What follows belongs to an exercise in optimizing a design on an open flow for a short achievable clock period and few clock cycles; a production flow would make more cautious choices.
RTL that was checked went through simulation tests only; none was proved equivalent to the original.
The series may have gaps, and a smaller design here may also do less where the tests do not look.
No functional check of the RTL was part of run 2.
Power is estimated from default activity; no workload was simulated.

==> flow/design.v <==
module mips(input  logic       clk, reset,
            input  logic [7:0] memdata,
            output logic [7:0] adr,
            output logic       memread, memwrite,
            output logic [7:0] writedata);
  logic       alusrca, iord, memtoreg, hit, cachewrite, morc, morw, pcen, regdst;
  logic       regwrite, zero;
  logic [2:0] alucontrol;
  logic [1:0] alusrcb;
  logic [5:0] funct;
  logic [3:0] irwrite;
  logic [7:0] cachedata, dpdata, cacheout;
  logic [5:0] op;
  logic [1:0] pcsrc;
  cache cache_0(.address(adr), .clk(clk), .reset(reset), .data_in(cachedata),
                .we(cachewrite), .data_out(cacheout), .hit(hit));
  controller_plabased controll_0(clk, reset, hit, op, funct, zero, memread, memwrite,
                    cachewrite, morc, morw,
                    alusrca, memtoreg, iord, pcen, regwrite, regdst,
                    pcsrc, alusrcb, alucontrol, irwrite);
  datapath0 #(8, 3)
            dp(clk, reset, dpdata, alusrca, memtoreg, iord, pcen,
               regwrite, regdst, pcsrc, alusrcb, irwrite, alucontrol,
               zero, op, funct, adr, writedata);
  mux2 #(8) cachemux(memdata, writedata, morw, cachedata);
  mux2 #(8) dpmux(memdata, cacheout, morc, dpdata);
endmodule
module controller_plabased(input  logic       clk, reset, hit,
                           input  logic [5:0] op,
                           input  logic [5:0] funct,
                           input  logic       zero,
                           output logic       memread, memwrite, cachewrite, morc, morw, alusrca,
                           output logic       memtoreg, iord, pcen,
                           output logic       regwrite, regdst,
                           output logic [1:0] pcsrc, alusrcb,
                           output logic [2:0] alucontrol,
                           output logic [3:0] irwrite);
  logic            pcwrite, branch;
  logic     [1:0]  aluop;
  logic     [10:0] in;
  logic            cw, cr;
  logic     [26:0] out;
  logic     [4:0]  state;
  logic     [4:0]  nextstate;
  always_ff @(posedge clk)
     if(reset) state <= 5'b00000;
     else      state <= nextstate;
  assign in = {op,state};
  assign {aluop, branch, pcwrite, irwrite, alusrcb, pcsrc, regdst, regwrite,
          iord, memtoreg, alusrca, memwrite, memread, nextstate, cw, cr, morw} = out;
  assign cachewrite = cw | (cr & ~hit);
  assign morc       = cr & hit;
  aludec  ac(aluop, funct, alucontrol);
  assign pcen = pcwrite | (branch & zero);  
  always_comb
    casez(in)
      11'b??????00000: out = 27'b000000000000000000010000000;
      11'b??????10000: out = 27'b000100010100000000100001010;
      11'b??????00001: out = 27'b000000000000000000010001000;
      11'b??????10001: out = 27'b000100100100000000100010010;
      11'b??????00010: out = 27'b000000000000000000010010000;
      11'b??????10010: out = 27'b000101000100000000100011010;
      11'b??????00011: out = 27'b000000000000000000010011000;
      11'b??????10011: out = 27'b000110000100000000100100010;
      11'b10000000100: out = 27'b000000001100000000000101000;
      11'b10100000100: out = 27'b000000001100000000000101000;
      11'b00000000100: out = 27'b000000001100000000001001000;
      11'b00010000100: out = 27'b000000001100000000001011000;
      11'b00001000100: out = 27'b000000001100000000001100000;
      11'b10000000101: out = 27'b000000001000000010000110000;
      11'b10100000101: out = 27'b000000001000000010001000000;
      11'b??????00110: out = 27'b000000001000000010010110000;
      11'b??????10110: out = 27'b000000000000001000100111010;
      11'b??????00111: out = 27'b000000000000010100000000000;
      11'b??????01000: out = 27'b000000000000001001000000101;
      11'b??????01001: out = 27'b100000000000000010001010000;
      11'b??????01010: out = 27'b000000000000110000000000000;
      11'b??????01011: out = 27'b011000000001000010000000000;
      11'b??????01100: out = 27'b000100000010000000000000000;
      default:          out = 27'b000000000000000000000000000;
    endcase
endmodule
module aludec(input  logic [1:0] aluop,
              input  logic [5:0] funct,
              output logic [2:0] alucontrol);
  localparam logic [5:0] ADD = 6'b100000,
                         SUB = 6'b100010,
                         AND = 6'b100100,
                         OR  = 6'b100101,
                         SLT = 6'b101010;
  always_comb
    case (aluop)
      2'b00: alucontrol = 3'b010;   
      2'b01: alucontrol = 3'b110;   
      default: case(funct)       
                 ADD: alucontrol = 3'b010;
                 SUB: alucontrol = 3'b110;
                 AND: alucontrol = 3'b000;
                 OR:  alucontrol = 3'b001;
                 SLT: alucontrol = 3'b111;
                 default:   alucontrol = 3'b101;  
               endcase
    endcase
endmodule
module datapath0 #(parameter WIDTH = 8, REGBITS = 3)
                 (input  logic             clk, reset,
                  input  logic [WIDTH-1:0] memdata,
                  input  logic             alusrca, memtoreg, iord,
                  input  logic             pcen, regwrite, regdst,
                  input  logic [1:0]       pcsrc, alusrcb,
                  input  logic [3:0]       irwrite,
                  input  logic [2:0]       alucontrol,
                  output logic             zero,
                  output logic [5:0]       op,
                  output logic [5:0]       funct,
                  output logic [WIDTH-1:0] adr, writedata);
  logic [REGBITS-1:0] ra1, ra2, wa;
  logic [WIDTH-1:0]   pc, nextpc, data, rd1, rd2, wd, a, srca,
                      srcb, aluresult, aluout, immx4;
  logic [31:0]        instr;
  localparam logic [WIDTH-1:0] CONST_ONE = 1;
  assign op = instr[31:26];
  assign funct = instr[5:0];
  assign immx4 = {instr[WIDTH-3:0],2'b00};
  assign ra1 = instr[REGBITS+20:21];
  assign ra2 = instr[REGBITS+15:16];
  mux2       #(REGBITS) regmux(instr[REGBITS+15:16],
                               instr[REGBITS+10:11], regdst, wa);
  flopen     #(8)      ir0(clk, irwrite[0], memdata[7:0], instr[7:0]);
  flopen     #(8)      ir1(clk, irwrite[1], memdata[7:0], instr[15:8]);
  flopen     #(8)      ir2(clk, irwrite[2], memdata[7:0], instr[23:16]);
  flopen     #(8)      ir3(clk, irwrite[3], memdata[7:0], instr[31:24]);
  flopenr    #(WIDTH)  pcreg(clk, reset, pcen, nextpc, pc);
  flop       #(WIDTH)  datareg(clk, memdata, data);
  flop       #(WIDTH)  areg(clk, rd1, a);
  flop       #(WIDTH)  wrdreg(clk, rd2, writedata);
  flop       #(WIDTH)  resreg(clk, aluresult, aluout);
  mux2       #(WIDTH)  adrmux(pc, aluout, iord, adr);
  mux2       #(WIDTH)  src1mux(pc, a, alusrca, srca);
  mux4       #(WIDTH)  src2mux(writedata, CONST_ONE, instr[WIDTH-1:0],
                               immx4, alusrcb, srcb);
  mux3       #(WIDTH)  pcmux(aluresult, aluout, immx4,
                             pcsrc, nextpc);
  mux2       #(WIDTH)  wdmux(aluout, data, memtoreg, wd);
  regfile    #(WIDTH,REGBITS) rf(clk, regwrite, ra1, ra2,
                                 wa, wd, rd1, rd2);
  alu        #(WIDTH) alunit(srca, srcb, alucontrol, aluresult, zero);
endmodule
module alu #(parameter WIDTH = 8)
            (input  logic [WIDTH-1:0] a, b,
             input  logic [2:0]       alucontrol,
             output logic [WIDTH-1:0] result,
             output logic             zero);
  logic [WIDTH-1:0] b2, andresult, orresult, sumresult, sltresult;
  andN    andblock(a, b, andresult);
  orN     orblock(a, b, orresult);
  condinv binv(b, alucontrol[2], b2);
  adder   addblock(a, b2, alucontrol[2], sumresult);
  assign sltresult = {{(WIDTH-1){1'b0}}, sumresult[WIDTH-1]};
  mux4 resultmux(andresult, orresult, sumresult, sltresult, alucontrol[1:0], result);
  zerodetect #(WIDTH) zd(result, zero);
endmodule
module regfile #(parameter WIDTH = 8, REGBITS = 3)
                (input  logic               clk,
                 input  logic               regwrite,
                 input  logic [REGBITS-1:0] ra1, ra2, wa,
                 input  logic [WIDTH-1:0]   wd,
                 output logic [WIDTH-1:0]   rd1, rd2);
   logic [WIDTH-1:0] RAM [2**REGBITS-1:0];
  always @(posedge clk)
    if (regwrite) RAM[wa] <= wd;
  assign rd1 = (ra1 != 0) ? RAM[ra1] : 0;
  assign rd2 = (ra2 != 0) ? RAM[ra2] : 0;
endmodule
module zerodetect #(parameter WIDTH = 8)
                   (input  logic [WIDTH-1:0] a,
                    output logic             y);
   assign y = (a==0);
endmodule
module flop #(parameter WIDTH = 8)
             (input  logic             clk,
              input  logic [WIDTH-1:0] d,
              output logic [WIDTH-1:0] q);
  always_ff @(posedge clk)
    q <= d;
endmodule
module flopen #(parameter WIDTH = 8)
               (input  logic             clk, en,
                input  logic [WIDTH-1:0] d,
                output logic [WIDTH-1:0] q);
  always_ff @(posedge clk)
    if (en) q <= d;
endmodule
module flopenr #(parameter WIDTH = 8)
                (input  logic             clk, reset, en,
                 input  logic [WIDTH-1:0] d,
                 output logic [WIDTH-1:0] q);
  always_ff @(posedge clk)
    if      (reset) q <= 0;
    else if (en)    q <= d;
endmodule
module mux2 #(parameter WIDTH = 8)
             (input  logic [WIDTH-1:0] d0, d1,
              input  logic             s,
              output logic [WIDTH-1:0] y);
  assign y = s ? d1 : d0;
endmodule
module mux3 #(parameter WIDTH = 8)
             (input  logic [WIDTH-1:0] d0, d1, d2,
              input  logic [1:0]       s,
              output logic [WIDTH-1:0] y);
  always_comb
    casez (s)
      2'b00:   y = d0;
      2'b01:   y = d1;
      default: y = d2;
    endcase
endmodule
module mux4 #(parameter WIDTH = 8)
             (input  logic [WIDTH-1:0] d0, d1, d2, d3,
              input  logic [1:0]       s,
              output logic [WIDTH-1:0] y);
  always_comb
    case (s)
      2'b00: y = d0;
      2'b01: y = d1;
      2'b10: y = d2;
      2'b11: y = d3;
    endcase
endmodule
module andN #(parameter WIDTH = 8)
             (input  logic [WIDTH-1:0] a, b,
              output logic [WIDTH-1:0] y);
  assign y = a & b;
endmodule
module orN #(parameter WIDTH = 8)
            (input  logic [WIDTH-1:0] a, b,
             output logic [WIDTH-1:0] y);
  assign y = a | b;
endmodule
module inv #(parameter WIDTH = 8)
            (input  logic [WIDTH-1:0] a,
             output logic [WIDTH-1:0] y);
  assign y = ~a;
endmodule
module condinv #(parameter WIDTH = 8)
                (input  logic [WIDTH-1:0] a,
                 input  logic             invert,
                 output logic [WIDTH-1:0] y);
  logic [WIDTH-1:0] ab;
  inv  inverter(a, ab);
  mux2 invmux(a, ab, invert, y);
endmodule
module adder #(parameter WIDTH = 8)
              (input  logic [WIDTH-1:0] a, b,
               input  logic             cin,
               output logic [WIDTH-1:0] y);
  assign y = a + b + cin;
endmodule
module cache(input  logic [7:0] address,
             input  logic       clk, reset,
             input  logic [7:0] data_in,
             input  logic       we,
             output logic [7:0] data_out,
             output logic       hit);
  logic [15:0] wl;
  logic [3:0]  tag_out;
  logic        valid_out, tag_match;
  decoder dec(address[3:0], wl);
  sram sram_0(clk, reset, we, wl, we, address[7:4], data_in, tag_out, data_out, valid_out);
  assign tag_match = (address[7:4] == tag_out);
  assign hit = valid_out & tag_match;
endmodule
module sram(clk, reset, we, wl, valid_in, tag_in, data_in, tag_out, data_out, valid_out);
	input logic clk;
	input logic reset;
	input logic we;
	input logic valid_in;
	input logic [15:0] wl;
	input logic [3:0] tag_in;
	input logic [7:0] data_in;
	output logic [3:0] tag_out;
	output logic [7:0] data_out;
	output logic valid_out;
	logic [7:0] ramD[15:0];
	logic [3:0] ramT[15:0];
	logic [15:0] ramV;
	logic [3:0] addr;
	encoder enc(wl, addr);
	always @ (posedge clk)
	begin
		if (we)
		begin
			ramT[addr] <= tag_in;
			ramD[addr] <= data_in;
		end
	end
	always @ (posedge clk)
	begin
		if (reset)
			ramV <= 16'b0;
		else if (we)
			ramV[addr] <= valid_in;
	end
	assign	tag_out = ramT[addr];
	assign	data_out = ramD[addr];
	assign 	valid_out = ramV[addr];
endmodule
module encoder(input logic [15:0] in, output logic [3:0] out);
	always_comb
	  casez (in)
		  16'b0000000000000001 : out = 0;
		  16'b0000000000000010 : out = 1;
		  16'b0000000000000100 : out = 2;
		  16'b0000000000001000 : out = 3;
		  16'b0000000000010000 : out = 4;
		  16'b0000000000100000 : out = 5;
		  16'b0000000001000000 : out = 6;
		  16'b0000000010000000 : out = 7;
		  16'b0000000100000000 : out = 8;
		  16'b0000001000000000 : out = 9;
		  16'b0000010000000000 : out = 10;
		  16'b0000100000000000 : out = 11;
		  16'b0001000000000000 : out = 12;
		  16'b0010000000000000 : out = 13;
		  16'b0100000000000000 : out = 14;
		  16'b1000000000000000 : out = 15;
	  default: out = 4'b0;
	  endcase
endmodule
module decoder(input logic [3:0] in, output logic [15:0] out);
	always_comb
	  case (in)
		  0 : out = 16'b0000000000000001;
		  1 : out = 16'b0000000000000010;
		  2 : out = 16'b0000000000000100;
		  3 : out = 16'b0000000000001000;
		  4 : out = 16'b0000000000010000;
		  5 : out = 16'b0000000000100000;
		  6 : out = 16'b0000000001000000;
		  7 : out = 16'b0000000010000000;
		  8 : out = 16'b0000000100000000;
		  9 : out = 16'b0000001000000000;
		  10 : out = 16'b0000010000000000;
		  11 : out = 16'b0000100000000000;
		  12 : out = 16'b0001000000000000;
		  13 : out = 16'b0010000000000000;
		  14 : out = 16'b0100000000000000;
		  15 : out = 16'b1000000000000000;
	  endcase
endmodule
==> flow/run.sh <==
#!/bin/bash
# synth_recipe.tcl (not shown) runs the flow's synth.tcl, then flattens the netlist and writes it again
# the make line also repeats each setting of config.mk as NAME=value (left out here)
make -C /OpenROAD-flow-scripts/flow DESIGN_CONFIG=/design/flow/config.mk WORK_HOME=/design/flow/orfs CLKGATE_MAP_FILE= SYNTH_SCRIPT=/design/flow/synth_recipe.tcl finish
==> flow/config.mk <==
export PLATFORM = sky130hd
export DESIGN_NAME = mips
export DESIGN_NICKNAME = mips
export VERILOG_FILES = /design/flow/design.v
export SDC_FILE = /design/flow/constraint.sdc
export NUM_CORES = 4
export LEC_CHECK = 0
export CAP_MARGIN = 20
export CORE_MARGIN = 2
export CORE_UTILIZATION = 40
export SLEW_MARGIN = 20
==> flow/constraint.sdc <==
create_clock -name core_clock -period 5.5 [get_ports {clk}]
set_input_delay 1.1000 -clock core_clock [delete_from_list [all_inputs] [get_ports {clk}]]
set_output_delay 1.1000 -clock core_clock [all_outputs]
set_load 0.01 [all_outputs]
==> metrics.md, run 1 <==
| Metric | Value |
|---|---|
| Status | `timing/DRC/antenna clean` |
| Synth Register Bits | `334` |
| Clock-cell share | `6.93%` |
| Clk slew on worst S/H paths | `0.06 ns` |
| Post-route setup TNS | `0 ns` |
| Min-Delay Path Depth | `1` |
| Pwr dens | `345 nW/µm²` |
| Setup-failing EPs final | `0` |
| Crit share post-route | `92.7%` |
| Final hold slack | `0.487 ns` |
| Met3 wire len | `2.47 mm` |
| DRC errors left | `0` |
| I/O Pins | `28` |
| Seq/Total Area, Yosys | `61.0%` |
| R2R Path End | `dp.pcreg.q[2]` |
| LEAKAGE | `5.96 nW` |
| Total track usage | `20.0%` |
| Post-route setup slack | `0.401 ns` |
| Maximum vdd drop | `0.000241 V` |
| Worst R2R Setup Slack | `0.40 ns` |
| Core area | `37800 µm²` |
| Multi-input combinational area share | `32.3%` |
| Cell Chain, Critical Path | `or3_1 > o31a_1 > nor2_2 > nand2_1 > a21oi_1 > xnor2_1 > ha_1 > nand2_1 > a21oi_1 > mux2_2 > o21a_1 > a311o_1 > o211ai_2 > nand4_2 > o31ai_4 > buf_4 > nor2_1 > a211oi_1` |
| Pwr Total | `6.04 mW` |
| Slowest cell on crit path | `or3_1` |
| Final Hold Viols | `0` |
| Syn avg cell area | `13.4 µm²` |
| Later-pin clock latency in the skew report | `0.54 ns` |
| Highest-count cells in the layout ignoring fill and taps | `edfxtp_1, nand2_1, nor2_1` |
| Worst R2R Path Depth | `18` |
| CTS tree | `built` |
| Vias per cell | `5.84` |
| Overflow after GRT | `0` |
| Fin area | `17500 µm²` |
| Worst Path Required | `5.91 ns` |
| Post-Place Worst Slack | `0.417 ns` |
| Most common cell after layout, fill and taps aside | `edfxtp_1` |
| Final Util | `46.3%` |
| Buffer share of cell area | `2.85%` |
| Combinational power | `0.682 mW` |
| Worst-path fanout max | `9` |
| Worst Setup SP | `dp.ir3.q[4]` |
| Post-synth top area cell | `edfxtp_1` |
| Mapped Cells | `1155` |
| Largest family of logic cells by synthesized area | `multiplexers` |
| Final Max Slew Viols | `0` |
| CP peak stage delay | `0.47 ns` |
| Clock buffers | `50` |
| Mux contribution to synthesized area | `12.6%` |
| Final ANT Viol Nets | `0` |
| Top FF cell, synth | `edfxtp_1` |
| Total sequential power | `2.92 mW` |
| Detailed placer's ending HPWL | `26.9 mm` |
| Period minus WS final | `5.10 ns` |
| Yosys top cell area share | `53.1%` |
Testbench counts for the RTL of run 1, summed over its fixed seeds: cycles 407,160.
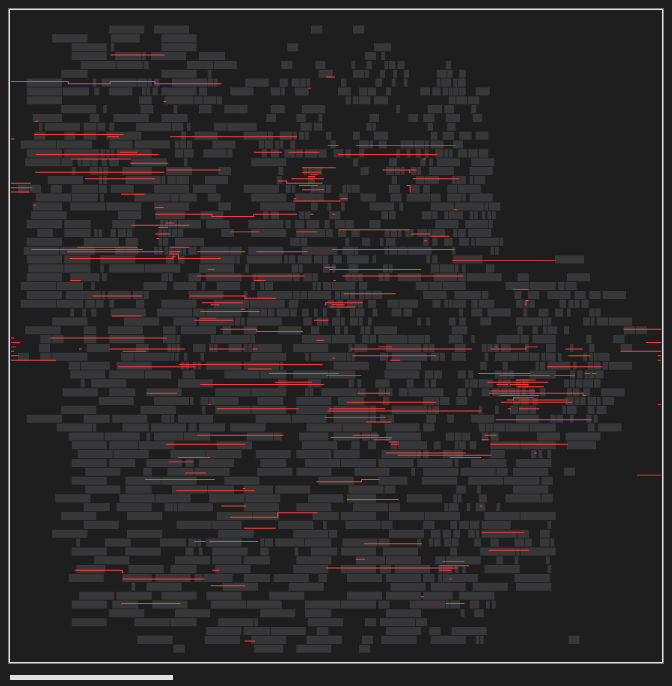
**Above:** run 1 (signal wires on met3).
Scale bar: 50 µm. Cells faint in the background.
share of all routed wire: 6.1%
wire length on this layer: 2470 µm
main direction: horizontal
longest straight run: 46.9 µm
nets with wire on the layer: 134
final WL: 40.4 mm
met3 track demand over resource: 2.61%
routed vias: 10100

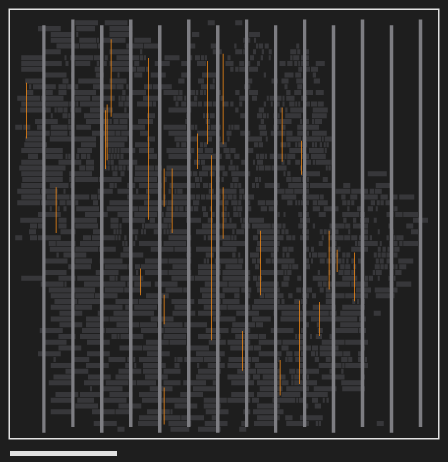
**Above:** run 1 (the metal 4 layer).
Scale bar: 50 µm. Supply wires on this layer in grey. Cells faint in the background.
main direction: vertical
share of all routed wire: 1.8%
nets with wire on the layer: 17
wire length on this layer: 729 µm
longest straight run: 86.4 µm

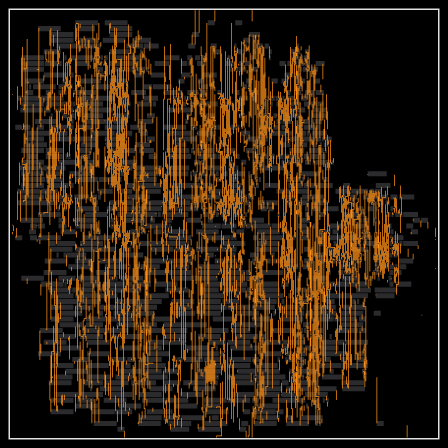
**Above:** run 1 (the metal 2 layer).
Cells faint in the background.
share of all routed wire: 45%
nets with wire on the layer: 1028
GR Layer Usage met2: 31.3%

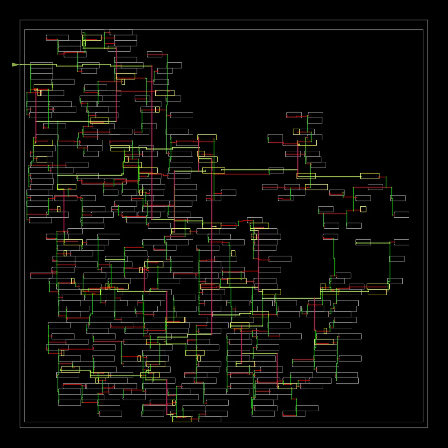
**Above:** run 1 (the clock network).
skew final: 0.0239 ns
CTS Buf Count: 38
# clock sinks: 334
FFs & Latches: 334
Clk. pwr: 2.44 mW

--- run 2 (changed files replaced; the others as in run 1) ---
==> flow/design.v <==
module mips(input  logic       clk, reset,
            input  logic [7:0] memdata,
            output logic [7:0] adr,
            output logic       memread, memwrite,
            output logic [7:0] writedata);
  localparam logic [5:0] OP_R = 6'b000000, OP_LB = 6'b100000, OP_SB = 6'b101000,
                         OP_BEQ = 6'b000100, OP_J = 6'b000010;
  logic [7:0] adr_q, wd_q;
  logic       rd_q, wr_q, ld_q;       
  logic       rec_v, rec_ld;
  logic [7:0] rec_a, rec_d;
  assign adr       = adr_q;
  assign memread   = rd_q;
  assign memwrite  = wr_q;
  assign writedata = wd_q;
  always_ff @(posedge clk) begin
    rec_v  <= !reset && (rd_q || wr_q);
    rec_ld <= !reset && rd_q && ld_q;
    rec_a  <= adr_q;
    rec_d  <= wr_q ? wd_q : memdata;
  end
  logic [7:0]   md [0:255];
  logic [255:0] mv;
  always_ff @(posedge clk)
    if (rec_v) md[rec_a] <= rec_d;
  always_ff @(posedge clk)
    if (reset)      mv <= '0;
    else if (rec_v) mv[rec_a] <= 1'b1;
  logic [63:0] rdy_c, full_c, rdy_q;
  always_comb
    for (int w = 0; w < 64; w++) begin
      logic [5:0] o;
      o = md[4*w+3][7:2];
      rdy_c[w]  = mv[4*w+3] & mv[4*w] & (mv[4*w+2] | (o == OP_J)) &
                  (mv[4*w+1] | (o != OP_R));
      full_c[w] = &mv[4*w +: 4];
    end
  always_ff @(posedge clk)
    if (reset) rdy_q <= '0;
    else       rdy_q <= rdy_c;
  logic [7:0] rf [1:7];
  function automatic logic [7:0] rfr(input logic [2:0] a);
    rfr = (a == 3'd0) ? 8'd0 : rf[a];
  endfunction
  logic [5:0]  pcw;                  
  logic [31:0] ir;                   
  logic        ir_v;
  logic [5:0]  ir_pc1;               
  logic        e_v, e_r, e_lb, e_sb, e_beq;
  logic [2:0]  e_alu;                
  logic [7:0]  e_a, e_b, e_sd;
  logic [2:0]  e_wreg;               
  logic [2:0]  e_lrt;                
  logic [5:0]  e_bt;                 
  logic        m1_v, m2_v, ms1_v, ms2_v;
  logic [7:0]  ld_a;
  logic [2:0]  ld_rt;
  logic [8:0]  cand [0:15];
  logic        fw_v;
  logic [7:0]  fw_d;
  logic [5:0]  pf_w;
  logic [1:0]  pf_ph;                
  logic [5:0]  pf_op;
  logic        pf_stc, pf_stn;       
  logic [1:0]  pf_mv;                
  logic [7:0] sum, bb, alu_o;
  logic       sub;
  assign sub   = (e_alu == 3'd1) || (e_alu == 3'd4);
  assign bb    = sub ? ~e_b : e_b;
  assign sum   = e_a + bb + {7'd0, sub};
  always_comb
    case (e_alu)
      3'd2:    alu_o = e_a & e_b;
      3'd3:    alu_o = e_a | e_b;
      3'd4:    alu_o = {7'd0, sum[7]};
      default: alu_o = sum;
    endcase
  logic btaken, st_go;
  assign btaken = e_v && e_beq && (e_a == e_b);
  assign st_go  = e_v && e_sb;
  logic [5:0] d_op, d_fn;
  logic [2:0] d_rs, d_rt, d_rd;
  logic       d_r, d_lb, d_sb, d_beq, d_j;
  assign d_op  = ir[31:26];
  assign d_fn  = ir[5:0];
  assign d_rs  = ir[23:21];
  assign d_rt  = ir[18:16];
  assign d_rd  = ir[13:11];
  assign d_r   = d_op == OP_R;
  assign d_lb  = d_op == OP_LB;
  assign d_sb  = d_op == OP_SB;
  assign d_beq = d_op == OP_BEQ;
  assign d_j   = d_op == OP_J;
  logic       ld_busy;
  logic [2:0] busy_rt;
  assign ld_busy = (e_v && e_lb) || m1_v || m2_v || ms1_v || ms2_v;
  assign busy_rt = (e_v && e_lb) ? e_lrt : ld_rt;
  logic d_rd_rs, d_rd_rt, dstall;
  assign d_rd_rs = d_r || d_lb || d_sb || d_beq;
  assign d_rd_rt = d_r || d_sb || d_beq;
  assign dstall  = ir_v && ld_busy &&
                   (d_lb || d_sb ||
                    (busy_rt != 3'd0 &&
                     ((d_rd_rs && d_rs == busy_rt) || (d_rd_rt && d_rt == busy_rt) ||
                      (d_r && d_rd == busy_rt))));
  logic [7:0] d_a, d_b;
  always_comb begin
    d_a = (e_v && e_r && e_wreg != 3'd0 && e_wreg == d_rs) ? alu_o : rfr(d_rs);
    d_b = (e_v && e_r && e_wreg != 3'd0 && e_wreg == d_rt) ? alu_o : rfr(d_rt);
  end
  logic [2:0] d_alu;
  always_comb
    if (!d_r) d_alu = d_beq ? 3'd1 : 3'd0;
    else case (d_fn)
      6'b100010: d_alu = 3'd1;
      6'b100100: d_alu = 3'd2;
      6'b100101: d_alu = 3'd3;
      6'b101010: d_alu = 3'd4;
      default:   d_alu = 3'd0;
    endcase
  logic d_go, jredir;
  assign d_go   = ir_v && !dstall && !btaken;
  assign jredir = d_go && d_j;
  always_ff @(posedge clk) begin
    if (reset) e_v <= 1'b0;
    else       e_v <= d_go && !d_j;
    e_r   <= d_r;
    e_lb  <= d_lb;
    e_sb  <= d_sb;
    e_beq <= d_beq;
    e_alu <= d_alu;
    e_a   <= d_a;
    e_b   <= (d_lb || d_sb) ? ir[7:0] : d_b;
    e_sd  <= d_b;
    e_wreg <= d_r ? d_rd : 3'd0;
    e_lrt <= d_rt;
    e_bt  <= ir_pc1 + ir[5:0];
  end
  logic [31:0] fword;
  assign fword = {md[{pcw,2'd3}], md[{pcw,2'd2}], md[{pcw,2'd1}], md[{pcw,2'd0}]};
  logic frdy;
  assign frdy = rdy_q[pcw];
  always_ff @(posedge clk) begin
    if (reset) begin
      pcw  <= 6'd0;
      ir_v <= 1'b0;
    end else if (btaken) begin
      pcw  <= e_bt;
      ir_v <= 1'b0;
    end else if (jredir) begin
      pcw  <= ir[5:0];
      ir_v <= 1'b0;
    end else if (dstall) begin
    end else if (frdy) begin
      pcw    <= pcw + 6'd1;
      ir_v   <= 1'b1;
      ir     <= fword;
      ir_pc1 <= pcw + 6'd1;
    end else
      ir_v <= 1'b0;
  end
  logic       m2_hit, ld_miss;
  logic [7:0] m2_d;
  logic [8:0] c2;
  assign c2     = cand[ld_a[7:4]];
  assign m2_hit = fw_v || c2[8];
  assign m2_d   = fw_v ? fw_d : c2[7:0];
  assign ld_miss = m2_v && !m2_hit;
  always_ff @(posedge clk) begin
    if (reset) begin
      m1_v <= 1'b0; m2_v <= 1'b0; ms1_v <= 1'b0; ms2_v <= 1'b0;
    end else begin
      m1_v  <= e_v && e_lb;
      m2_v  <= m1_v;
      ms1_v <= ld_miss;
      ms2_v <= ms1_v;
    end
    if (e_v && e_lb) begin
      ld_a  <= alu_o;
      ld_rt <= e_lrt;
    end
    for (int g = 0; g < 16; g++)
      cand[g] <= {mv[{g[3:0], ld_a[3:0]}], md[{g[3:0], ld_a[3:0]}]};
    fw_v <= rec_v && rec_a == ld_a;
    fw_d <= rec_d;
  end
  always_ff @(posedge clk) begin
    if (e_v && e_r && e_wreg != 3'd0) rf[e_wreg] <= alu_o;
    if (m2_v && m2_hit && ld_rt != 3'd0) rf[ld_rt] <= m2_d;
    if (ms2_v && ld_rt != 3'd0) rf[ld_rt] <= rec_d;
  end
  logic [5:0] pf_dist, pf_back, pf_w1;
  logic       skip, fwait, pf_redir;
  assign pf_dist  = pf_w - pcw;
  assign pf_back  = pcw - pf_w;
  assign skip     = pf_dist <= 6'd2;
  assign fwait    = !frdy;
  assign pf_redir = fwait && pf_back >= 6'd3;
  assign pf_w1    = pf_w + 6'd1;
  logic [5:0] op_now;
  assign op_now = (rec_v && rec_a == {pf_w, 2'd3}) ? rec_d[7:2] : pf_op;
  logic       pf_req;
  logic [7:0] pf_adr;
  logic [5:0] pf_nw;
  logic [1:0] pf_nph;
  always_comb begin
    pf_req = 1'b1;
    pf_nw  = pf_w;
    pf_nph = pf_ph;
    pf_adr = {pf_w, 2'd3};
    if (pf_redir) begin
      pf_adr = {pcw, 2'd3}; pf_nw = pcw; pf_nph = 2'd1;
    end else case (pf_ph)
      2'd0: begin pf_adr = {pf_w, 2'd3}; pf_nph = 2'd1; end
      2'd1: if (pf_mv == 2'd0 ? pf_stc : pf_mv == 2'd1 ? pf_stn : 1'b0) begin
              pf_adr = {pf_w1, 2'd3}; pf_nw = pf_w1; pf_nph = 2'd1;
            end else begin
              pf_adr = {pf_w, 2'd0}; pf_nph = 2'd2;
            end
      2'd2: if (skip && op_now == OP_J) begin
              pf_adr = {pf_w1, 2'd3}; pf_nw = pf_w1; pf_nph = 2'd1;
            end else begin
              pf_adr = {pf_w, 2'd2}; pf_nph = 2'd3;
            end
      default: if (skip && op_now != OP_R) begin
              pf_adr = {pf_w1, 2'd3}; pf_nw = pf_w1; pf_nph = 2'd1;
            end else begin
              pf_adr = {pf_w, 2'd1}; pf_nw = pf_w1; pf_nph = 2'd0;
            end
    endcase
  end
  always_ff @(posedge clk) begin
    if (reset) begin
      adr_q <= 8'd3; rd_q <= 1'b1; wr_q <= 1'b0; ld_q <= 1'b0;
      pf_w  <= 6'd0; pf_ph <= 2'd1;
    end else if (st_go) begin
      adr_q <= alu_o; wd_q <= e_sd; rd_q <= 1'b0; wr_q <= 1'b1; ld_q <= 1'b0;
    end else if (ld_miss) begin
      adr_q <= ld_a; rd_q <= 1'b1; wr_q <= 1'b0; ld_q <= 1'b1;
    end else begin
      adr_q <= pf_adr; rd_q <= pf_req; wr_q <= 1'b0; ld_q <= 1'b0;
      pf_w  <= pf_nw; pf_ph <= pf_nph;
    end
    if (rec_v && rec_a == {pf_w, 2'd3}) pf_op <= rec_d[7:2];
    pf_stc <= !reset && (skip ? rdy_c[pf_w] : full_c[pf_w]);
    pf_stn <= !reset && ((pf_dist <= 6'd1) ? rdy_c[pf_w1] : full_c[pf_w1]);
    if (reset || st_go || ld_miss) pf_mv <= 2'd0;
    else pf_mv <= pf_redir ? 2'd2 : (pf_nw != pf_w) ? 2'd1 : 2'd0;
  end
endmodule
==> run 2 against run 1 <==
- still clean
- clock power grew to 8.3 times the previous value
- worst setup slack improved by 0.42 ns
- clock skew up 0.031 ns
- maximum frequency up 9.0%
- design area increased to 7.9 times the previous value
- synthesized cell count grew to 6.2 times the previous value
- highest routed layer is now met5
==> metrics.md, run 2 <==
| Metric | Value |
|---|---|
| Final Max Slew Viols | `0` |
| Most common cell after layout, fill and taps aside | `edfxtp_1` |
| Post-cts hold buffer count | `0` |
| # clock sinks | `2725` |
| Status | `timing/DRC/antenna clean` |
| Fin area | `138000 µm²` |
| Worst-path fanout max | `106` |
| I/O Pins | `28` |
| Crit share post-route | `85.0%` |
| Clock-cell share | `7.13%` |
| LEAKAGE | `43.5 nW` |
| Synth Register Bits | `2725` |
| GR Layer Usage met2 | `42.2%` |
| CP peak stage delay | `0.93 ns` |
| Worst R2R Path Depth | `12` |
| Clk slew on worst S/H paths | `0.06 ns` |
| Worst Path Required | `6.28 ns` |
| Post-route setup TNS | `0 ns` |
| Top FF cell, synth | `edfxtp_1` |
| Post-synth EDFFs | `2149` |
| Maximum vdd drop | `0.000419 V` |
| Overflow after GRT | `0` |
| Slowest cell on crit path | `buf_4` |
| DRC errors left | `0` |
| Combinational power | `4.06 mW` |
| Syn avg cell area | `16.9 µm²` |
| Cell Chain, Critical Path | `buf_12 > buf_4 > ha_1 > o21a_1 > nand2_1 > a21boi_0 > o21ai_0 > a2111oi_0 > buf_4 > or2_1 > o31ai_1 > a2111oi_0` |
| Mapped Cells | `7167` |
| Seq/Total Area, Yosys | `62.7%` |
| Final Util | `45.7%` |
| Final Hold Viols | `0` |
| Core area | `302000 µm²` |
| Vias per cell | `6.50` |
| Pwr dens | `341 nW/µm²` |
| Post-synth top area cell | `edfxtp_1` |
| Later-pin clock latency in the skew report | `0.92 ns` |
| CTS Buf Count | `295` |
| Worst R2R Setup Slack | `0.82 ns` |
| Worst Setup SP | `pcw[1]` |
| Flop pwr share | `48.2%` |
| Final hold slack | `0.407 ns` |
| Largest family of logic cells by synthesized area | `multiplexers` |
| Pwr Total | `47.1 mW` |
| Mux contribution to synthesized area | `24.9%` |
| Multi-input combinational area share | `31.3%` |
| Setup-failing EPs final | `0` |
| Biggest consumer | `registers` |
| Yosys top cell area share | `53.2%` |
| Period minus WS final | `4.68 ns` |
| R2R Path End | `adr_q[7]` |
| Total sequential power | `22.7 mW` |
| Skew final | `0.0551 ns` |
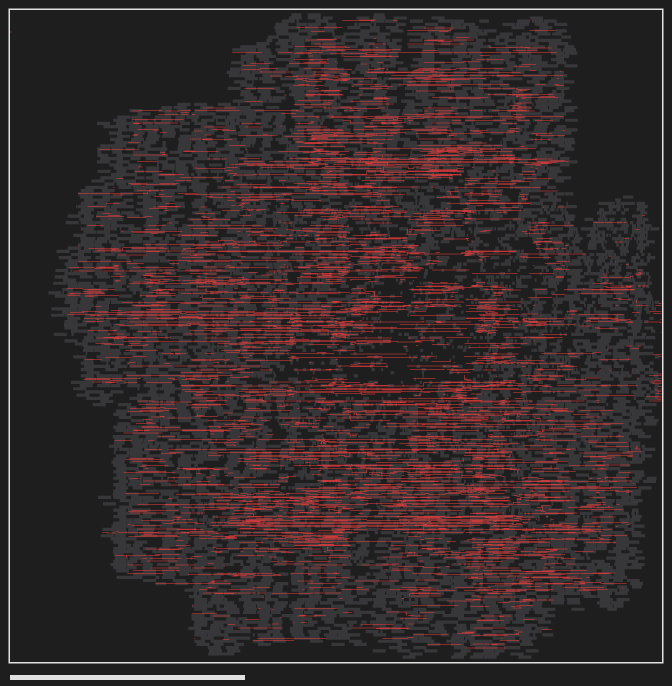
**Above:** run 2 (signal wires on met3).
Scale bar: 200 µm. Cells faint in the background.
longest straight run: 240 µm
share of all routed wire: 11%
main direction: horizontal
nets with wire on the layer: 1361
wire length on this layer: 51.3 mm
met3 track demand over resource: 7.29%
routed vias: 75300
final WL: 447 mm

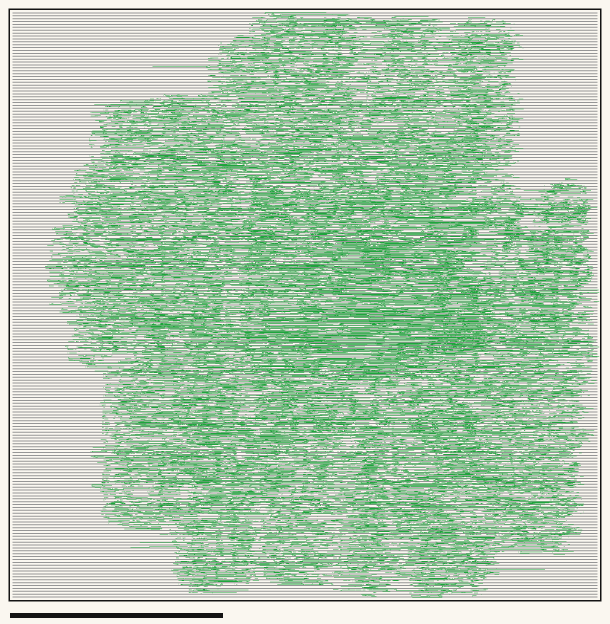
**Above:** run 2 (met1 routing).
Scale bar: 200 µm. Supply wires on this layer in grey.
nets with wire on the layer: 7179
share of all routed wire: 38%
grt met1 use: 39.7%

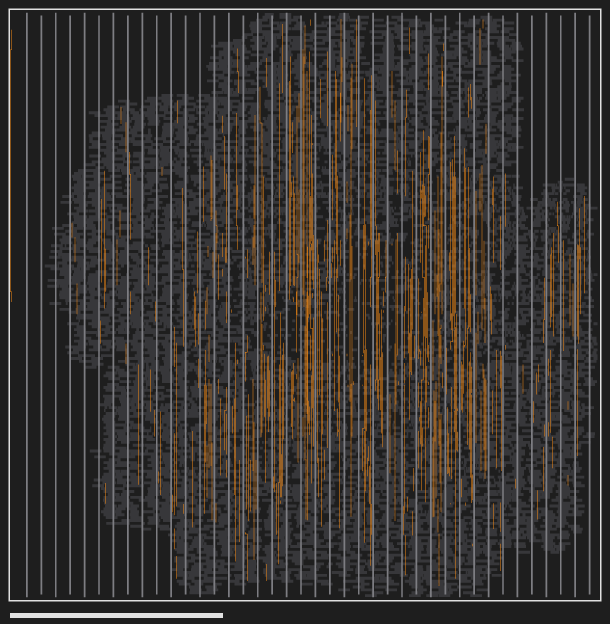
**Above:** run 2 (the metal 4 layer).
Scale bar: 200 µm. Supply wires on this layer in grey. Cells faint in the background.
nets with wire on the layer: 262
wire length on this layer: 26.7 mm

==> run 3: a larger rewrite; changed files in full <==
==> flow/design.v <==
module mips(input  logic       clk, reset,
            input  logic [7:0] memdata,
            output logic [7:0] adr,
            output logic       memread, memwrite,
            output logic [7:0] writedata);
  localparam logic [5:0] OP_R = 6'b000000, OP_LB = 6'b100000, OP_SB = 6'b101000,
                         OP_BEQ = 6'b000100, OP_J = 6'b000010;
  function automatic logic [63:0] oh64(input logic [5:0] a);
    oh64 = 64'd1 << a;
  endfunction
  function automatic logic [15:0] oh16(input logic [3:0] a);
    oh16 = 16'd1 << a;
  endfunction
  logic [7:0] adr_q, wd_q;
  logic       rd_q, wr_q, ld_q;       
  logic         rec_v;
  logic [7:0]   rec_a, rec_d;
  logic [255:0] rec_oh;               
  assign adr       = adr_q;
  assign memread   = rd_q;
  assign memwrite  = wr_q;
  assign writedata = wd_q;
  always_ff @(posedge clk) begin
    rec_v <= !reset && (rd_q || wr_q);
    rec_a <= adr_q;
    rec_d <= wr_q ? wd_q : memdata;
    rec_oh <= (!reset && (rd_q || wr_q)) ? (256'd1 << adr_q) : '0;
  end
  logic [7:0]   md [0:255];
  logic [255:0] mv;
  always_ff @(posedge clk)
    for (int i = 0; i < 256; i++)
      if (rec_oh[i]) md[i] <= rec_d;
  always_ff @(posedge clk)
    if (reset) mv <= '0;
    else       mv <= mv | rec_oh;
  logic [63:0]  rdy_c, rdy_q;
  logic [255:0] mvn;
  assign mvn = mv | rec_oh;
  always_comb
    for (int w = 0; w < 64; w++) begin
      logic [5:0] o;
      o = rec_oh[4*w+3] ? rec_d[7:2] : md[4*w+3][7:2];
      rdy_c[w] = mvn[4*w+3] & mvn[4*w] & (mvn[4*w+2] | (o == OP_J)) &
                 (mvn[4*w+1] | (o != OP_R));
    end
  always_ff @(posedge clk)
    if (reset) rdy_q <= '0;
    else       rdy_q <= rdy_c;
  logic [7:0] rf [1:7];
  function automatic logic [7:0] rfr(input logic [2:0] a);
    rfr = (a == 3'd0) ? 8'd0 : rf[a];
  endfunction
  logic [5:0]  pcw;                  
  logic [63:0] pch;                  
  logic [31:0] ir;                   
  logic        ir_v;
  logic [5:0]  ir_pc;                
  logic        e_v, e_r, e_lb, e_sb, e_beq;
  logic        e_add, e_sub, e_and, e_or, e_slt;
  logic [7:0]  e_a, e_b, e_imm;
  logic [15:0] e_lo;                 
  logic [3:0]  e_hi;                 
  logic [7:0]  e_la;                 
  logic [2:0]  e_wreg;               
  logic [2:0]  e_lrt;                
  logic [5:0]  e_bt, e_pc;
  logic        w_v;                  
  logic [7:0]  w_a;
  logic [15:0] w_hi;                 
  logic [2:0]  w_rt;
  logic [8:0]  cand [0:15];
  logic        w_fv;                 
  logic [7:0]  w_fd;
  logic        ms1, ms2;             
  logic        ms1_wb, ms2_wb;       
  logic [2:0]  ms1_rt, ms2_rt;
  logic        rp_q;                 
  logic [5:0]  rp_pc;
  logic       w_hit, w_miss;
  logic [7:0] w_d;
  always_comb begin
    logic [8:0] c2;
    c2 = '0;
    for (int g = 0; g < 16; g++) c2 = c2 | ({9{w_hi[g]}} & cand[g]);
    w_hit = w_fv || c2[8];
    w_d   = w_fv ? w_fd : c2[7:0];
  end
  assign w_miss = w_v && !w_hit;
  logic       e_ok;
  assign e_ok = e_v && !rp_q;
  logic [7:0] sum, dif, alu_o, st_a;
  assign sum   = e_a + e_b;
  assign dif   = e_a - e_b;
  assign alu_o = ({8{e_add}} & sum) | ({8{e_sub}} & dif) |
                 ({8{e_and}} & (e_a & e_b)) | ({8{e_or}} & (e_a | e_b)) |
                 {7'd0, e_slt & dif[7]};
  assign st_a  = e_a + e_imm;
  logic btaken, st_go, e_wen;
  assign btaken = e_ok && e_beq && (e_a == e_b);
  assign st_go  = e_ok && e_sb && !w_miss;
  assign e_wen  = e_ok && e_r && e_wreg != 3'd0;
  logic [5:0] d_op, d_fn;
  logic [2:0] d_rs, d_rt, d_rd;
  logic       d_r, d_lb, d_sb, d_beq, d_j;
  assign d_op  = ir[31:26];
  assign d_fn  = ir[5:0];
  assign d_rs  = ir[23:21];
  assign d_rt  = ir[18:16];
  assign d_rd  = ir[13:11];
  assign d_r   = d_op == OP_R;
  assign d_lb  = d_op == OP_LB;
  assign d_sb  = d_op == OP_SB;
  assign d_beq = d_op == OP_BEQ;
  assign d_j   = d_op == OP_J;
  logic d_urs, d_urt;
  assign d_urs = (d_r || d_lb || d_sb || d_beq) && d_rs != 3'd0;
  assign d_urt = (d_r || d_sb || d_beq) && d_rt != 3'd0;
  logic le;                           
  assign le = e_ok && e_lb;
  logic hz_le, hz_ms, hz_ers, hz_mem, dstall;
  assign hz_le  = le && e_lrt != 3'd0 &&
                  ((d_urs && d_rs == e_lrt) || (d_urt && d_rt == e_lrt));
  assign hz_ms  = ms1 && ms1_rt != 3'd0 &&
                  ((d_urs && d_rs == ms1_rt) || (d_urt && d_rt == ms1_rt));
  assign hz_ers = d_lb && d_urs &&
                  ((e_wen && e_wreg == d_rs) || (w_v && w_rt == d_rs) ||
                   (ms2 && ms2_rt == d_rs));
  assign hz_mem = (d_lb || d_sb) && (ms1 || ms2);
  assign dstall = ir_v && (hz_le || hz_ms || hz_ers || hz_mem);
  logic       fa_e, fb_e;
  logic [7:0] d_a, d_b, d_a0, d_b0;
  always_comb begin
    fa_e = e_wen && e_wreg == d_rs;
    fb_e = e_wen && e_wreg == d_rt;
    if (w_v && w_rt != 3'd0 && w_rt == d_rs)          d_a0 = w_d;
    else if (ms2 && ms2_wb && ms2_rt != 3'd0 && ms2_rt == d_rs) d_a0 = rec_d;
    else                                              d_a0 = rfr(d_rs);
    if (w_v && w_rt != 3'd0 && w_rt == d_rt)          d_b0 = w_d;
    else if (ms2 && ms2_wb && ms2_rt != 3'd0 && ms2_rt == d_rt) d_b0 = rec_d;
    else                                              d_b0 = rfr(d_rt);
    d_a = fa_e ? alu_o : d_a0;
    d_b = fb_e ? alu_o : d_b0;
  end
  logic d_go, jredir;
  assign d_go   = ir_v && !dstall && !btaken && !rp_q;
  assign jredir = d_go && d_j;
  logic [7:0] d_la;
  assign d_la = rfr(d_rs) + ir[7:0];
  always_ff @(posedge clk) begin
    if (reset) e_v <= 1'b0;
    else       e_v <= d_go && !d_j;
    e_r   <= d_r;
    e_lb  <= d_lb;
    e_sb  <= d_sb;
    e_beq <= d_beq;
    e_add <= d_r && d_fn == 6'b100000;
    e_sub <= d_r && d_fn == 6'b100010;
    e_and <= d_r && d_fn == 6'b100100;
    e_or  <= d_r && d_fn == 6'b100101;
    e_slt <= d_r && d_fn == 6'b101010;
    e_a   <= d_a;
    e_b   <= d_b;
    e_imm <= ir[7:0];
    e_la  <= d_la;
    e_lo  <= oh16(d_la[3:0]);
    e_hi  <= d_la[7:4];
    e_wreg <= d_r ? d_rd : 3'd0;
    e_lrt <= d_rt;
    e_bt  <= ir_pc + 6'd1 + ir[5:0];
    e_pc  <= ir_pc;
  end
  logic [63:0] uj_q;
  logic [5:0]  ut_q [0:63];
  always_ff @(posedge clk)
    for (int w = 0; w < 64; w++) begin
      logic [5:0] o;
      o = md[4*w+3][7:2];
      uj_q[w] <= !reset && rdy_q[w] &&
                 (o == OP_J || (o == OP_BEQ && md[4*w+2][7:5] == md[4*w+2][2:0]));
      ut_q[w] <= (o == OP_J) ? md[4*w][5:0] : 6'(w + 1) + md[4*w][5:0];
    end
  logic [31:0] fword;
  logic        frdy;                 
  logic        la2_j, lat_j;         
  logic [5:0]  la2_t, lat_t;
  logic [63:0] latp1, lath, bth, jth, rph;
  logic        la_j;                 
  logic [5:0]  la_t;
  logic        r_hold, r_adv, r_skip, r_bt, r_j, r_rp;
  assign latp1 = oh64(la_t + 6'd1);
  assign lath  = oh64(la_t);
  assign bth   = oh64(e_bt);
  assign jth   = oh64(ir[5:0]);
  assign rph   = oh64(rp_pc);
  always_comb begin
    fword = '0;
    la2_j = 1'b0; la2_t = '0;
    lat_j = 1'b0; lat_t = '0;
    r_hold = 1'b0; r_adv = 1'b0; r_skip = 1'b0; r_bt = 1'b0; r_j = 1'b0; r_rp = 1'b0;
    for (int w = 0; w < 64; w++) begin
      fword = fword | ({32{pch[w]}} & {md[4*w+3], md[4*w+2], md[4*w+1], md[4*w]});
      la2_j = la2_j | (pch[(w + 62) % 64] & uj_q[w]);
      la2_t = la2_t | ({6{pch[(w + 62) % 64]}} & ut_q[w]);
      lat_j = lat_j | (latp1[w] & uj_q[w]);
      lat_t = lat_t | ({6{latp1[w]}} & ut_q[w]);
      r_hold = r_hold | (pch[w] & rdy_q[w]);
      r_adv  = r_adv  | (pch[(w + 63) % 64] & rdy_q[w]);
      r_skip = r_skip | (lath[w] & rdy_q[w]);
      r_bt   = r_bt   | (bth[w] & rdy_q[w]);
      r_j    = r_j    | (jth[w] & rdy_q[w]);
      r_rp   = r_rp   | (rph[w] & rdy_q[w]);
    end
  end
  logic ir_ld, skip;
  assign ir_ld = frdy && !(ir_v && dstall);
  assign skip  = la_j;
  always_ff @(posedge clk) begin
    if (reset) begin
      pcw <= 6'd0;
      pch <= 64'd1;
      la_j <= 1'b0;
      frdy <= 1'b0;
    end else if (rp_q) begin
      pcw <= rp_pc;
      pch <= rph;
      la_j <= 1'b0;
      frdy <= r_rp;
    end else if (btaken) begin
      pcw <= e_bt;
      pch <= bth;
      la_j <= 1'b0;
      frdy <= r_bt;
    end else if (jredir) begin
      pcw <= ir[5:0];
      pch <= jth;
      la_j <= 1'b0;
      frdy <= r_j;
    end else if (ir_ld && skip) begin
      pcw <= la_t;
      pch <= lath;
      la_j <= lat_j; la_t <= lat_t;
      frdy <= r_skip;
    end else if (ir_ld) begin
      pcw <= pcw + 6'd1;
      pch <= {pch[62:0], pch[63]};
      la_j <= la2_j; la_t <= la2_t;
      frdy <= r_adv;
    end else
      frdy <= r_hold;
    if (reset || rp_q || btaken || jredir) ir_v <= 1'b0;
    else if (!(ir_v && dstall))            ir_v <= frdy;
    if (ir_ld) begin
      ir    <= fword;
      ir_pc <= pcw;
    end
  end
  always_ff @(posedge clk) begin
    if (reset) w_v <= 1'b0;
    else       w_v <= le && !w_miss;
    w_a  <= e_la;
    w_hi <= oh16(e_hi);
    w_rt <= e_lrt;
    for (int g = 0; g < 16; g++) begin
      logic [8:0] c;
      c = '0;
      for (int l = 0; l < 16; l++)
        c = c | ({9{e_lo[l]}} & {mv[16*g+l], md[16*g+l]});
      cand[g] <= c;
    end
    if (wr_q && adr_q == e_la) begin
      w_fv <= 1'b1; w_fd <= wd_q;
    end else begin
      w_fv <= rec_v && rec_a == e_la; w_fd <= rec_d;
    end
  end
  logic d_fw;
  assign d_fw = w_rt != 3'd0 &&
                ((d_urs && d_rs == w_rt && !fa_e) || (d_urt && d_rt == w_rt && !fb_e));
  always_ff @(posedge clk) begin
    if (reset) begin
      ms1 <= 1'b0; ms2 <= 1'b0; rp_q <= 1'b0;
    end else begin
      ms1  <= w_miss;
      ms2  <= ms1;
      rp_q <= w_miss && ((e_ok && (e_lb || e_sb)) || (d_go && !d_j && d_fw));
    end
    rp_pc <= (e_ok && (e_lb || e_sb)) ? e_pc : ir_pc;
    ms1_rt <= w_rt;
    ms1_wb <= !(e_wen && e_wreg == w_rt);
    ms2_rt <= ms1_rt;
    ms2_wb <= ms1_wb && !(e_wen && e_wreg == ms1_rt);
  end
  always_ff @(posedge clk)
    for (int r = 1; r < 8; r++)
      if (e_wen && e_wreg == 3'(r))
        rf[r] <= alu_o;
      else if (w_v && w_hit && w_rt == 3'(r))
        rf[r] <= w_d;
      else if (ms2 && ms2_wb && ms2_rt == 3'(r))
        rf[r] <= rec_d;
  logic [5:0]  pf_w, pf_w1;          
  logic [1:0]  pf_ph;                
  logic [5:0]  pf_op;
  logic [63:0] iss;                  
  logic        pf_isq;               
  logic        pf_rq;                
  logic fiss;
  always_comb begin
    fiss = 1'b0;
    for (int w = 0; w < 64; w++) fiss = fiss | (pch[w] & iss[w]);
  end
  logic [5:0] op_now;
  assign op_now = (rec_v && rec_a == {pf_w, 2'd3}) ? rec_d[7:2] : pf_op;
  logic [7:0] pf_adr;
  logic [1:0] pf_nph;
  logic       pf_next, pf_done;      
  always_comb begin
    pf_nph  = pf_ph;
    pf_adr  = {pf_w, 2'd3};
    pf_next = 1'b0;
    pf_done = 1'b0;
    if (pf_rq) begin
      pf_adr = {pcw, 2'd3}; pf_nph = 2'd1;
    end else case (pf_ph)
      2'd0: begin pf_adr = {pf_w, 2'd3}; pf_nph = 2'd1; end
      2'd1: begin pf_adr = {pf_w, 2'd0}; pf_nph = 2'd2; end
      2'd2: if (pf_isq || op_now == OP_J) begin
              pf_adr = {pf_w1, 2'd3}; pf_nph = 2'd1; pf_next = 1'b1; pf_done = 1'b1;
            end else begin
              pf_adr = {pf_w, 2'd2}; pf_nph = 2'd3;
            end
      default: if (op_now != OP_R) begin
              pf_adr = {pf_w1, 2'd3}; pf_nph = 2'd1; pf_next = 1'b1; pf_done = 1'b1;
            end else begin
              pf_adr = {pf_w, 2'd1}; pf_nph = 2'd0; pf_next = 1'b1; pf_done = 1'b1;
            end
    endcase
  end
  logic pf_issue;
  assign pf_issue = !st_go && !w_miss;
  logic [5:0] pcw1;
  assign pcw1 = pcw + 6'd1;
  always_ff @(posedge clk) begin
    wd_q <= e_b;
    if (reset) begin
      adr_q <= 8'd3; rd_q <= 1'b1; wr_q <= 1'b0; ld_q <= 1'b0;
    end else if (st_go) begin
      adr_q <= st_a; rd_q <= 1'b0; wr_q <= 1'b1; ld_q <= 1'b0;
    end else if (w_miss) begin
      adr_q <= w_a; rd_q <= 1'b1; wr_q <= 1'b0; ld_q <= 1'b1;
    end else begin
      adr_q <= pf_adr; rd_q <= 1'b1; wr_q <= 1'b0; ld_q <= 1'b0;
    end
    if (reset) begin
      pf_w <= 6'd0; pf_w1 <= 6'd1; pf_ph <= 2'd1;
    end else if (pf_issue) begin
      pf_ph <= pf_nph;
      if (pf_rq) begin
        pf_w <= pcw; pf_w1 <= pcw1;
      end else if (pf_next) begin
        pf_w <= pf_w1; pf_w1 <= pf_w1 + 6'd1;
      end
    end
    if (rec_v && rec_a == {pf_w, 2'd3}) pf_op <= rec_d[7:2];
    pf_isq <= iss[pf_w];
    pf_rq  <= !reset && !frdy && !fiss && pf_w != pcw && !rp_q && !btaken && !jredir &&
              !(pf_rq && pf_issue);
    if (reset) iss <= '0;
    else if (pf_issue && pf_done && !pf_rq && !pf_isq) iss[pf_w] <= 1'b1;
  end
endmodule
==> flow/config.mk <==
export PLATFORM = sky130hd
export DESIGN_NAME = mips
export DESIGN_NICKNAME = mips
export VERILOG_FILES = /design/flow/design.v
export SDC_FILE = /design/flow/constraint.sdc
export NUM_CORES = 4
export LEC_CHECK = 0
export ABC_CLOCK_PERIOD_IN_PS = 2400
export CAP_MARGIN = 20
export CORE_MARGIN = 2
export CORE_UTILIZATION = 40
export SETUP_SLACK_MARGIN = 2.9
export SLEW_MARGIN = 20
==> run 3 against run 2 <==
- the run now fails in 5_1_grt
- area after synthesis increased by 26%
- synthesized cell count increased by 75%
==> metrics.md, run 3 <==
| Metric | Value |
|---|---|
| Mux contribution to synthesized area | `1.73%` |
| Overflow after GRT | `3066` |
| Post-synth top area cell | `edfxtp_1` |
| Yosys top cell area share | `42.1%` |
| Met3 track demand over resource | `76.6%` |
| # clock sinks | `3631` |
| Error msg | `[ERROR GRT-0116] Global routing finished with congestion. Check the congestion regions in the DRC Viewer.` |
| Largest net degree at the start of global routing | `143` |
| Largest family of logic cells by synthesized area | `compound AO/OA/AOI/OAI gates` |
| GR Layer Usage met2 | `94.5%` |
| I/O Pins | `28` |
| Global-route wire length before repair | `2180 mm` |
| Resized cells post-CTS | `1501` |
| Post-Place Worst Slack | `0.422 ns` |
| Total track usage | `84.2%` |
| Seq/Total Area, Yosys | `61.7%` |
| Synth Register Bits | `3631` |
| Post-cts hold buffer count | `0` |
| Last stage | `5_1_grt` |
| Status | `aborted with a tool error` |
| CTS Buf Count | `392` |
| Detailed placer's ending HPWL | `1080 mm` |
| Fraction of registers with async set/reset | `0%` |
| Mapped Cells | `12500` |
| Syn avg cell area | `12.2 µm²` |
Testbench counts for the RTL of run 3, summed over its fixed seeds: cycles 64,361.
==> run 4: changes to the inputs <==
--- a/flow/design.v
+++ b/flow/design.v
@@ -71,6 +71,7 @@
   logic [2:0]  w_rt;
   logic [8:0]  cand [0:15];
   logic        w_fv;                 
+  logic        w_vh;                 
   logic [7:0]  w_fd;
   logic        ms1, ms2;             
   logic        ms1_wb, ms2_wb;       
@@ -83,7 +84,7 @@
     logic [8:0] c2;
     c2 = '0;
     for (int g = 0; g < 16; g++) c2 = c2 | ({9{w_hi[g]}} & cand[g]);
-    w_hit = w_fv || c2[8];
+    w_hit = w_fv || w_vh;
     w_d   = w_fv ? w_fd : c2[7:0];
   end
   assign w_miss = w_v && !w_hit;
@@ -144,7 +145,7 @@
   end
   logic d_go, jredir;
   assign d_go   = ir_v && !dstall && !btaken && !rp_q;
-  assign jredir = d_go && d_j;
+  assign jredir = ir_v && d_j && !btaken && !rp_q;
   logic [7:0] d_la;
   assign d_la = rfr(d_rs) + ir[7:0];
   always_ff @(posedge clk) begin
@@ -212,9 +213,14 @@
       r_rp   = r_rp   | (rph[w] & rdy_q[w]);
     end
   end
-  logic ir_ld, skip;
-  assign ir_ld = frdy && !(ir_v && dstall);
-  assign skip  = la_j;
+  logic        sk_v;
+  logic [31:0] sk;
+  logic [5:0]  sk_pc;
+  logic f_push, skip, pop, flush;
+  assign f_push = frdy && !sk_v;
+  assign skip   = la_j;
+  assign pop    = d_go;
+  assign flush  = rp_q || btaken || jredir;
   always_ff @(posedge clk) begin
     if (reset) begin
       pcw <= 6'd0;
@@ -236,23 +242,33 @@
       pch <= jth;
       la_j <= 1'b0;
       frdy <= r_j;
-    end else if (ir_ld && skip) begin
+    end else if (f_push && skip) begin
       pcw <= la_t;
       pch <= lath;
       la_j <= lat_j; la_t <= lat_t;
       frdy <= r_skip;
-    end else if (ir_ld) begin
+    end else if (f_push) begin
       pcw <= pcw + 6'd1;
       pch <= {pch[62:0], pch[63]};
       la_j <= la2_j; la_t <= la2_t;
       frdy <= r_adv;
     end else
       frdy <= r_hold;
-    if (reset || rp_q || btaken || jredir) ir_v <= 1'b0;
-    else if (!(ir_v && dstall))            ir_v <= frdy;
-    if (ir_ld) begin
-      ir    <= fword;
-      ir_pc <= pcw;
+    if (reset || flush) begin
+      ir_v <= 1'b0;
+      sk_v <= 1'b0;
+    end else if (pop || !ir_v) begin
+      ir_v <= sk_v || f_push;
+      sk_v <= 1'b0;
+    end else if (f_push)
+      sk_v <= 1'b1;
+    if (pop || !ir_v) begin
+      ir    <= sk_v ? sk : fword;
+      ir_pc <= sk_v ? sk_pc : pcw;
+    end
+    if (!sk_v) begin
+      sk    <= fword;
+      sk_pc <= pcw;
     end
   end
   always_ff @(posedge clk) begin
@@ -260,6 +276,16 @@
     else       w_v <= le && !w_miss;
     w_a  <= e_la;
     w_hi <= oh16(e_hi);
+    begin
+      logic [15:0] hh;
+      logic        vh;
+      hh = oh16(e_hi);
+      vh = 1'b0;
+      for (int g = 0; g < 16; g++)
+        for (int l = 0; l < 16; l++)
+          vh = vh | (hh[g] & e_lo[l] & mv[16*g+l]);
+      w_vh <= vh;
+    end
     w_rt <= e_lrt;
     for (int g = 0; g < 16; g++) begin
       logic [8:0] c;
==> flow/config.mk (replaced) <==
export PLATFORM = sky130hd
export DESIGN_NAME = mips
export DESIGN_NICKNAME = mips
export VERILOG_FILES = /design/flow/design.v
export SDC_FILE = /design/flow/constraint.sdc
export NUM_CORES = 4
export LEC_CHECK = 0
export ABC_CLOCK_PERIOD_IN_PS = 2400
export CAP_MARGIN = 40
export CELL_PAD_IN_SITES_DETAIL_PLACEMENT = 1
export CELL_PAD_IN_SITES_GLOBAL_PLACEMENT = 2
export CORE_MARGIN = 2
export CORE_UTILIZATION = 20
export PLACE_DENSITY = 0.4
export SETUP_SLACK_MARGIN = 2.0
export SLEW_MARGIN = 40
==> run 4 against run 3 <==
- now clean on timing, DRC and antenna
- synthesized cell count up 1.4%
- area after synthesis grew 0.48%
==> metrics.md, run 4 <==
| Metric | Value |
|---|---|
| Seq/Total Area, Yosys | `61.6%` |
| Final ANT Viol Nets | `0` |
| Final Hold Viols | `0` |
| Status | `timing/DRC/antenna clean` |
| Resized cells post-CTS | `224` |
| Later-pin clock latency in the skew report | `1.19 ns` |
| Min-Delay Path Depth | `0` |
| Worst-path fanout max | `25` |
| Detailed placer's ending HPWL | `1560 mm` |
| Total sequential power | `33.6 mW` |
| Period minus WS final | `3.88 ns` |
| Setup-failing EPs final | `0` |
| Syn avg cell area | `12.1 µm²` |
| Worst R2R Path Depth | `12` |
| DRC errors left | `0` |
| GR Layer Usage met2 | `66.9%` |
| Final Util | `26.2%` |
| Global-route wire length before repair | `2270 mm` |
| Most common cell after layout, fill and taps aside | `edfxtp_1` |
| Pwr dens | `441 nW/µm²` |
| Final Max Slew Viols | `0` |
| Largest family of logic cells by synthesized area | `compound AO/OA/AOI/OAI gates` |
| Met3 track demand over resource | `19.4%` |
| Biggest consumer | `registers` |
| Yosys top cell area share | `41.9%` |
| Clock buffers | `632` |
| Clock-cell share | `8.02%` |
| CP peak stage delay | `0.64 ns` |
| Overflow after GRT | `0` |
| Worst Path Required | `6.33 ns` |
| CTS tree | `built` |
| Mapped Cells | `12700` |
| Post-route setup TNS | `0 ns` |
| Combinational power | `21.1 mW` |
| Total track usage | `48.2%` |
| Top FF cell, synth | `edfxtp_1` |
| Fraction of registers with async set/reset | `0%` |
| Highest-count cells in the layout ignoring fill and taps | `edfxtp_1, buf_4, dfxtp_1` |
| Worst Setup SP | `pch[54]` |
| R2R Path End | `ir[28]` |
| Vias per cell | `6.49` |
| Maximum vdd drop | `0.000313 V` |
| Pwr Total | `88.2 mW` |
Testbench counts for the RTL of run 4, summed over its fixed seeds: cycles 64,364.
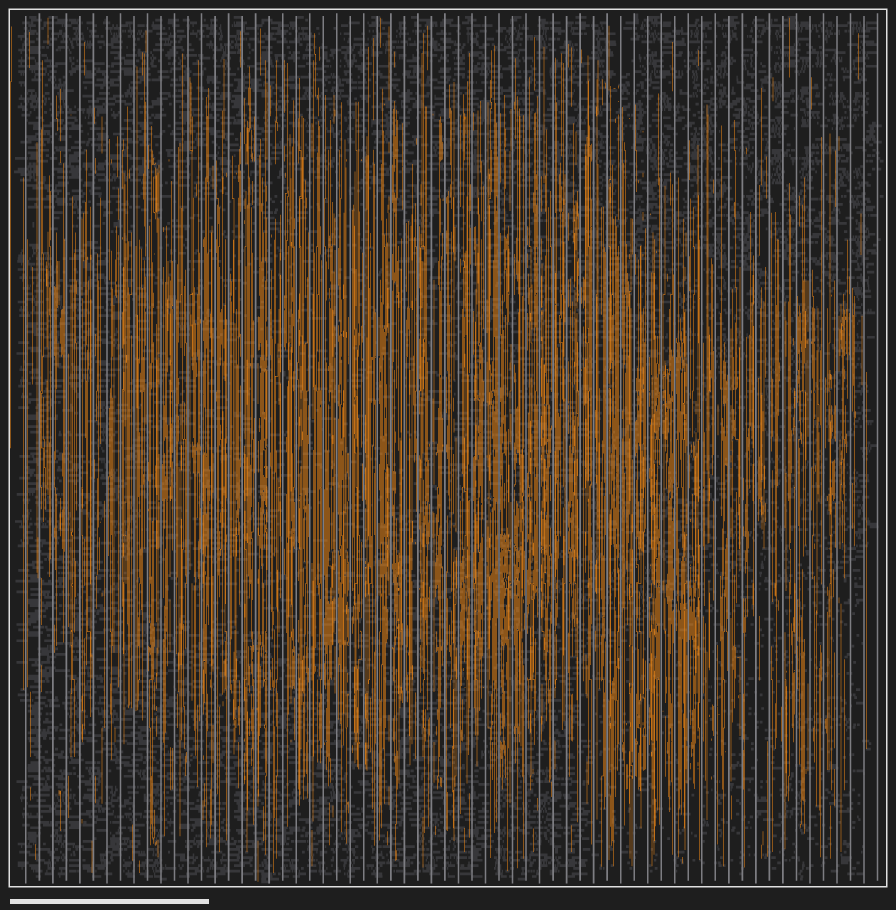
**Above:** run 4 (the metal 4 layer).
Scale bar: 200 µm. Supply wires on this layer in grey. Cells faint in the background.
wire length on this layer: 211 mm
main direction: vertical
longest straight run: 594 µm
share of all routed wire: 11%
final WL: 1940 mm
routed vias: 164000

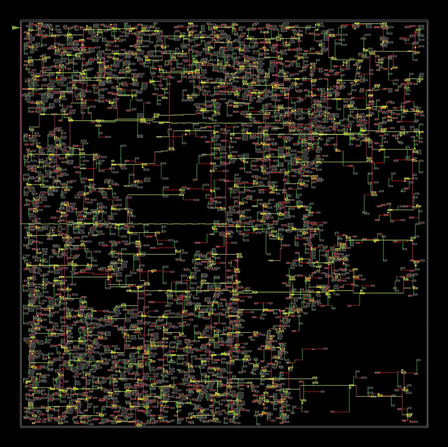
**Above:** run 4 (the clock network).
CTS Buf Count: 458
FFs & Latches: 3646
skew final: 0.0952 ns
Clk. pwr: 33.5 mW

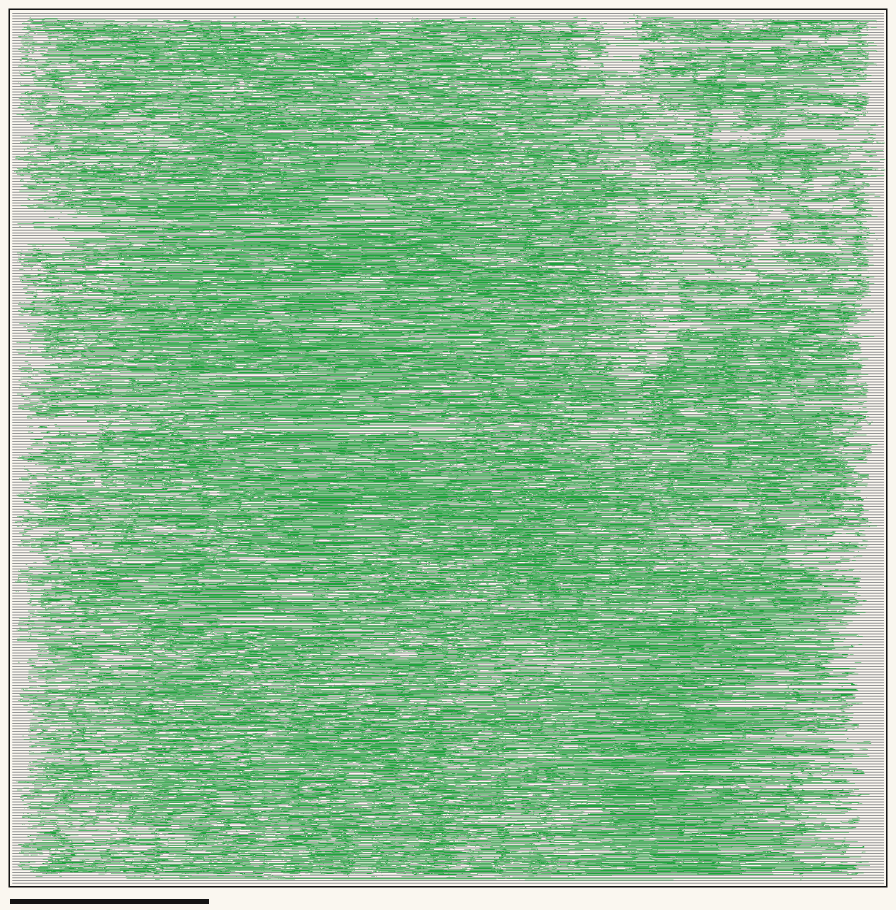
**Above:** run 4 (met1 routing).
Scale bar: 200 µm. Supply wires on this layer in grey.
longest straight run: 346 µm
nets with wire on the layer: 13583
main direction: horizontal
grt met1 use: 56.6%

==> run 5: a larger rewrite; changed files in full <==
==> flow/design.v <==
module mips(input  logic       clk, reset,
            input  logic [7:0] memdata,
            output logic [7:0] adr,
            output logic       memread, memwrite,
            output logic [7:0] writedata);
  localparam logic [5:0] OP_R = 6'b000000, OP_LB = 6'b100000, OP_SB = 6'b101000,
                         OP_BEQ = 6'b000100, OP_J = 6'b000010;
  function automatic logic [63:0] oh64(input logic [5:0] a);
    oh64 = 64'd1 << a;
  endfunction
  function automatic logic [15:0] oh16(input logic [3:0] a);
    oh16 = 16'd1 << a;
  endfunction
  function automatic logic [63:0] rot(input logic [63:0] v, input int n);
    rot = (v << n) | (v >> (64 - n));
  endfunction
  function automatic logic lk(input logic [63:0] sel, input logic [63:0] v);
    lk = |(sel & v);
  endfunction
  logic [7:0]   adr_q, wd_q;
  logic         rd_q, wr_q, ld_q;     
  logic         rec_v;
  logic [7:0]   rec_a, rec_d;
  logic [255:0] rec_oh;               
  assign adr       = adr_q;
  assign memread   = rd_q;
  assign memwrite  = wr_q;
  assign writedata = wd_q;
  always_ff @(posedge clk) begin
    rec_v  <= !reset && (rd_q || wr_q);
    rec_a  <= adr_q;
    rec_d  <= wr_q ? wd_q : memdata;
    rec_oh <= (!reset && (rd_q || wr_q)) ? (256'd1 << adr_q) : '0;
  end
  logic [7:0]   md [0:255];
  logic [255:0] mv;
  always_ff @(posedge clk)
    for (int i = 0; i < 256; i++)
      if (rec_oh[i]) md[i] <= rec_d;
  always_ff @(posedge clk)
    if (reset) mv <= '0;
    else       mv <= mv | rec_oh;
  logic [63:0]  rdy_c, rdy_q;
  logic [255:0] mvn;
  assign mvn = mv | rec_oh;
  always_comb
    for (int w = 0; w < 64; w++) begin
      logic [5:0] o;
      o = rec_oh[4*w+3] ? rec_d[7:2] : md[4*w+3][7:2];
      rdy_c[w] = mvn[4*w+3] & mvn[4*w] & (mvn[4*w+2] | (o == OP_J)) &
                 (mvn[4*w+1] | (o != OP_R));
    end
  always_ff @(posedge clk)
    if (reset) rdy_q <= '0;
    else       rdy_q <= rdy_c;
  logic [63:0] uj_q, pr_q, sw_q;
  logic [5:0]  ut_q [0:63];
  always_ff @(posedge clk)
    for (int w = 0; w < 64; w++) begin
      logic [5:0] o0, o1;
      logic [2:0] s0, t0, d0, s1, t1, d1, w0d;
      logic       r0, l0, st0, b0, r1, b1, l1, st1, rd1s, rd1t;
      logic [2:0] w1d;
      o0 = md[4*w+3][7:2];
      s0 = md[4*w+2][7:5]; t0 = md[4*w+2][2:0]; d0 = md[4*w+1][5:3];
      o1 = md[(4*w+7)%256][7:2];
      s1 = md[(4*w+6)%256][7:5]; t1 = md[(4*w+6)%256][2:0]; d1 = md[(4*w+5)%256][5:3];
      r0 = o0 == OP_R; l0 = o0 == OP_LB; st0 = o0 == OP_SB; b0 = o0 == OP_BEQ;
      r1 = o1 == OP_R; b1 = o1 == OP_BEQ; l1 = o1 == OP_LB; st1 = o1 == OP_SB;
      w0d = r0 ? d0 : l0 ? t0 : 3'd0;
      w1d = r1 ? d1 : l1 ? t1 : 3'd0;
      rd1s = r1 || b1 || l1 || st1;
      rd1t = r1 || b1 || st1;
      uj_q[w] <= !reset && rdy_q[w] && (o0 == OP_J || (o0 == OP_BEQ && s0 == t0));
      ut_q[w] <= (o0 == OP_J) ? md[4*w][5:0] : 6'(w + 1) + md[4*w][5:0];
      pr_q[w] <= !reset && rdy_q[w] && rdy_q[(w+1)%64] &&
                 (((r0 || l0 || st0) && (r1 || b1) && !(b1 && s1 == t1)) ||
                  (r0 && (l1 || st1)) || (b0 && r1)) &&
                 (w0d == 3'd0 || (!(rd1s && s1 == w0d) && !(rd1t && t1 == w0d) &&
                                  w1d != w0d));
      sw_q[w] <= r0 && (l1 || st1);
    end
  logic [7:0] rf [1:7];
  function automatic logic [7:0] rfr(input logic [2:0] a);
    rfr = (a == 3'd0) ? 8'd0 : rf[a];
  endfunction
  logic [5:0]  pcw;                  
  logic [63:0] pch;                  
  logic [31:0] ir0, ir1;             
  logic        ir_v, ir_2;           
  logic [5:0]  ir_pc;                
  logic [5:0]  ir_pc0;               
  logic        e_v, e_r, e_lb, e_sb, e_beq;
  logic        e_add, e_sub, e_and, e_or, e_slt;
  logic [7:0]  e_a, e_b, e_imm;
  logic [15:0] e_lo;                 
  logic [3:0]  e_hi;                 
  logic [7:0]  e_la;                 
  logic [2:0]  e_wreg;               
  logic [2:0]  e_lrt;                
  logic [5:0]  e_bt, e_pc;           
  logic        f_v, f_r, f_beq;      
  logic        f_add, f_sub, f_and, f_or, f_slt;
  logic [7:0]  f_a, f_b;
  logic [2:0]  f_wreg;
  logic        w_v;                  
  logic [7:0]  w_a;
  logic [15:0] w_hi;                 
  logic [2:0]  w_rt;
  logic [8:0]  cand [0:15];
  logic        w_fv;                 
  logic        w_vh;                 
  logic [7:0]  w_fd;
  logic        ms1, ms2;             
  logic        ms1_wb, ms2_wb;       
  logic [2:0]  ms1_rt, ms2_rt;
  logic        rp_q;                 
  logic [5:0]  rp_pc;
  logic       w_hit, w_miss;
  logic [7:0] w_d;
  always_comb begin
    logic [8:0] c2;
    c2 = '0;
    for (int g = 0; g < 16; g++) c2 = c2 | ({9{w_hi[g]}} & cand[g]);
    w_hit = w_fv || w_vh;
    w_d   = w_fv ? w_fd : c2[7:0];
  end
  assign w_miss = w_v && !w_hit;
  logic e_ok, f_ok;
  assign e_ok = e_v && !rp_q;
  assign f_ok = f_v && !rp_q;
  logic [7:0] sum, dif, alu_o, st_a;
  assign sum   = e_a + e_b;
  assign dif   = e_a - e_b;
  assign alu_o = ({8{e_add}} & sum) | ({8{e_sub}} & dif) |
                 ({8{e_and}} & (e_a & e_b)) | ({8{e_or}} & (e_a | e_b)) |
                 {7'd0, e_slt & dif[7]};
  assign st_a  = e_a + e_imm;
  logic [7:0] fsum, fdif, alu1_o;
  assign fsum   = f_a + f_b;
  assign fdif   = f_a - f_b;
  assign alu1_o = ({8{f_add}} & fsum) | ({8{f_sub}} & fdif) |
                  ({8{f_and}} & (f_a & f_b)) | ({8{f_or}} & (f_a | f_b)) |
                  {7'd0, f_slt & fdif[7]};
  logic btaken, st_go, e_wen, f_wen;
  logic bt0;
  assign bt0    = e_ok && e_beq && (e_a == e_b);
  assign btaken = bt0 || (f_ok && f_beq && (f_a == f_b));
  assign st_go  = e_ok && e_sb && !w_miss;
  assign e_wen  = e_ok && e_r && e_wreg != 3'd0;
  assign f_wen  = f_ok && f_r && f_wreg != 3'd0 && !bt0;
  logic [5:0] d_op, d_fn, g_op, g_fn;
  logic [2:0] d_rs, d_rt, d_rd, g_rs, g_rt, g_rd;
  logic       d_r, d_lb, d_sb, d_beq, d_j, g_r, g_beq;
  assign d_op  = ir0[31:26];
  assign d_fn  = ir0[5:0];
  assign d_rs  = ir0[23:21];
  assign d_rt  = ir0[18:16];
  assign d_rd  = ir0[13:11];
  assign d_r   = d_op == OP_R;
  assign d_lb  = d_op == OP_LB;
  assign d_sb  = d_op == OP_SB;
  assign d_beq = d_op == OP_BEQ;
  assign d_j   = d_op == OP_J;
  assign g_op  = ir1[31:26];
  assign g_fn  = ir1[5:0];
  assign g_rs  = ir1[23:21];
  assign g_rt  = ir1[18:16];
  assign g_rd  = ir1[13:11];
  assign g_r   = g_op == OP_R;
  assign g_beq = g_op == OP_BEQ;
  logic d_urs, d_urt, g_urs, g_urt;
  assign d_urs = (d_r || d_lb || d_sb || d_beq) && d_rs != 3'd0;
  assign d_urt = (d_r || d_sb || d_beq) && d_rt != 3'd0;
  assign g_urs = g_rs != 3'd0;
  assign g_urt = g_rt != 3'd0;
  logic le;                           
  assign le = e_ok && e_lb;
  logic hz_le, hz_ms, hz_ers, hz_mem, hz_g, dstall;
  assign hz_le  = le && e_lrt != 3'd0 &&
                  ((d_urs && d_rs == e_lrt) || (d_urt && d_rt == e_lrt));
  assign hz_ms  = ms1 && ms1_rt != 3'd0 &&
                  ((d_urs && d_rs == ms1_rt) || (d_urt && d_rt == ms1_rt));
  assign hz_ers = d_lb && d_urs &&
                  ((e_wen && e_wreg == d_rs) || (f_wen && f_wreg == d_rs) ||
                   (w_v && w_rt == d_rs) || (ms2 && ms2_rt == d_rs));
  assign hz_mem = (d_lb || d_sb) && (ms1 || ms2);
  assign hz_g   = ir_2 &&
                  ((le && e_lrt != 3'd0 &&
                    ((g_urs && g_rs == e_lrt) || (g_urt && g_rt == e_lrt))) ||
                   (ms1 && ms1_rt != 3'd0 &&
                    ((g_urs && g_rs == ms1_rt) || (g_urt && g_rt == ms1_rt))) ||
                   ((d_lb || d_sb) && le && ir_pc == ir_pc0));
  assign dstall = ir_v && (hz_le || hz_ms || hz_ers || hz_mem || hz_g);
  function automatic logic [7:0] opnd(input logic [2:0] r);
    if (w_v && w_rt != 3'd0 && w_rt == r)          opnd = w_d;
    else if (ms2 && ms2_wb && ms2_rt != 3'd0 && ms2_rt == r) opnd = rec_d;
    else                                           opnd = rfr(r);
  endfunction
  function automatic logic [7:0] byp(input logic [2:0] r, input logic [7:0] v);
    if (f_wen && f_wreg == r)      byp = alu1_o;
    else if (e_wen && e_wreg == r) byp = alu_o;
    else                           byp = v;
  endfunction
  logic [7:0] d_a, d_b, g_a, g_b;
  assign d_a = byp(d_rs, opnd(d_rs));
  assign d_b = byp(d_rt, opnd(d_rt));
  assign g_a = byp(g_rs, opnd(g_rs));
  assign g_b = byp(g_rt, opnd(g_rt));
  logic d_go, jredir;
  assign d_go   = ir_v && !dstall && !btaken && !rp_q;
  assign jredir = d_go && d_j;
  logic [7:0] d_la;
  assign d_la = rfr(d_rs) + ir0[7:0];
  always_ff @(posedge clk) begin
    if (reset) begin
      e_v <= 1'b0; f_v <= 1'b0;
    end else begin
      e_v <= d_go && !d_j;
      f_v <= d_go && ir_2;
    end
    e_r   <= d_r;
    e_lb  <= d_lb;
    e_sb  <= d_sb;
    e_beq <= d_beq;
    e_add <= d_r && d_fn == 6'b100000;
    e_sub <= d_r && d_fn == 6'b100010;
    e_and <= d_r && d_fn == 6'b100100;
    e_or  <= d_r && d_fn == 6'b100101;
    e_slt <= d_r && d_fn == 6'b101010;
    e_a   <= d_a;
    e_b   <= d_b;
    e_imm <= ir0[7:0];
    e_la  <= d_la;
    e_lo  <= oh16(d_la[3:0]);
    e_hi  <= d_la[7:4];
    e_wreg <= d_r ? d_rd : 3'd0;
    e_lrt <= d_rt;
    e_bt  <= d_beq ? ir_pc + 6'd1 + ir0[5:0] : ir_pc + 6'd2 + ir1[5:0];
    e_pc  <= ir_pc;
    f_r   <= g_r;
    f_beq <= g_beq;
    f_add <= g_r && g_fn == 6'b100000;
    f_sub <= g_r && g_fn == 6'b100010;
    f_and <= g_r && g_fn == 6'b100100;
    f_or  <= g_r && g_fn == 6'b100101;
    f_slt <= g_r && g_fn == 6'b101010;
    f_a   <= g_a;
    f_b   <= g_b;
    f_wreg <= g_r ? g_rd : 3'd0;
  end
  logic       frdy, fpair, fswap;
  logic       la1_j, la2_j;
  logic [5:0] la1_t, la2_t;
  function automatic logic [5:0] lt(input logic [63:0] h);
    lt = '0;
    for (int w = 0; w < 64; w++) lt = lt | ({6{h[w]}} & ut_q[w]);
  endfunction
  logic [63:0] h_a1, h_a2, h_s1, h_s2, h_bt, h_j, h_rp;
  assign h_a1 = rot(pch, 1);
  assign h_a2 = rot(pch, 2);
  assign h_s1 = oh64(la1_t);
  assign h_s2 = oh64(la2_t);
  assign h_bt = oh64(e_bt);
  assign h_j  = oh64(ir0[5:0]);
  assign h_rp = oh64(rp_pc);
  logic [31:0] fw0, fw1;
  always_comb begin
    fw0 = '0;
    fw1 = '0;
    for (int w = 0; w < 64; w++) begin
      fw0 = fw0 | ({32{pch[w]}} & {md[4*w+3], md[4*w+2], md[4*w+1], md[4*w]});
      fw1 = fw1 | ({32{h_a1[w]}} & {md[4*w+3], md[4*w+2], md[4*w+1], md[4*w]});
    end
  end
  logic        sk_v, sk_2;
  logic [31:0] sk0, sk1;
  logic [5:0]  sk_pc, sk_pc0;
  logic ir_ld, pop, flush;
  assign ir_ld = frdy && !sk_v;
  assign pop   = d_go;
  assign flush = rp_q || btaken || jredir;
  logic [5:0]  n_pcw;
  logic [63:0] n_pch;
  always_comb begin
    if (rp_q)                        begin n_pcw = rp_pc;       n_pch = h_rp; end
    else if (btaken)                 begin n_pcw = e_bt;        n_pch = h_bt; end
    else if (jredir)                 begin n_pcw = ir0[5:0];    n_pch = h_j;  end
    else if (ir_ld && fpair && la2_j) begin n_pcw = la2_t;      n_pch = h_s2; end
    else if (ir_ld && fpair)         begin n_pcw = pcw + 6'd2;  n_pch = h_a2; end
    else if (ir_ld && la1_j)         begin n_pcw = la1_t;       n_pch = h_s1; end
    else if (ir_ld)                  begin n_pcw = pcw + 6'd1;  n_pch = h_a1; end
    else                             begin n_pcw = pcw;         n_pch = pch;  end
  end
  logic c_hold_r, c_hold_p, c_hold_j1, c_hold_j2;
  logic [5:0] c_hold_t1, c_hold_t2;
  assign c_hold_r  = lk(pch, rdy_q);
  assign c_hold_p  = lk(pch, pr_q);
  logic c_hold_s;
  assign c_hold_s  = lk(pch, sw_q);
  assign c_hold_j1 = lk(rot(pch, 1), uj_q);
  assign c_hold_j2 = lk(rot(pch, 2), uj_q);
  assign c_hold_t1 = lt(rot(pch, 1));
  assign c_hold_t2 = lt(rot(pch, 2));
  logic c_a1_r, c_a1_p, c_a1_j1, c_a1_j2;
  logic [5:0] c_a1_t1, c_a1_t2;
  assign c_a1_r  = lk(h_a1, rdy_q);
  assign c_a1_p  = lk(h_a1, pr_q);
  logic c_a1_s;
  assign c_a1_s  = lk(h_a1, sw_q);
  assign c_a1_j1 = lk(rot(h_a1, 1), uj_q);
  assign c_a1_j2 = lk(rot(h_a1, 2), uj_q);
  assign c_a1_t1 = lt(rot(h_a1, 1));
  assign c_a1_t2 = lt(rot(h_a1, 2));
  logic c_a2_r, c_a2_p, c_a2_j1, c_a2_j2;
  logic [5:0] c_a2_t1, c_a2_t2;
  assign c_a2_r  = lk(h_a2, rdy_q);
  assign c_a2_p  = lk(h_a2, pr_q);
  logic c_a2_s;
  assign c_a2_s  = lk(h_a2, sw_q);
  assign c_a2_j1 = lk(rot(h_a2, 1), uj_q);
  assign c_a2_j2 = lk(rot(h_a2, 2), uj_q);
  assign c_a2_t1 = lt(rot(h_a2, 1));
  assign c_a2_t2 = lt(rot(h_a2, 2));
  logic c_s1_r, c_s1_p, c_s1_j1, c_s1_j2;
  logic [5:0] c_s1_t1, c_s1_t2;
  assign c_s1_r  = lk(h_s1, rdy_q);
  assign c_s1_p  = lk(h_s1, pr_q);
  logic c_s1_s;
  assign c_s1_s  = lk(h_s1, sw_q);
  assign c_s1_j1 = lk(rot(h_s1, 1), uj_q);
  assign c_s1_j2 = lk(rot(h_s1, 2), uj_q);
  assign c_s1_t1 = lt(rot(h_s1, 1));
  assign c_s1_t2 = lt(rot(h_s1, 2));
  logic c_s2_r, c_s2_p, c_s2_j1, c_s2_j2;
  logic [5:0] c_s2_t1, c_s2_t2;
  assign c_s2_r  = lk(h_s2, rdy_q);
  assign c_s2_p  = lk(h_s2, pr_q);
  logic c_s2_s;
  assign c_s2_s  = lk(h_s2, sw_q);
  assign c_s2_j1 = lk(rot(h_s2, 1), uj_q);
  assign c_s2_j2 = lk(rot(h_s2, 2), uj_q);
  assign c_s2_t1 = lt(rot(h_s2, 1));
  assign c_s2_t2 = lt(rot(h_s2, 2));
  logic c_bt_r, c_bt_p, c_bt_j1, c_bt_j2;
  logic [5:0] c_bt_t1, c_bt_t2;
  assign c_bt_r  = lk(h_bt, rdy_q);
  assign c_bt_p  = lk(h_bt, pr_q);
  logic c_bt_s;
  assign c_bt_s  = lk(h_bt, sw_q);
  assign c_bt_j1 = lk(rot(h_bt, 1), uj_q);
  assign c_bt_j2 = lk(rot(h_bt, 2), uj_q);
  assign c_bt_t1 = lt(rot(h_bt, 1));
  assign c_bt_t2 = lt(rot(h_bt, 2));
  logic c_j_r, c_j_p, c_j_j1, c_j_j2;
  logic [5:0] c_j_t1, c_j_t2;
  assign c_j_r  = lk(h_j, rdy_q);
  assign c_j_p  = lk(h_j, pr_q);
  logic c_j_s;
  assign c_j_s  = lk(h_j, sw_q);
  assign c_j_j1 = lk(rot(h_j, 1), uj_q);
  assign c_j_j2 = lk(rot(h_j, 2), uj_q);
  assign c_j_t1 = lt(rot(h_j, 1));
  assign c_j_t2 = lt(rot(h_j, 2));
  logic c_rp_r, c_rp_p, c_rp_j1, c_rp_j2;
  logic [5:0] c_rp_t1, c_rp_t2;
  assign c_rp_r  = lk(h_rp, rdy_q);
  assign c_rp_p  = lk(h_rp, pr_q);
  logic c_rp_s;
  assign c_rp_s  = lk(h_rp, sw_q);
  assign c_rp_j1 = lk(rot(h_rp, 1), uj_q);
  assign c_rp_j2 = lk(rot(h_rp, 2), uj_q);
  assign c_rp_t1 = lt(rot(h_rp, 1));
  assign c_rp_t2 = lt(rot(h_rp, 2));
  logic n_r, n_p, n_s, n_j1, n_j2;
  logic [5:0] n_t1, n_t2;
  always_comb begin
    if (rp_q) begin n_r = 1'b0; n_p = 1'b0; n_s = 1'b0; n_j1 = 1'b0; n_j2 = 1'b0; n_t1 = c_hold_t1; n_t2 = c_hold_t2; end
    else if (btaken) begin n_r = c_bt_r; n_p = c_bt_p; n_s = c_bt_s; n_j1 = c_bt_j1; n_j2 = c_bt_j2; n_t1 = c_bt_t1; n_t2 = c_bt_t2; end
    else if (jredir) begin n_r = 1'b0; n_p = 1'b0; n_s = 1'b0; n_j1 = 1'b0; n_j2 = 1'b0; n_t1 = c_hold_t1; n_t2 = c_hold_t2; end
    else if (ir_ld && fpair && la2_j) begin n_r = c_s2_r; n_p = c_s2_p; n_s = c_s2_s; n_j1 = c_s2_j1; n_j2 = c_s2_j2; n_t1 = c_s2_t1; n_t2 = c_s2_t2; end
    else if (ir_ld && fpair) begin n_r = c_a2_r; n_p = c_a2_p; n_s = c_a2_s; n_j1 = c_a2_j1; n_j2 = c_a2_j2; n_t1 = c_a2_t1; n_t2 = c_a2_t2; end
    else if (ir_ld && la1_j) begin n_r = c_s1_r; n_p = c_s1_p; n_s = c_s1_s; n_j1 = c_s1_j1; n_j2 = c_s1_j2; n_t1 = c_s1_t1; n_t2 = c_s1_t2; end
    else if (ir_ld) begin n_r = c_a1_r; n_p = c_a1_p; n_s = c_a1_s; n_j1 = c_a1_j1; n_j2 = c_a1_j2; n_t1 = c_a1_t1; n_t2 = c_a1_t2; end
    else begin n_r = c_hold_r; n_p = c_hold_p; n_s = c_hold_s; n_j1 = c_hold_j1; n_j2 = c_hold_j2; n_t1 = c_hold_t1; n_t2 = c_hold_t2; end
  end
  always_ff @(posedge clk) begin
    if (reset) begin
      pcw <= 6'd0; pch <= 64'd1;
      frdy <= 1'b0; fpair <= 1'b0; fswap <= 1'b0; la1_j <= 1'b0; la2_j <= 1'b0;
    end else begin
      pcw   <= n_pcw;
      pch   <= n_pch;
      frdy  <= n_r;
      fpair <= n_p;
      fswap <= n_s;
      la1_j <= n_j1;
      la2_j <= 1'b0;
    end
    la1_t <= n_t1;
    la2_t <= n_t2;
    if (reset || flush) begin
      ir_v <= 1'b0;
      sk_v <= 1'b0;
    end else if (pop || !ir_v) begin
      ir_v <= sk_v || ir_ld;
      sk_v <= 1'b0;
    end else if (ir_ld)
      sk_v <= 1'b1;
    if (pop || !ir_v) begin
      ir0    <= sk_v ? sk0 : nb0;
      ir1    <= sk_v ? sk1 : nb1;
      ir_2   <= sk_v ? sk_2 : fpair;
      ir_pc  <= sk_v ? sk_pc : nb_pc;
      ir_pc0 <= sk_v ? sk_pc0 : pcw;
    end
    if (!sk_v) begin
      sk0    <= nb0;
      sk1    <= nb1;
      sk_2   <= fpair;
      sk_pc  <= nb_pc;
      sk_pc0 <= pcw;
    end
  end
  logic [31:0] nb0, nb1;
  logic [5:0]  nb_pc;
  assign nb0   = (fpair && fswap) ? fw1 : fw0;
  assign nb1   = (fpair && fswap) ? fw0 : fw1;
  assign nb_pc = (fpair && fswap) ? pcw + 6'd1 : pcw;
  always_ff @(posedge clk) begin
    if (reset) w_v <= 1'b0;
    else       w_v <= le && !w_miss;
    w_a  <= e_la;
    w_hi <= oh16(e_hi);
    begin
      logic [15:0] hh;
      logic        vh;
      hh = oh16(e_hi);
      vh = 1'b0;
      for (int g = 0; g < 16; g++)
        for (int l = 0; l < 16; l++)
          vh = vh | (hh[g] & e_lo[l] & mv[16*g+l]);
      w_vh <= vh;
    end
    w_rt <= e_lrt;
    for (int g = 0; g < 16; g++) begin
      logic [8:0] c;
      c = '0;
      for (int l = 0; l < 16; l++)
        c = c | ({9{e_lo[l]}} & {mv[16*g+l], md[16*g+l]});
      cand[g] <= c;
    end
    if (wr_q && adr_q == e_la) begin
      w_fv <= 1'b1; w_fd <= wd_q;
    end else begin
      w_fv <= rec_v && rec_a == e_la; w_fd <= rec_d;
    end
  end
  function automatic logic takes_w(input logic [2:0] r, input logic u);
    takes_w = u && r == w_rt && !(e_wen && e_wreg == r) && !(f_wen && f_wreg == r);
  endfunction
  logic d_fw;
  assign d_fw = w_rt != 3'd0 &&
                (takes_w(d_rs, d_urs) || takes_w(d_rt, d_urt) ||
                 (ir_2 && (takes_w(g_rs, g_urs) || takes_w(g_rt, g_urt))));
  always_ff @(posedge clk) begin
    if (reset) begin
      ms1 <= 1'b0; ms2 <= 1'b0; rp_q <= 1'b0;
    end else begin
      ms1  <= w_miss;
      ms2  <= ms1;
      rp_q <= w_miss && ((e_ok && (e_lb || e_sb)) || (d_go && !d_j && d_fw));
    end
    rp_pc <= (e_ok && (e_lb || e_sb)) ? e_pc : ir_pc0;
    ms1_rt <= w_rt;
    ms1_wb <= !(e_wen && e_wreg == w_rt) && !(f_wen && f_wreg == w_rt);
    ms2_rt <= ms1_rt;
    ms2_wb <= ms1_wb && !(e_wen && e_wreg == ms1_rt) && !(f_wen && f_wreg == ms1_rt);
  end
  always_ff @(posedge clk)
    for (int r = 1; r < 8; r++)
      if (f_wen && f_wreg == 3'(r))
        rf[r] <= alu1_o;
      else if (e_wen && e_wreg == 3'(r))
        rf[r] <= alu_o;
      else if (w_v && w_hit && w_rt == 3'(r))
        rf[r] <= w_d;
      else if (ms2 && ms2_wb && ms2_rt == 3'(r))
        rf[r] <= rec_d;
  logic [5:0]  pf_w, pf_w1;          
  logic [1:0]  pf_ph;                
  logic [5:0]  pf_op;
  logic [63:0] iss;                  
  logic        pf_isq;               
  logic        pf_rq;                
  logic fiss;
  assign fiss = lk(pch, iss);
  logic [5:0] op_now;
  assign op_now = (rec_v && rec_a == {pf_w, 2'd3}) ? rec_d[7:2] : pf_op;
  logic [7:0] pf_adr;
  logic [1:0] pf_nph;
  logic       pf_next, pf_done;      
  always_comb begin
    pf_nph  = pf_ph;
    pf_adr  = {pf_w, 2'd3};
    pf_next = 1'b0;
    pf_done = 1'b0;
    if (pf_rq) begin
      pf_adr = {pcw, 2'd3}; pf_nph = 2'd1;
    end else case (pf_ph)
      2'd0: begin pf_adr = {pf_w, 2'd3}; pf_nph = 2'd1; end
      2'd1: begin pf_adr = {pf_w, 2'd0}; pf_nph = 2'd2; end
      2'd2: if (pf_isq || op_now == OP_J) begin
              pf_adr = {pf_w1, 2'd3}; pf_nph = 2'd1; pf_next = 1'b1; pf_done = 1'b1;
            end else begin
              pf_adr = {pf_w, 2'd2}; pf_nph = 2'd3;
            end
      default: if (op_now != OP_R) begin
              pf_adr = {pf_w1, 2'd3}; pf_nph = 2'd1; pf_next = 1'b1; pf_done = 1'b1;
            end else begin
              pf_adr = {pf_w, 2'd1}; pf_nph = 2'd0; pf_next = 1'b1; pf_done = 1'b1;
            end
    endcase
  end
  logic pf_issue;
  assign pf_issue = !st_go && !w_miss;
  logic [5:0] pcw1;
  assign pcw1 = pcw + 6'd1;
  always_ff @(posedge clk) begin
    wd_q <= e_b;
    if (reset) begin
      adr_q <= 8'd3; rd_q <= 1'b1; wr_q <= 1'b0; ld_q <= 1'b0;
    end else if (st_go) begin
      adr_q <= st_a; rd_q <= 1'b0; wr_q <= 1'b1; ld_q <= 1'b0;
    end else if (w_miss) begin
      adr_q <= w_a; rd_q <= 1'b1; wr_q <= 1'b0; ld_q <= 1'b1;
    end else begin
      adr_q <= pf_adr; rd_q <= 1'b1; wr_q <= 1'b0; ld_q <= 1'b0;
    end
    if (reset) begin
      pf_w <= 6'd0; pf_w1 <= 6'd1; pf_ph <= 2'd1;
    end else if (pf_issue) begin
      pf_ph <= pf_nph;
      if (pf_rq) begin
        pf_w <= pcw; pf_w1 <= pcw1;
      end else if (pf_next) begin
        pf_w <= pf_w1; pf_w1 <= pf_w1 + 6'd1;
      end
    end
    if (rec_v && rec_a == {pf_w, 2'd3}) pf_op <= rec_d[7:2];
    pf_isq <= iss[pf_w];
    pf_rq  <= !reset && !frdy && !fiss && pf_w != pcw && !rp_q && !btaken && !jredir &&
              !(pf_rq && pf_issue);
    if (reset) iss <= '0;
    else if (pf_issue && pf_done && !pf_rq && !pf_isq) iss[pf_w] <= 1'b1;
  end
endmodule
==> flow/config.mk <==
export PLATFORM = sky130hd
export DESIGN_NAME = mips
export DESIGN_NICKNAME = mips
export VERILOG_FILES = /design/flow/design.v
export SDC_FILE = /design/flow/constraint.sdc
export NUM_CORES = 4
export LEC_CHECK = 0
export ABC_CLOCK_PERIOD_IN_PS = 2400
export CAP_MARGIN = 20
export CORE_MARGIN = 2
export CORE_UTILIZATION = 30
export PLACE_DENSITY = 0.42
export SETUP_SLACK_MARGIN = 2.9
export SLEW_MARGIN = 20
==> run 5 against run 4 <==
- the run now fails in 5_1_grt
- synthesized cell count is 51% higher
- area after synthesis increased by 30%
==> metrics.md, run 5 <==
| Metric | Value |
|---|---|
| Syn avg cell area | `10.4 µm²` |
| Post-Place Worst Slack | `0.868 ns` |
| # clock sinks | `3859` |
| Synth top area cells | `edfxtp_1, dfxtp_1, a221oi_1, a22o_1, a22oi_1` |
| Resized cells post-CTS | `3295` |
| Mux contribution to synthesized area | `1.99%` |
| Post-synth top area cell | `edfxtp_1` |
| Gp weighted congestion | `1.33` |
| Overflow after GRT | `8078` |
| Vias in the first global route | `289000` |
| Synth Register Bits | `3859` |
| Placed cells | `28100` |
| Top FF cell, synth | `edfxtp_1` |
| Initial Util | `30.1%` |
| Adder-cell share of the synthesized area | `0.966%` |
| Error msg | `[ERROR GRT-0116] Global routing finished with congestion. Check the congestion regions in the DRC Viewer.` |
| GR peak layer | `met2` |
| DP Area | `221000 µm²` |
| CTS Buf Count | `451` |
| Post-synthesis cell type count | `100` |
| GR Layer Usage met2 | `95.0%` |
| Global-route wire length before repair | `3880 mm` |
| Fraction of registers with async set/reset | `0%` |
| Port bufs | `27` |
| Post-CTS Setup Inserts | `1854` |
| Total track usage | `85.7%` |
| H-tree level count | `5` |
| Post-Synth Simple-Gate Area | `13.3%` |
| Post-cts hold buffer count | `0` |
| CTS max path bufs | `4` |
| Most numerous cell in the Yosys netlist | `edfxtp_1` |
| Die width | `819 µm` |
| Area fraction in compound gates after synthesis | `25.6%` |
| Largest family of logic cells by synthesized area | `compound AO/OA/AOI/OAI gates` |
| Post-synth EDFFs | `2161` |
| Seq/Total Area, Yosys | `49.7%` |
| Met3 track demand over resource | `78.0%` |
| Status | `aborted with a tool error` |
| Largest net degree at the start of global routing | `121` |
| Yosys top cell area share | `32.6%` |
| Detailed placer's ending HPWL | `1920 mm` |
| I/O Pins | `28` |
| Last stage | `5_1_grt` |
| Post-Syn Area | `199000 µm²` |
| Mapped Cells | `19200` |
| Grt met1 use | `87.2%` |
| Syn. warnings | `13` |
| Die H | `819 µm` |
Testbench counts for the RTL of run 5, summed over its fixed seeds: cycles 58,964.

## re-timing with driven ports
The flow's constraints put no driver on any port. The routed layouts listed below were extracted and timed again, unchanged, in two steps.
Step 1: set_driving_cell puts a clkbuf_16 on clk and a buf_2 on each other input, an assumption about the parent block.
Step 2, shift: input delay + t, output delay - t, t = (earliest + latest rising clock arrival at the registers) / 2. This alone moves slack from input paths to output paths.
Slacks: ideal / step 1 / step 2; pairs: ideal / step 1.
| run | shift t [ns] | setup slack, ns | slew at the worst register clock pin (ns) |
|---|---|---|---|
| run 1 | 0.576 | 0.401 / 0.401 / 0.401 | 0.06 / 0.06 |
| run 2 | 0.994 | 0.824 / 0.824 / 0.824 | 0.07 / 0.07 |
| run 4 | 1.284 | 1.624 / 1.624 / 1.527 | 0.07 / 0.07 |
After both steps setup and hold are still met in every run listed. For run 4, which loses most, drivers alone change the setup slack by 0.000 ns; drivers and shift together by -0.097 ns.
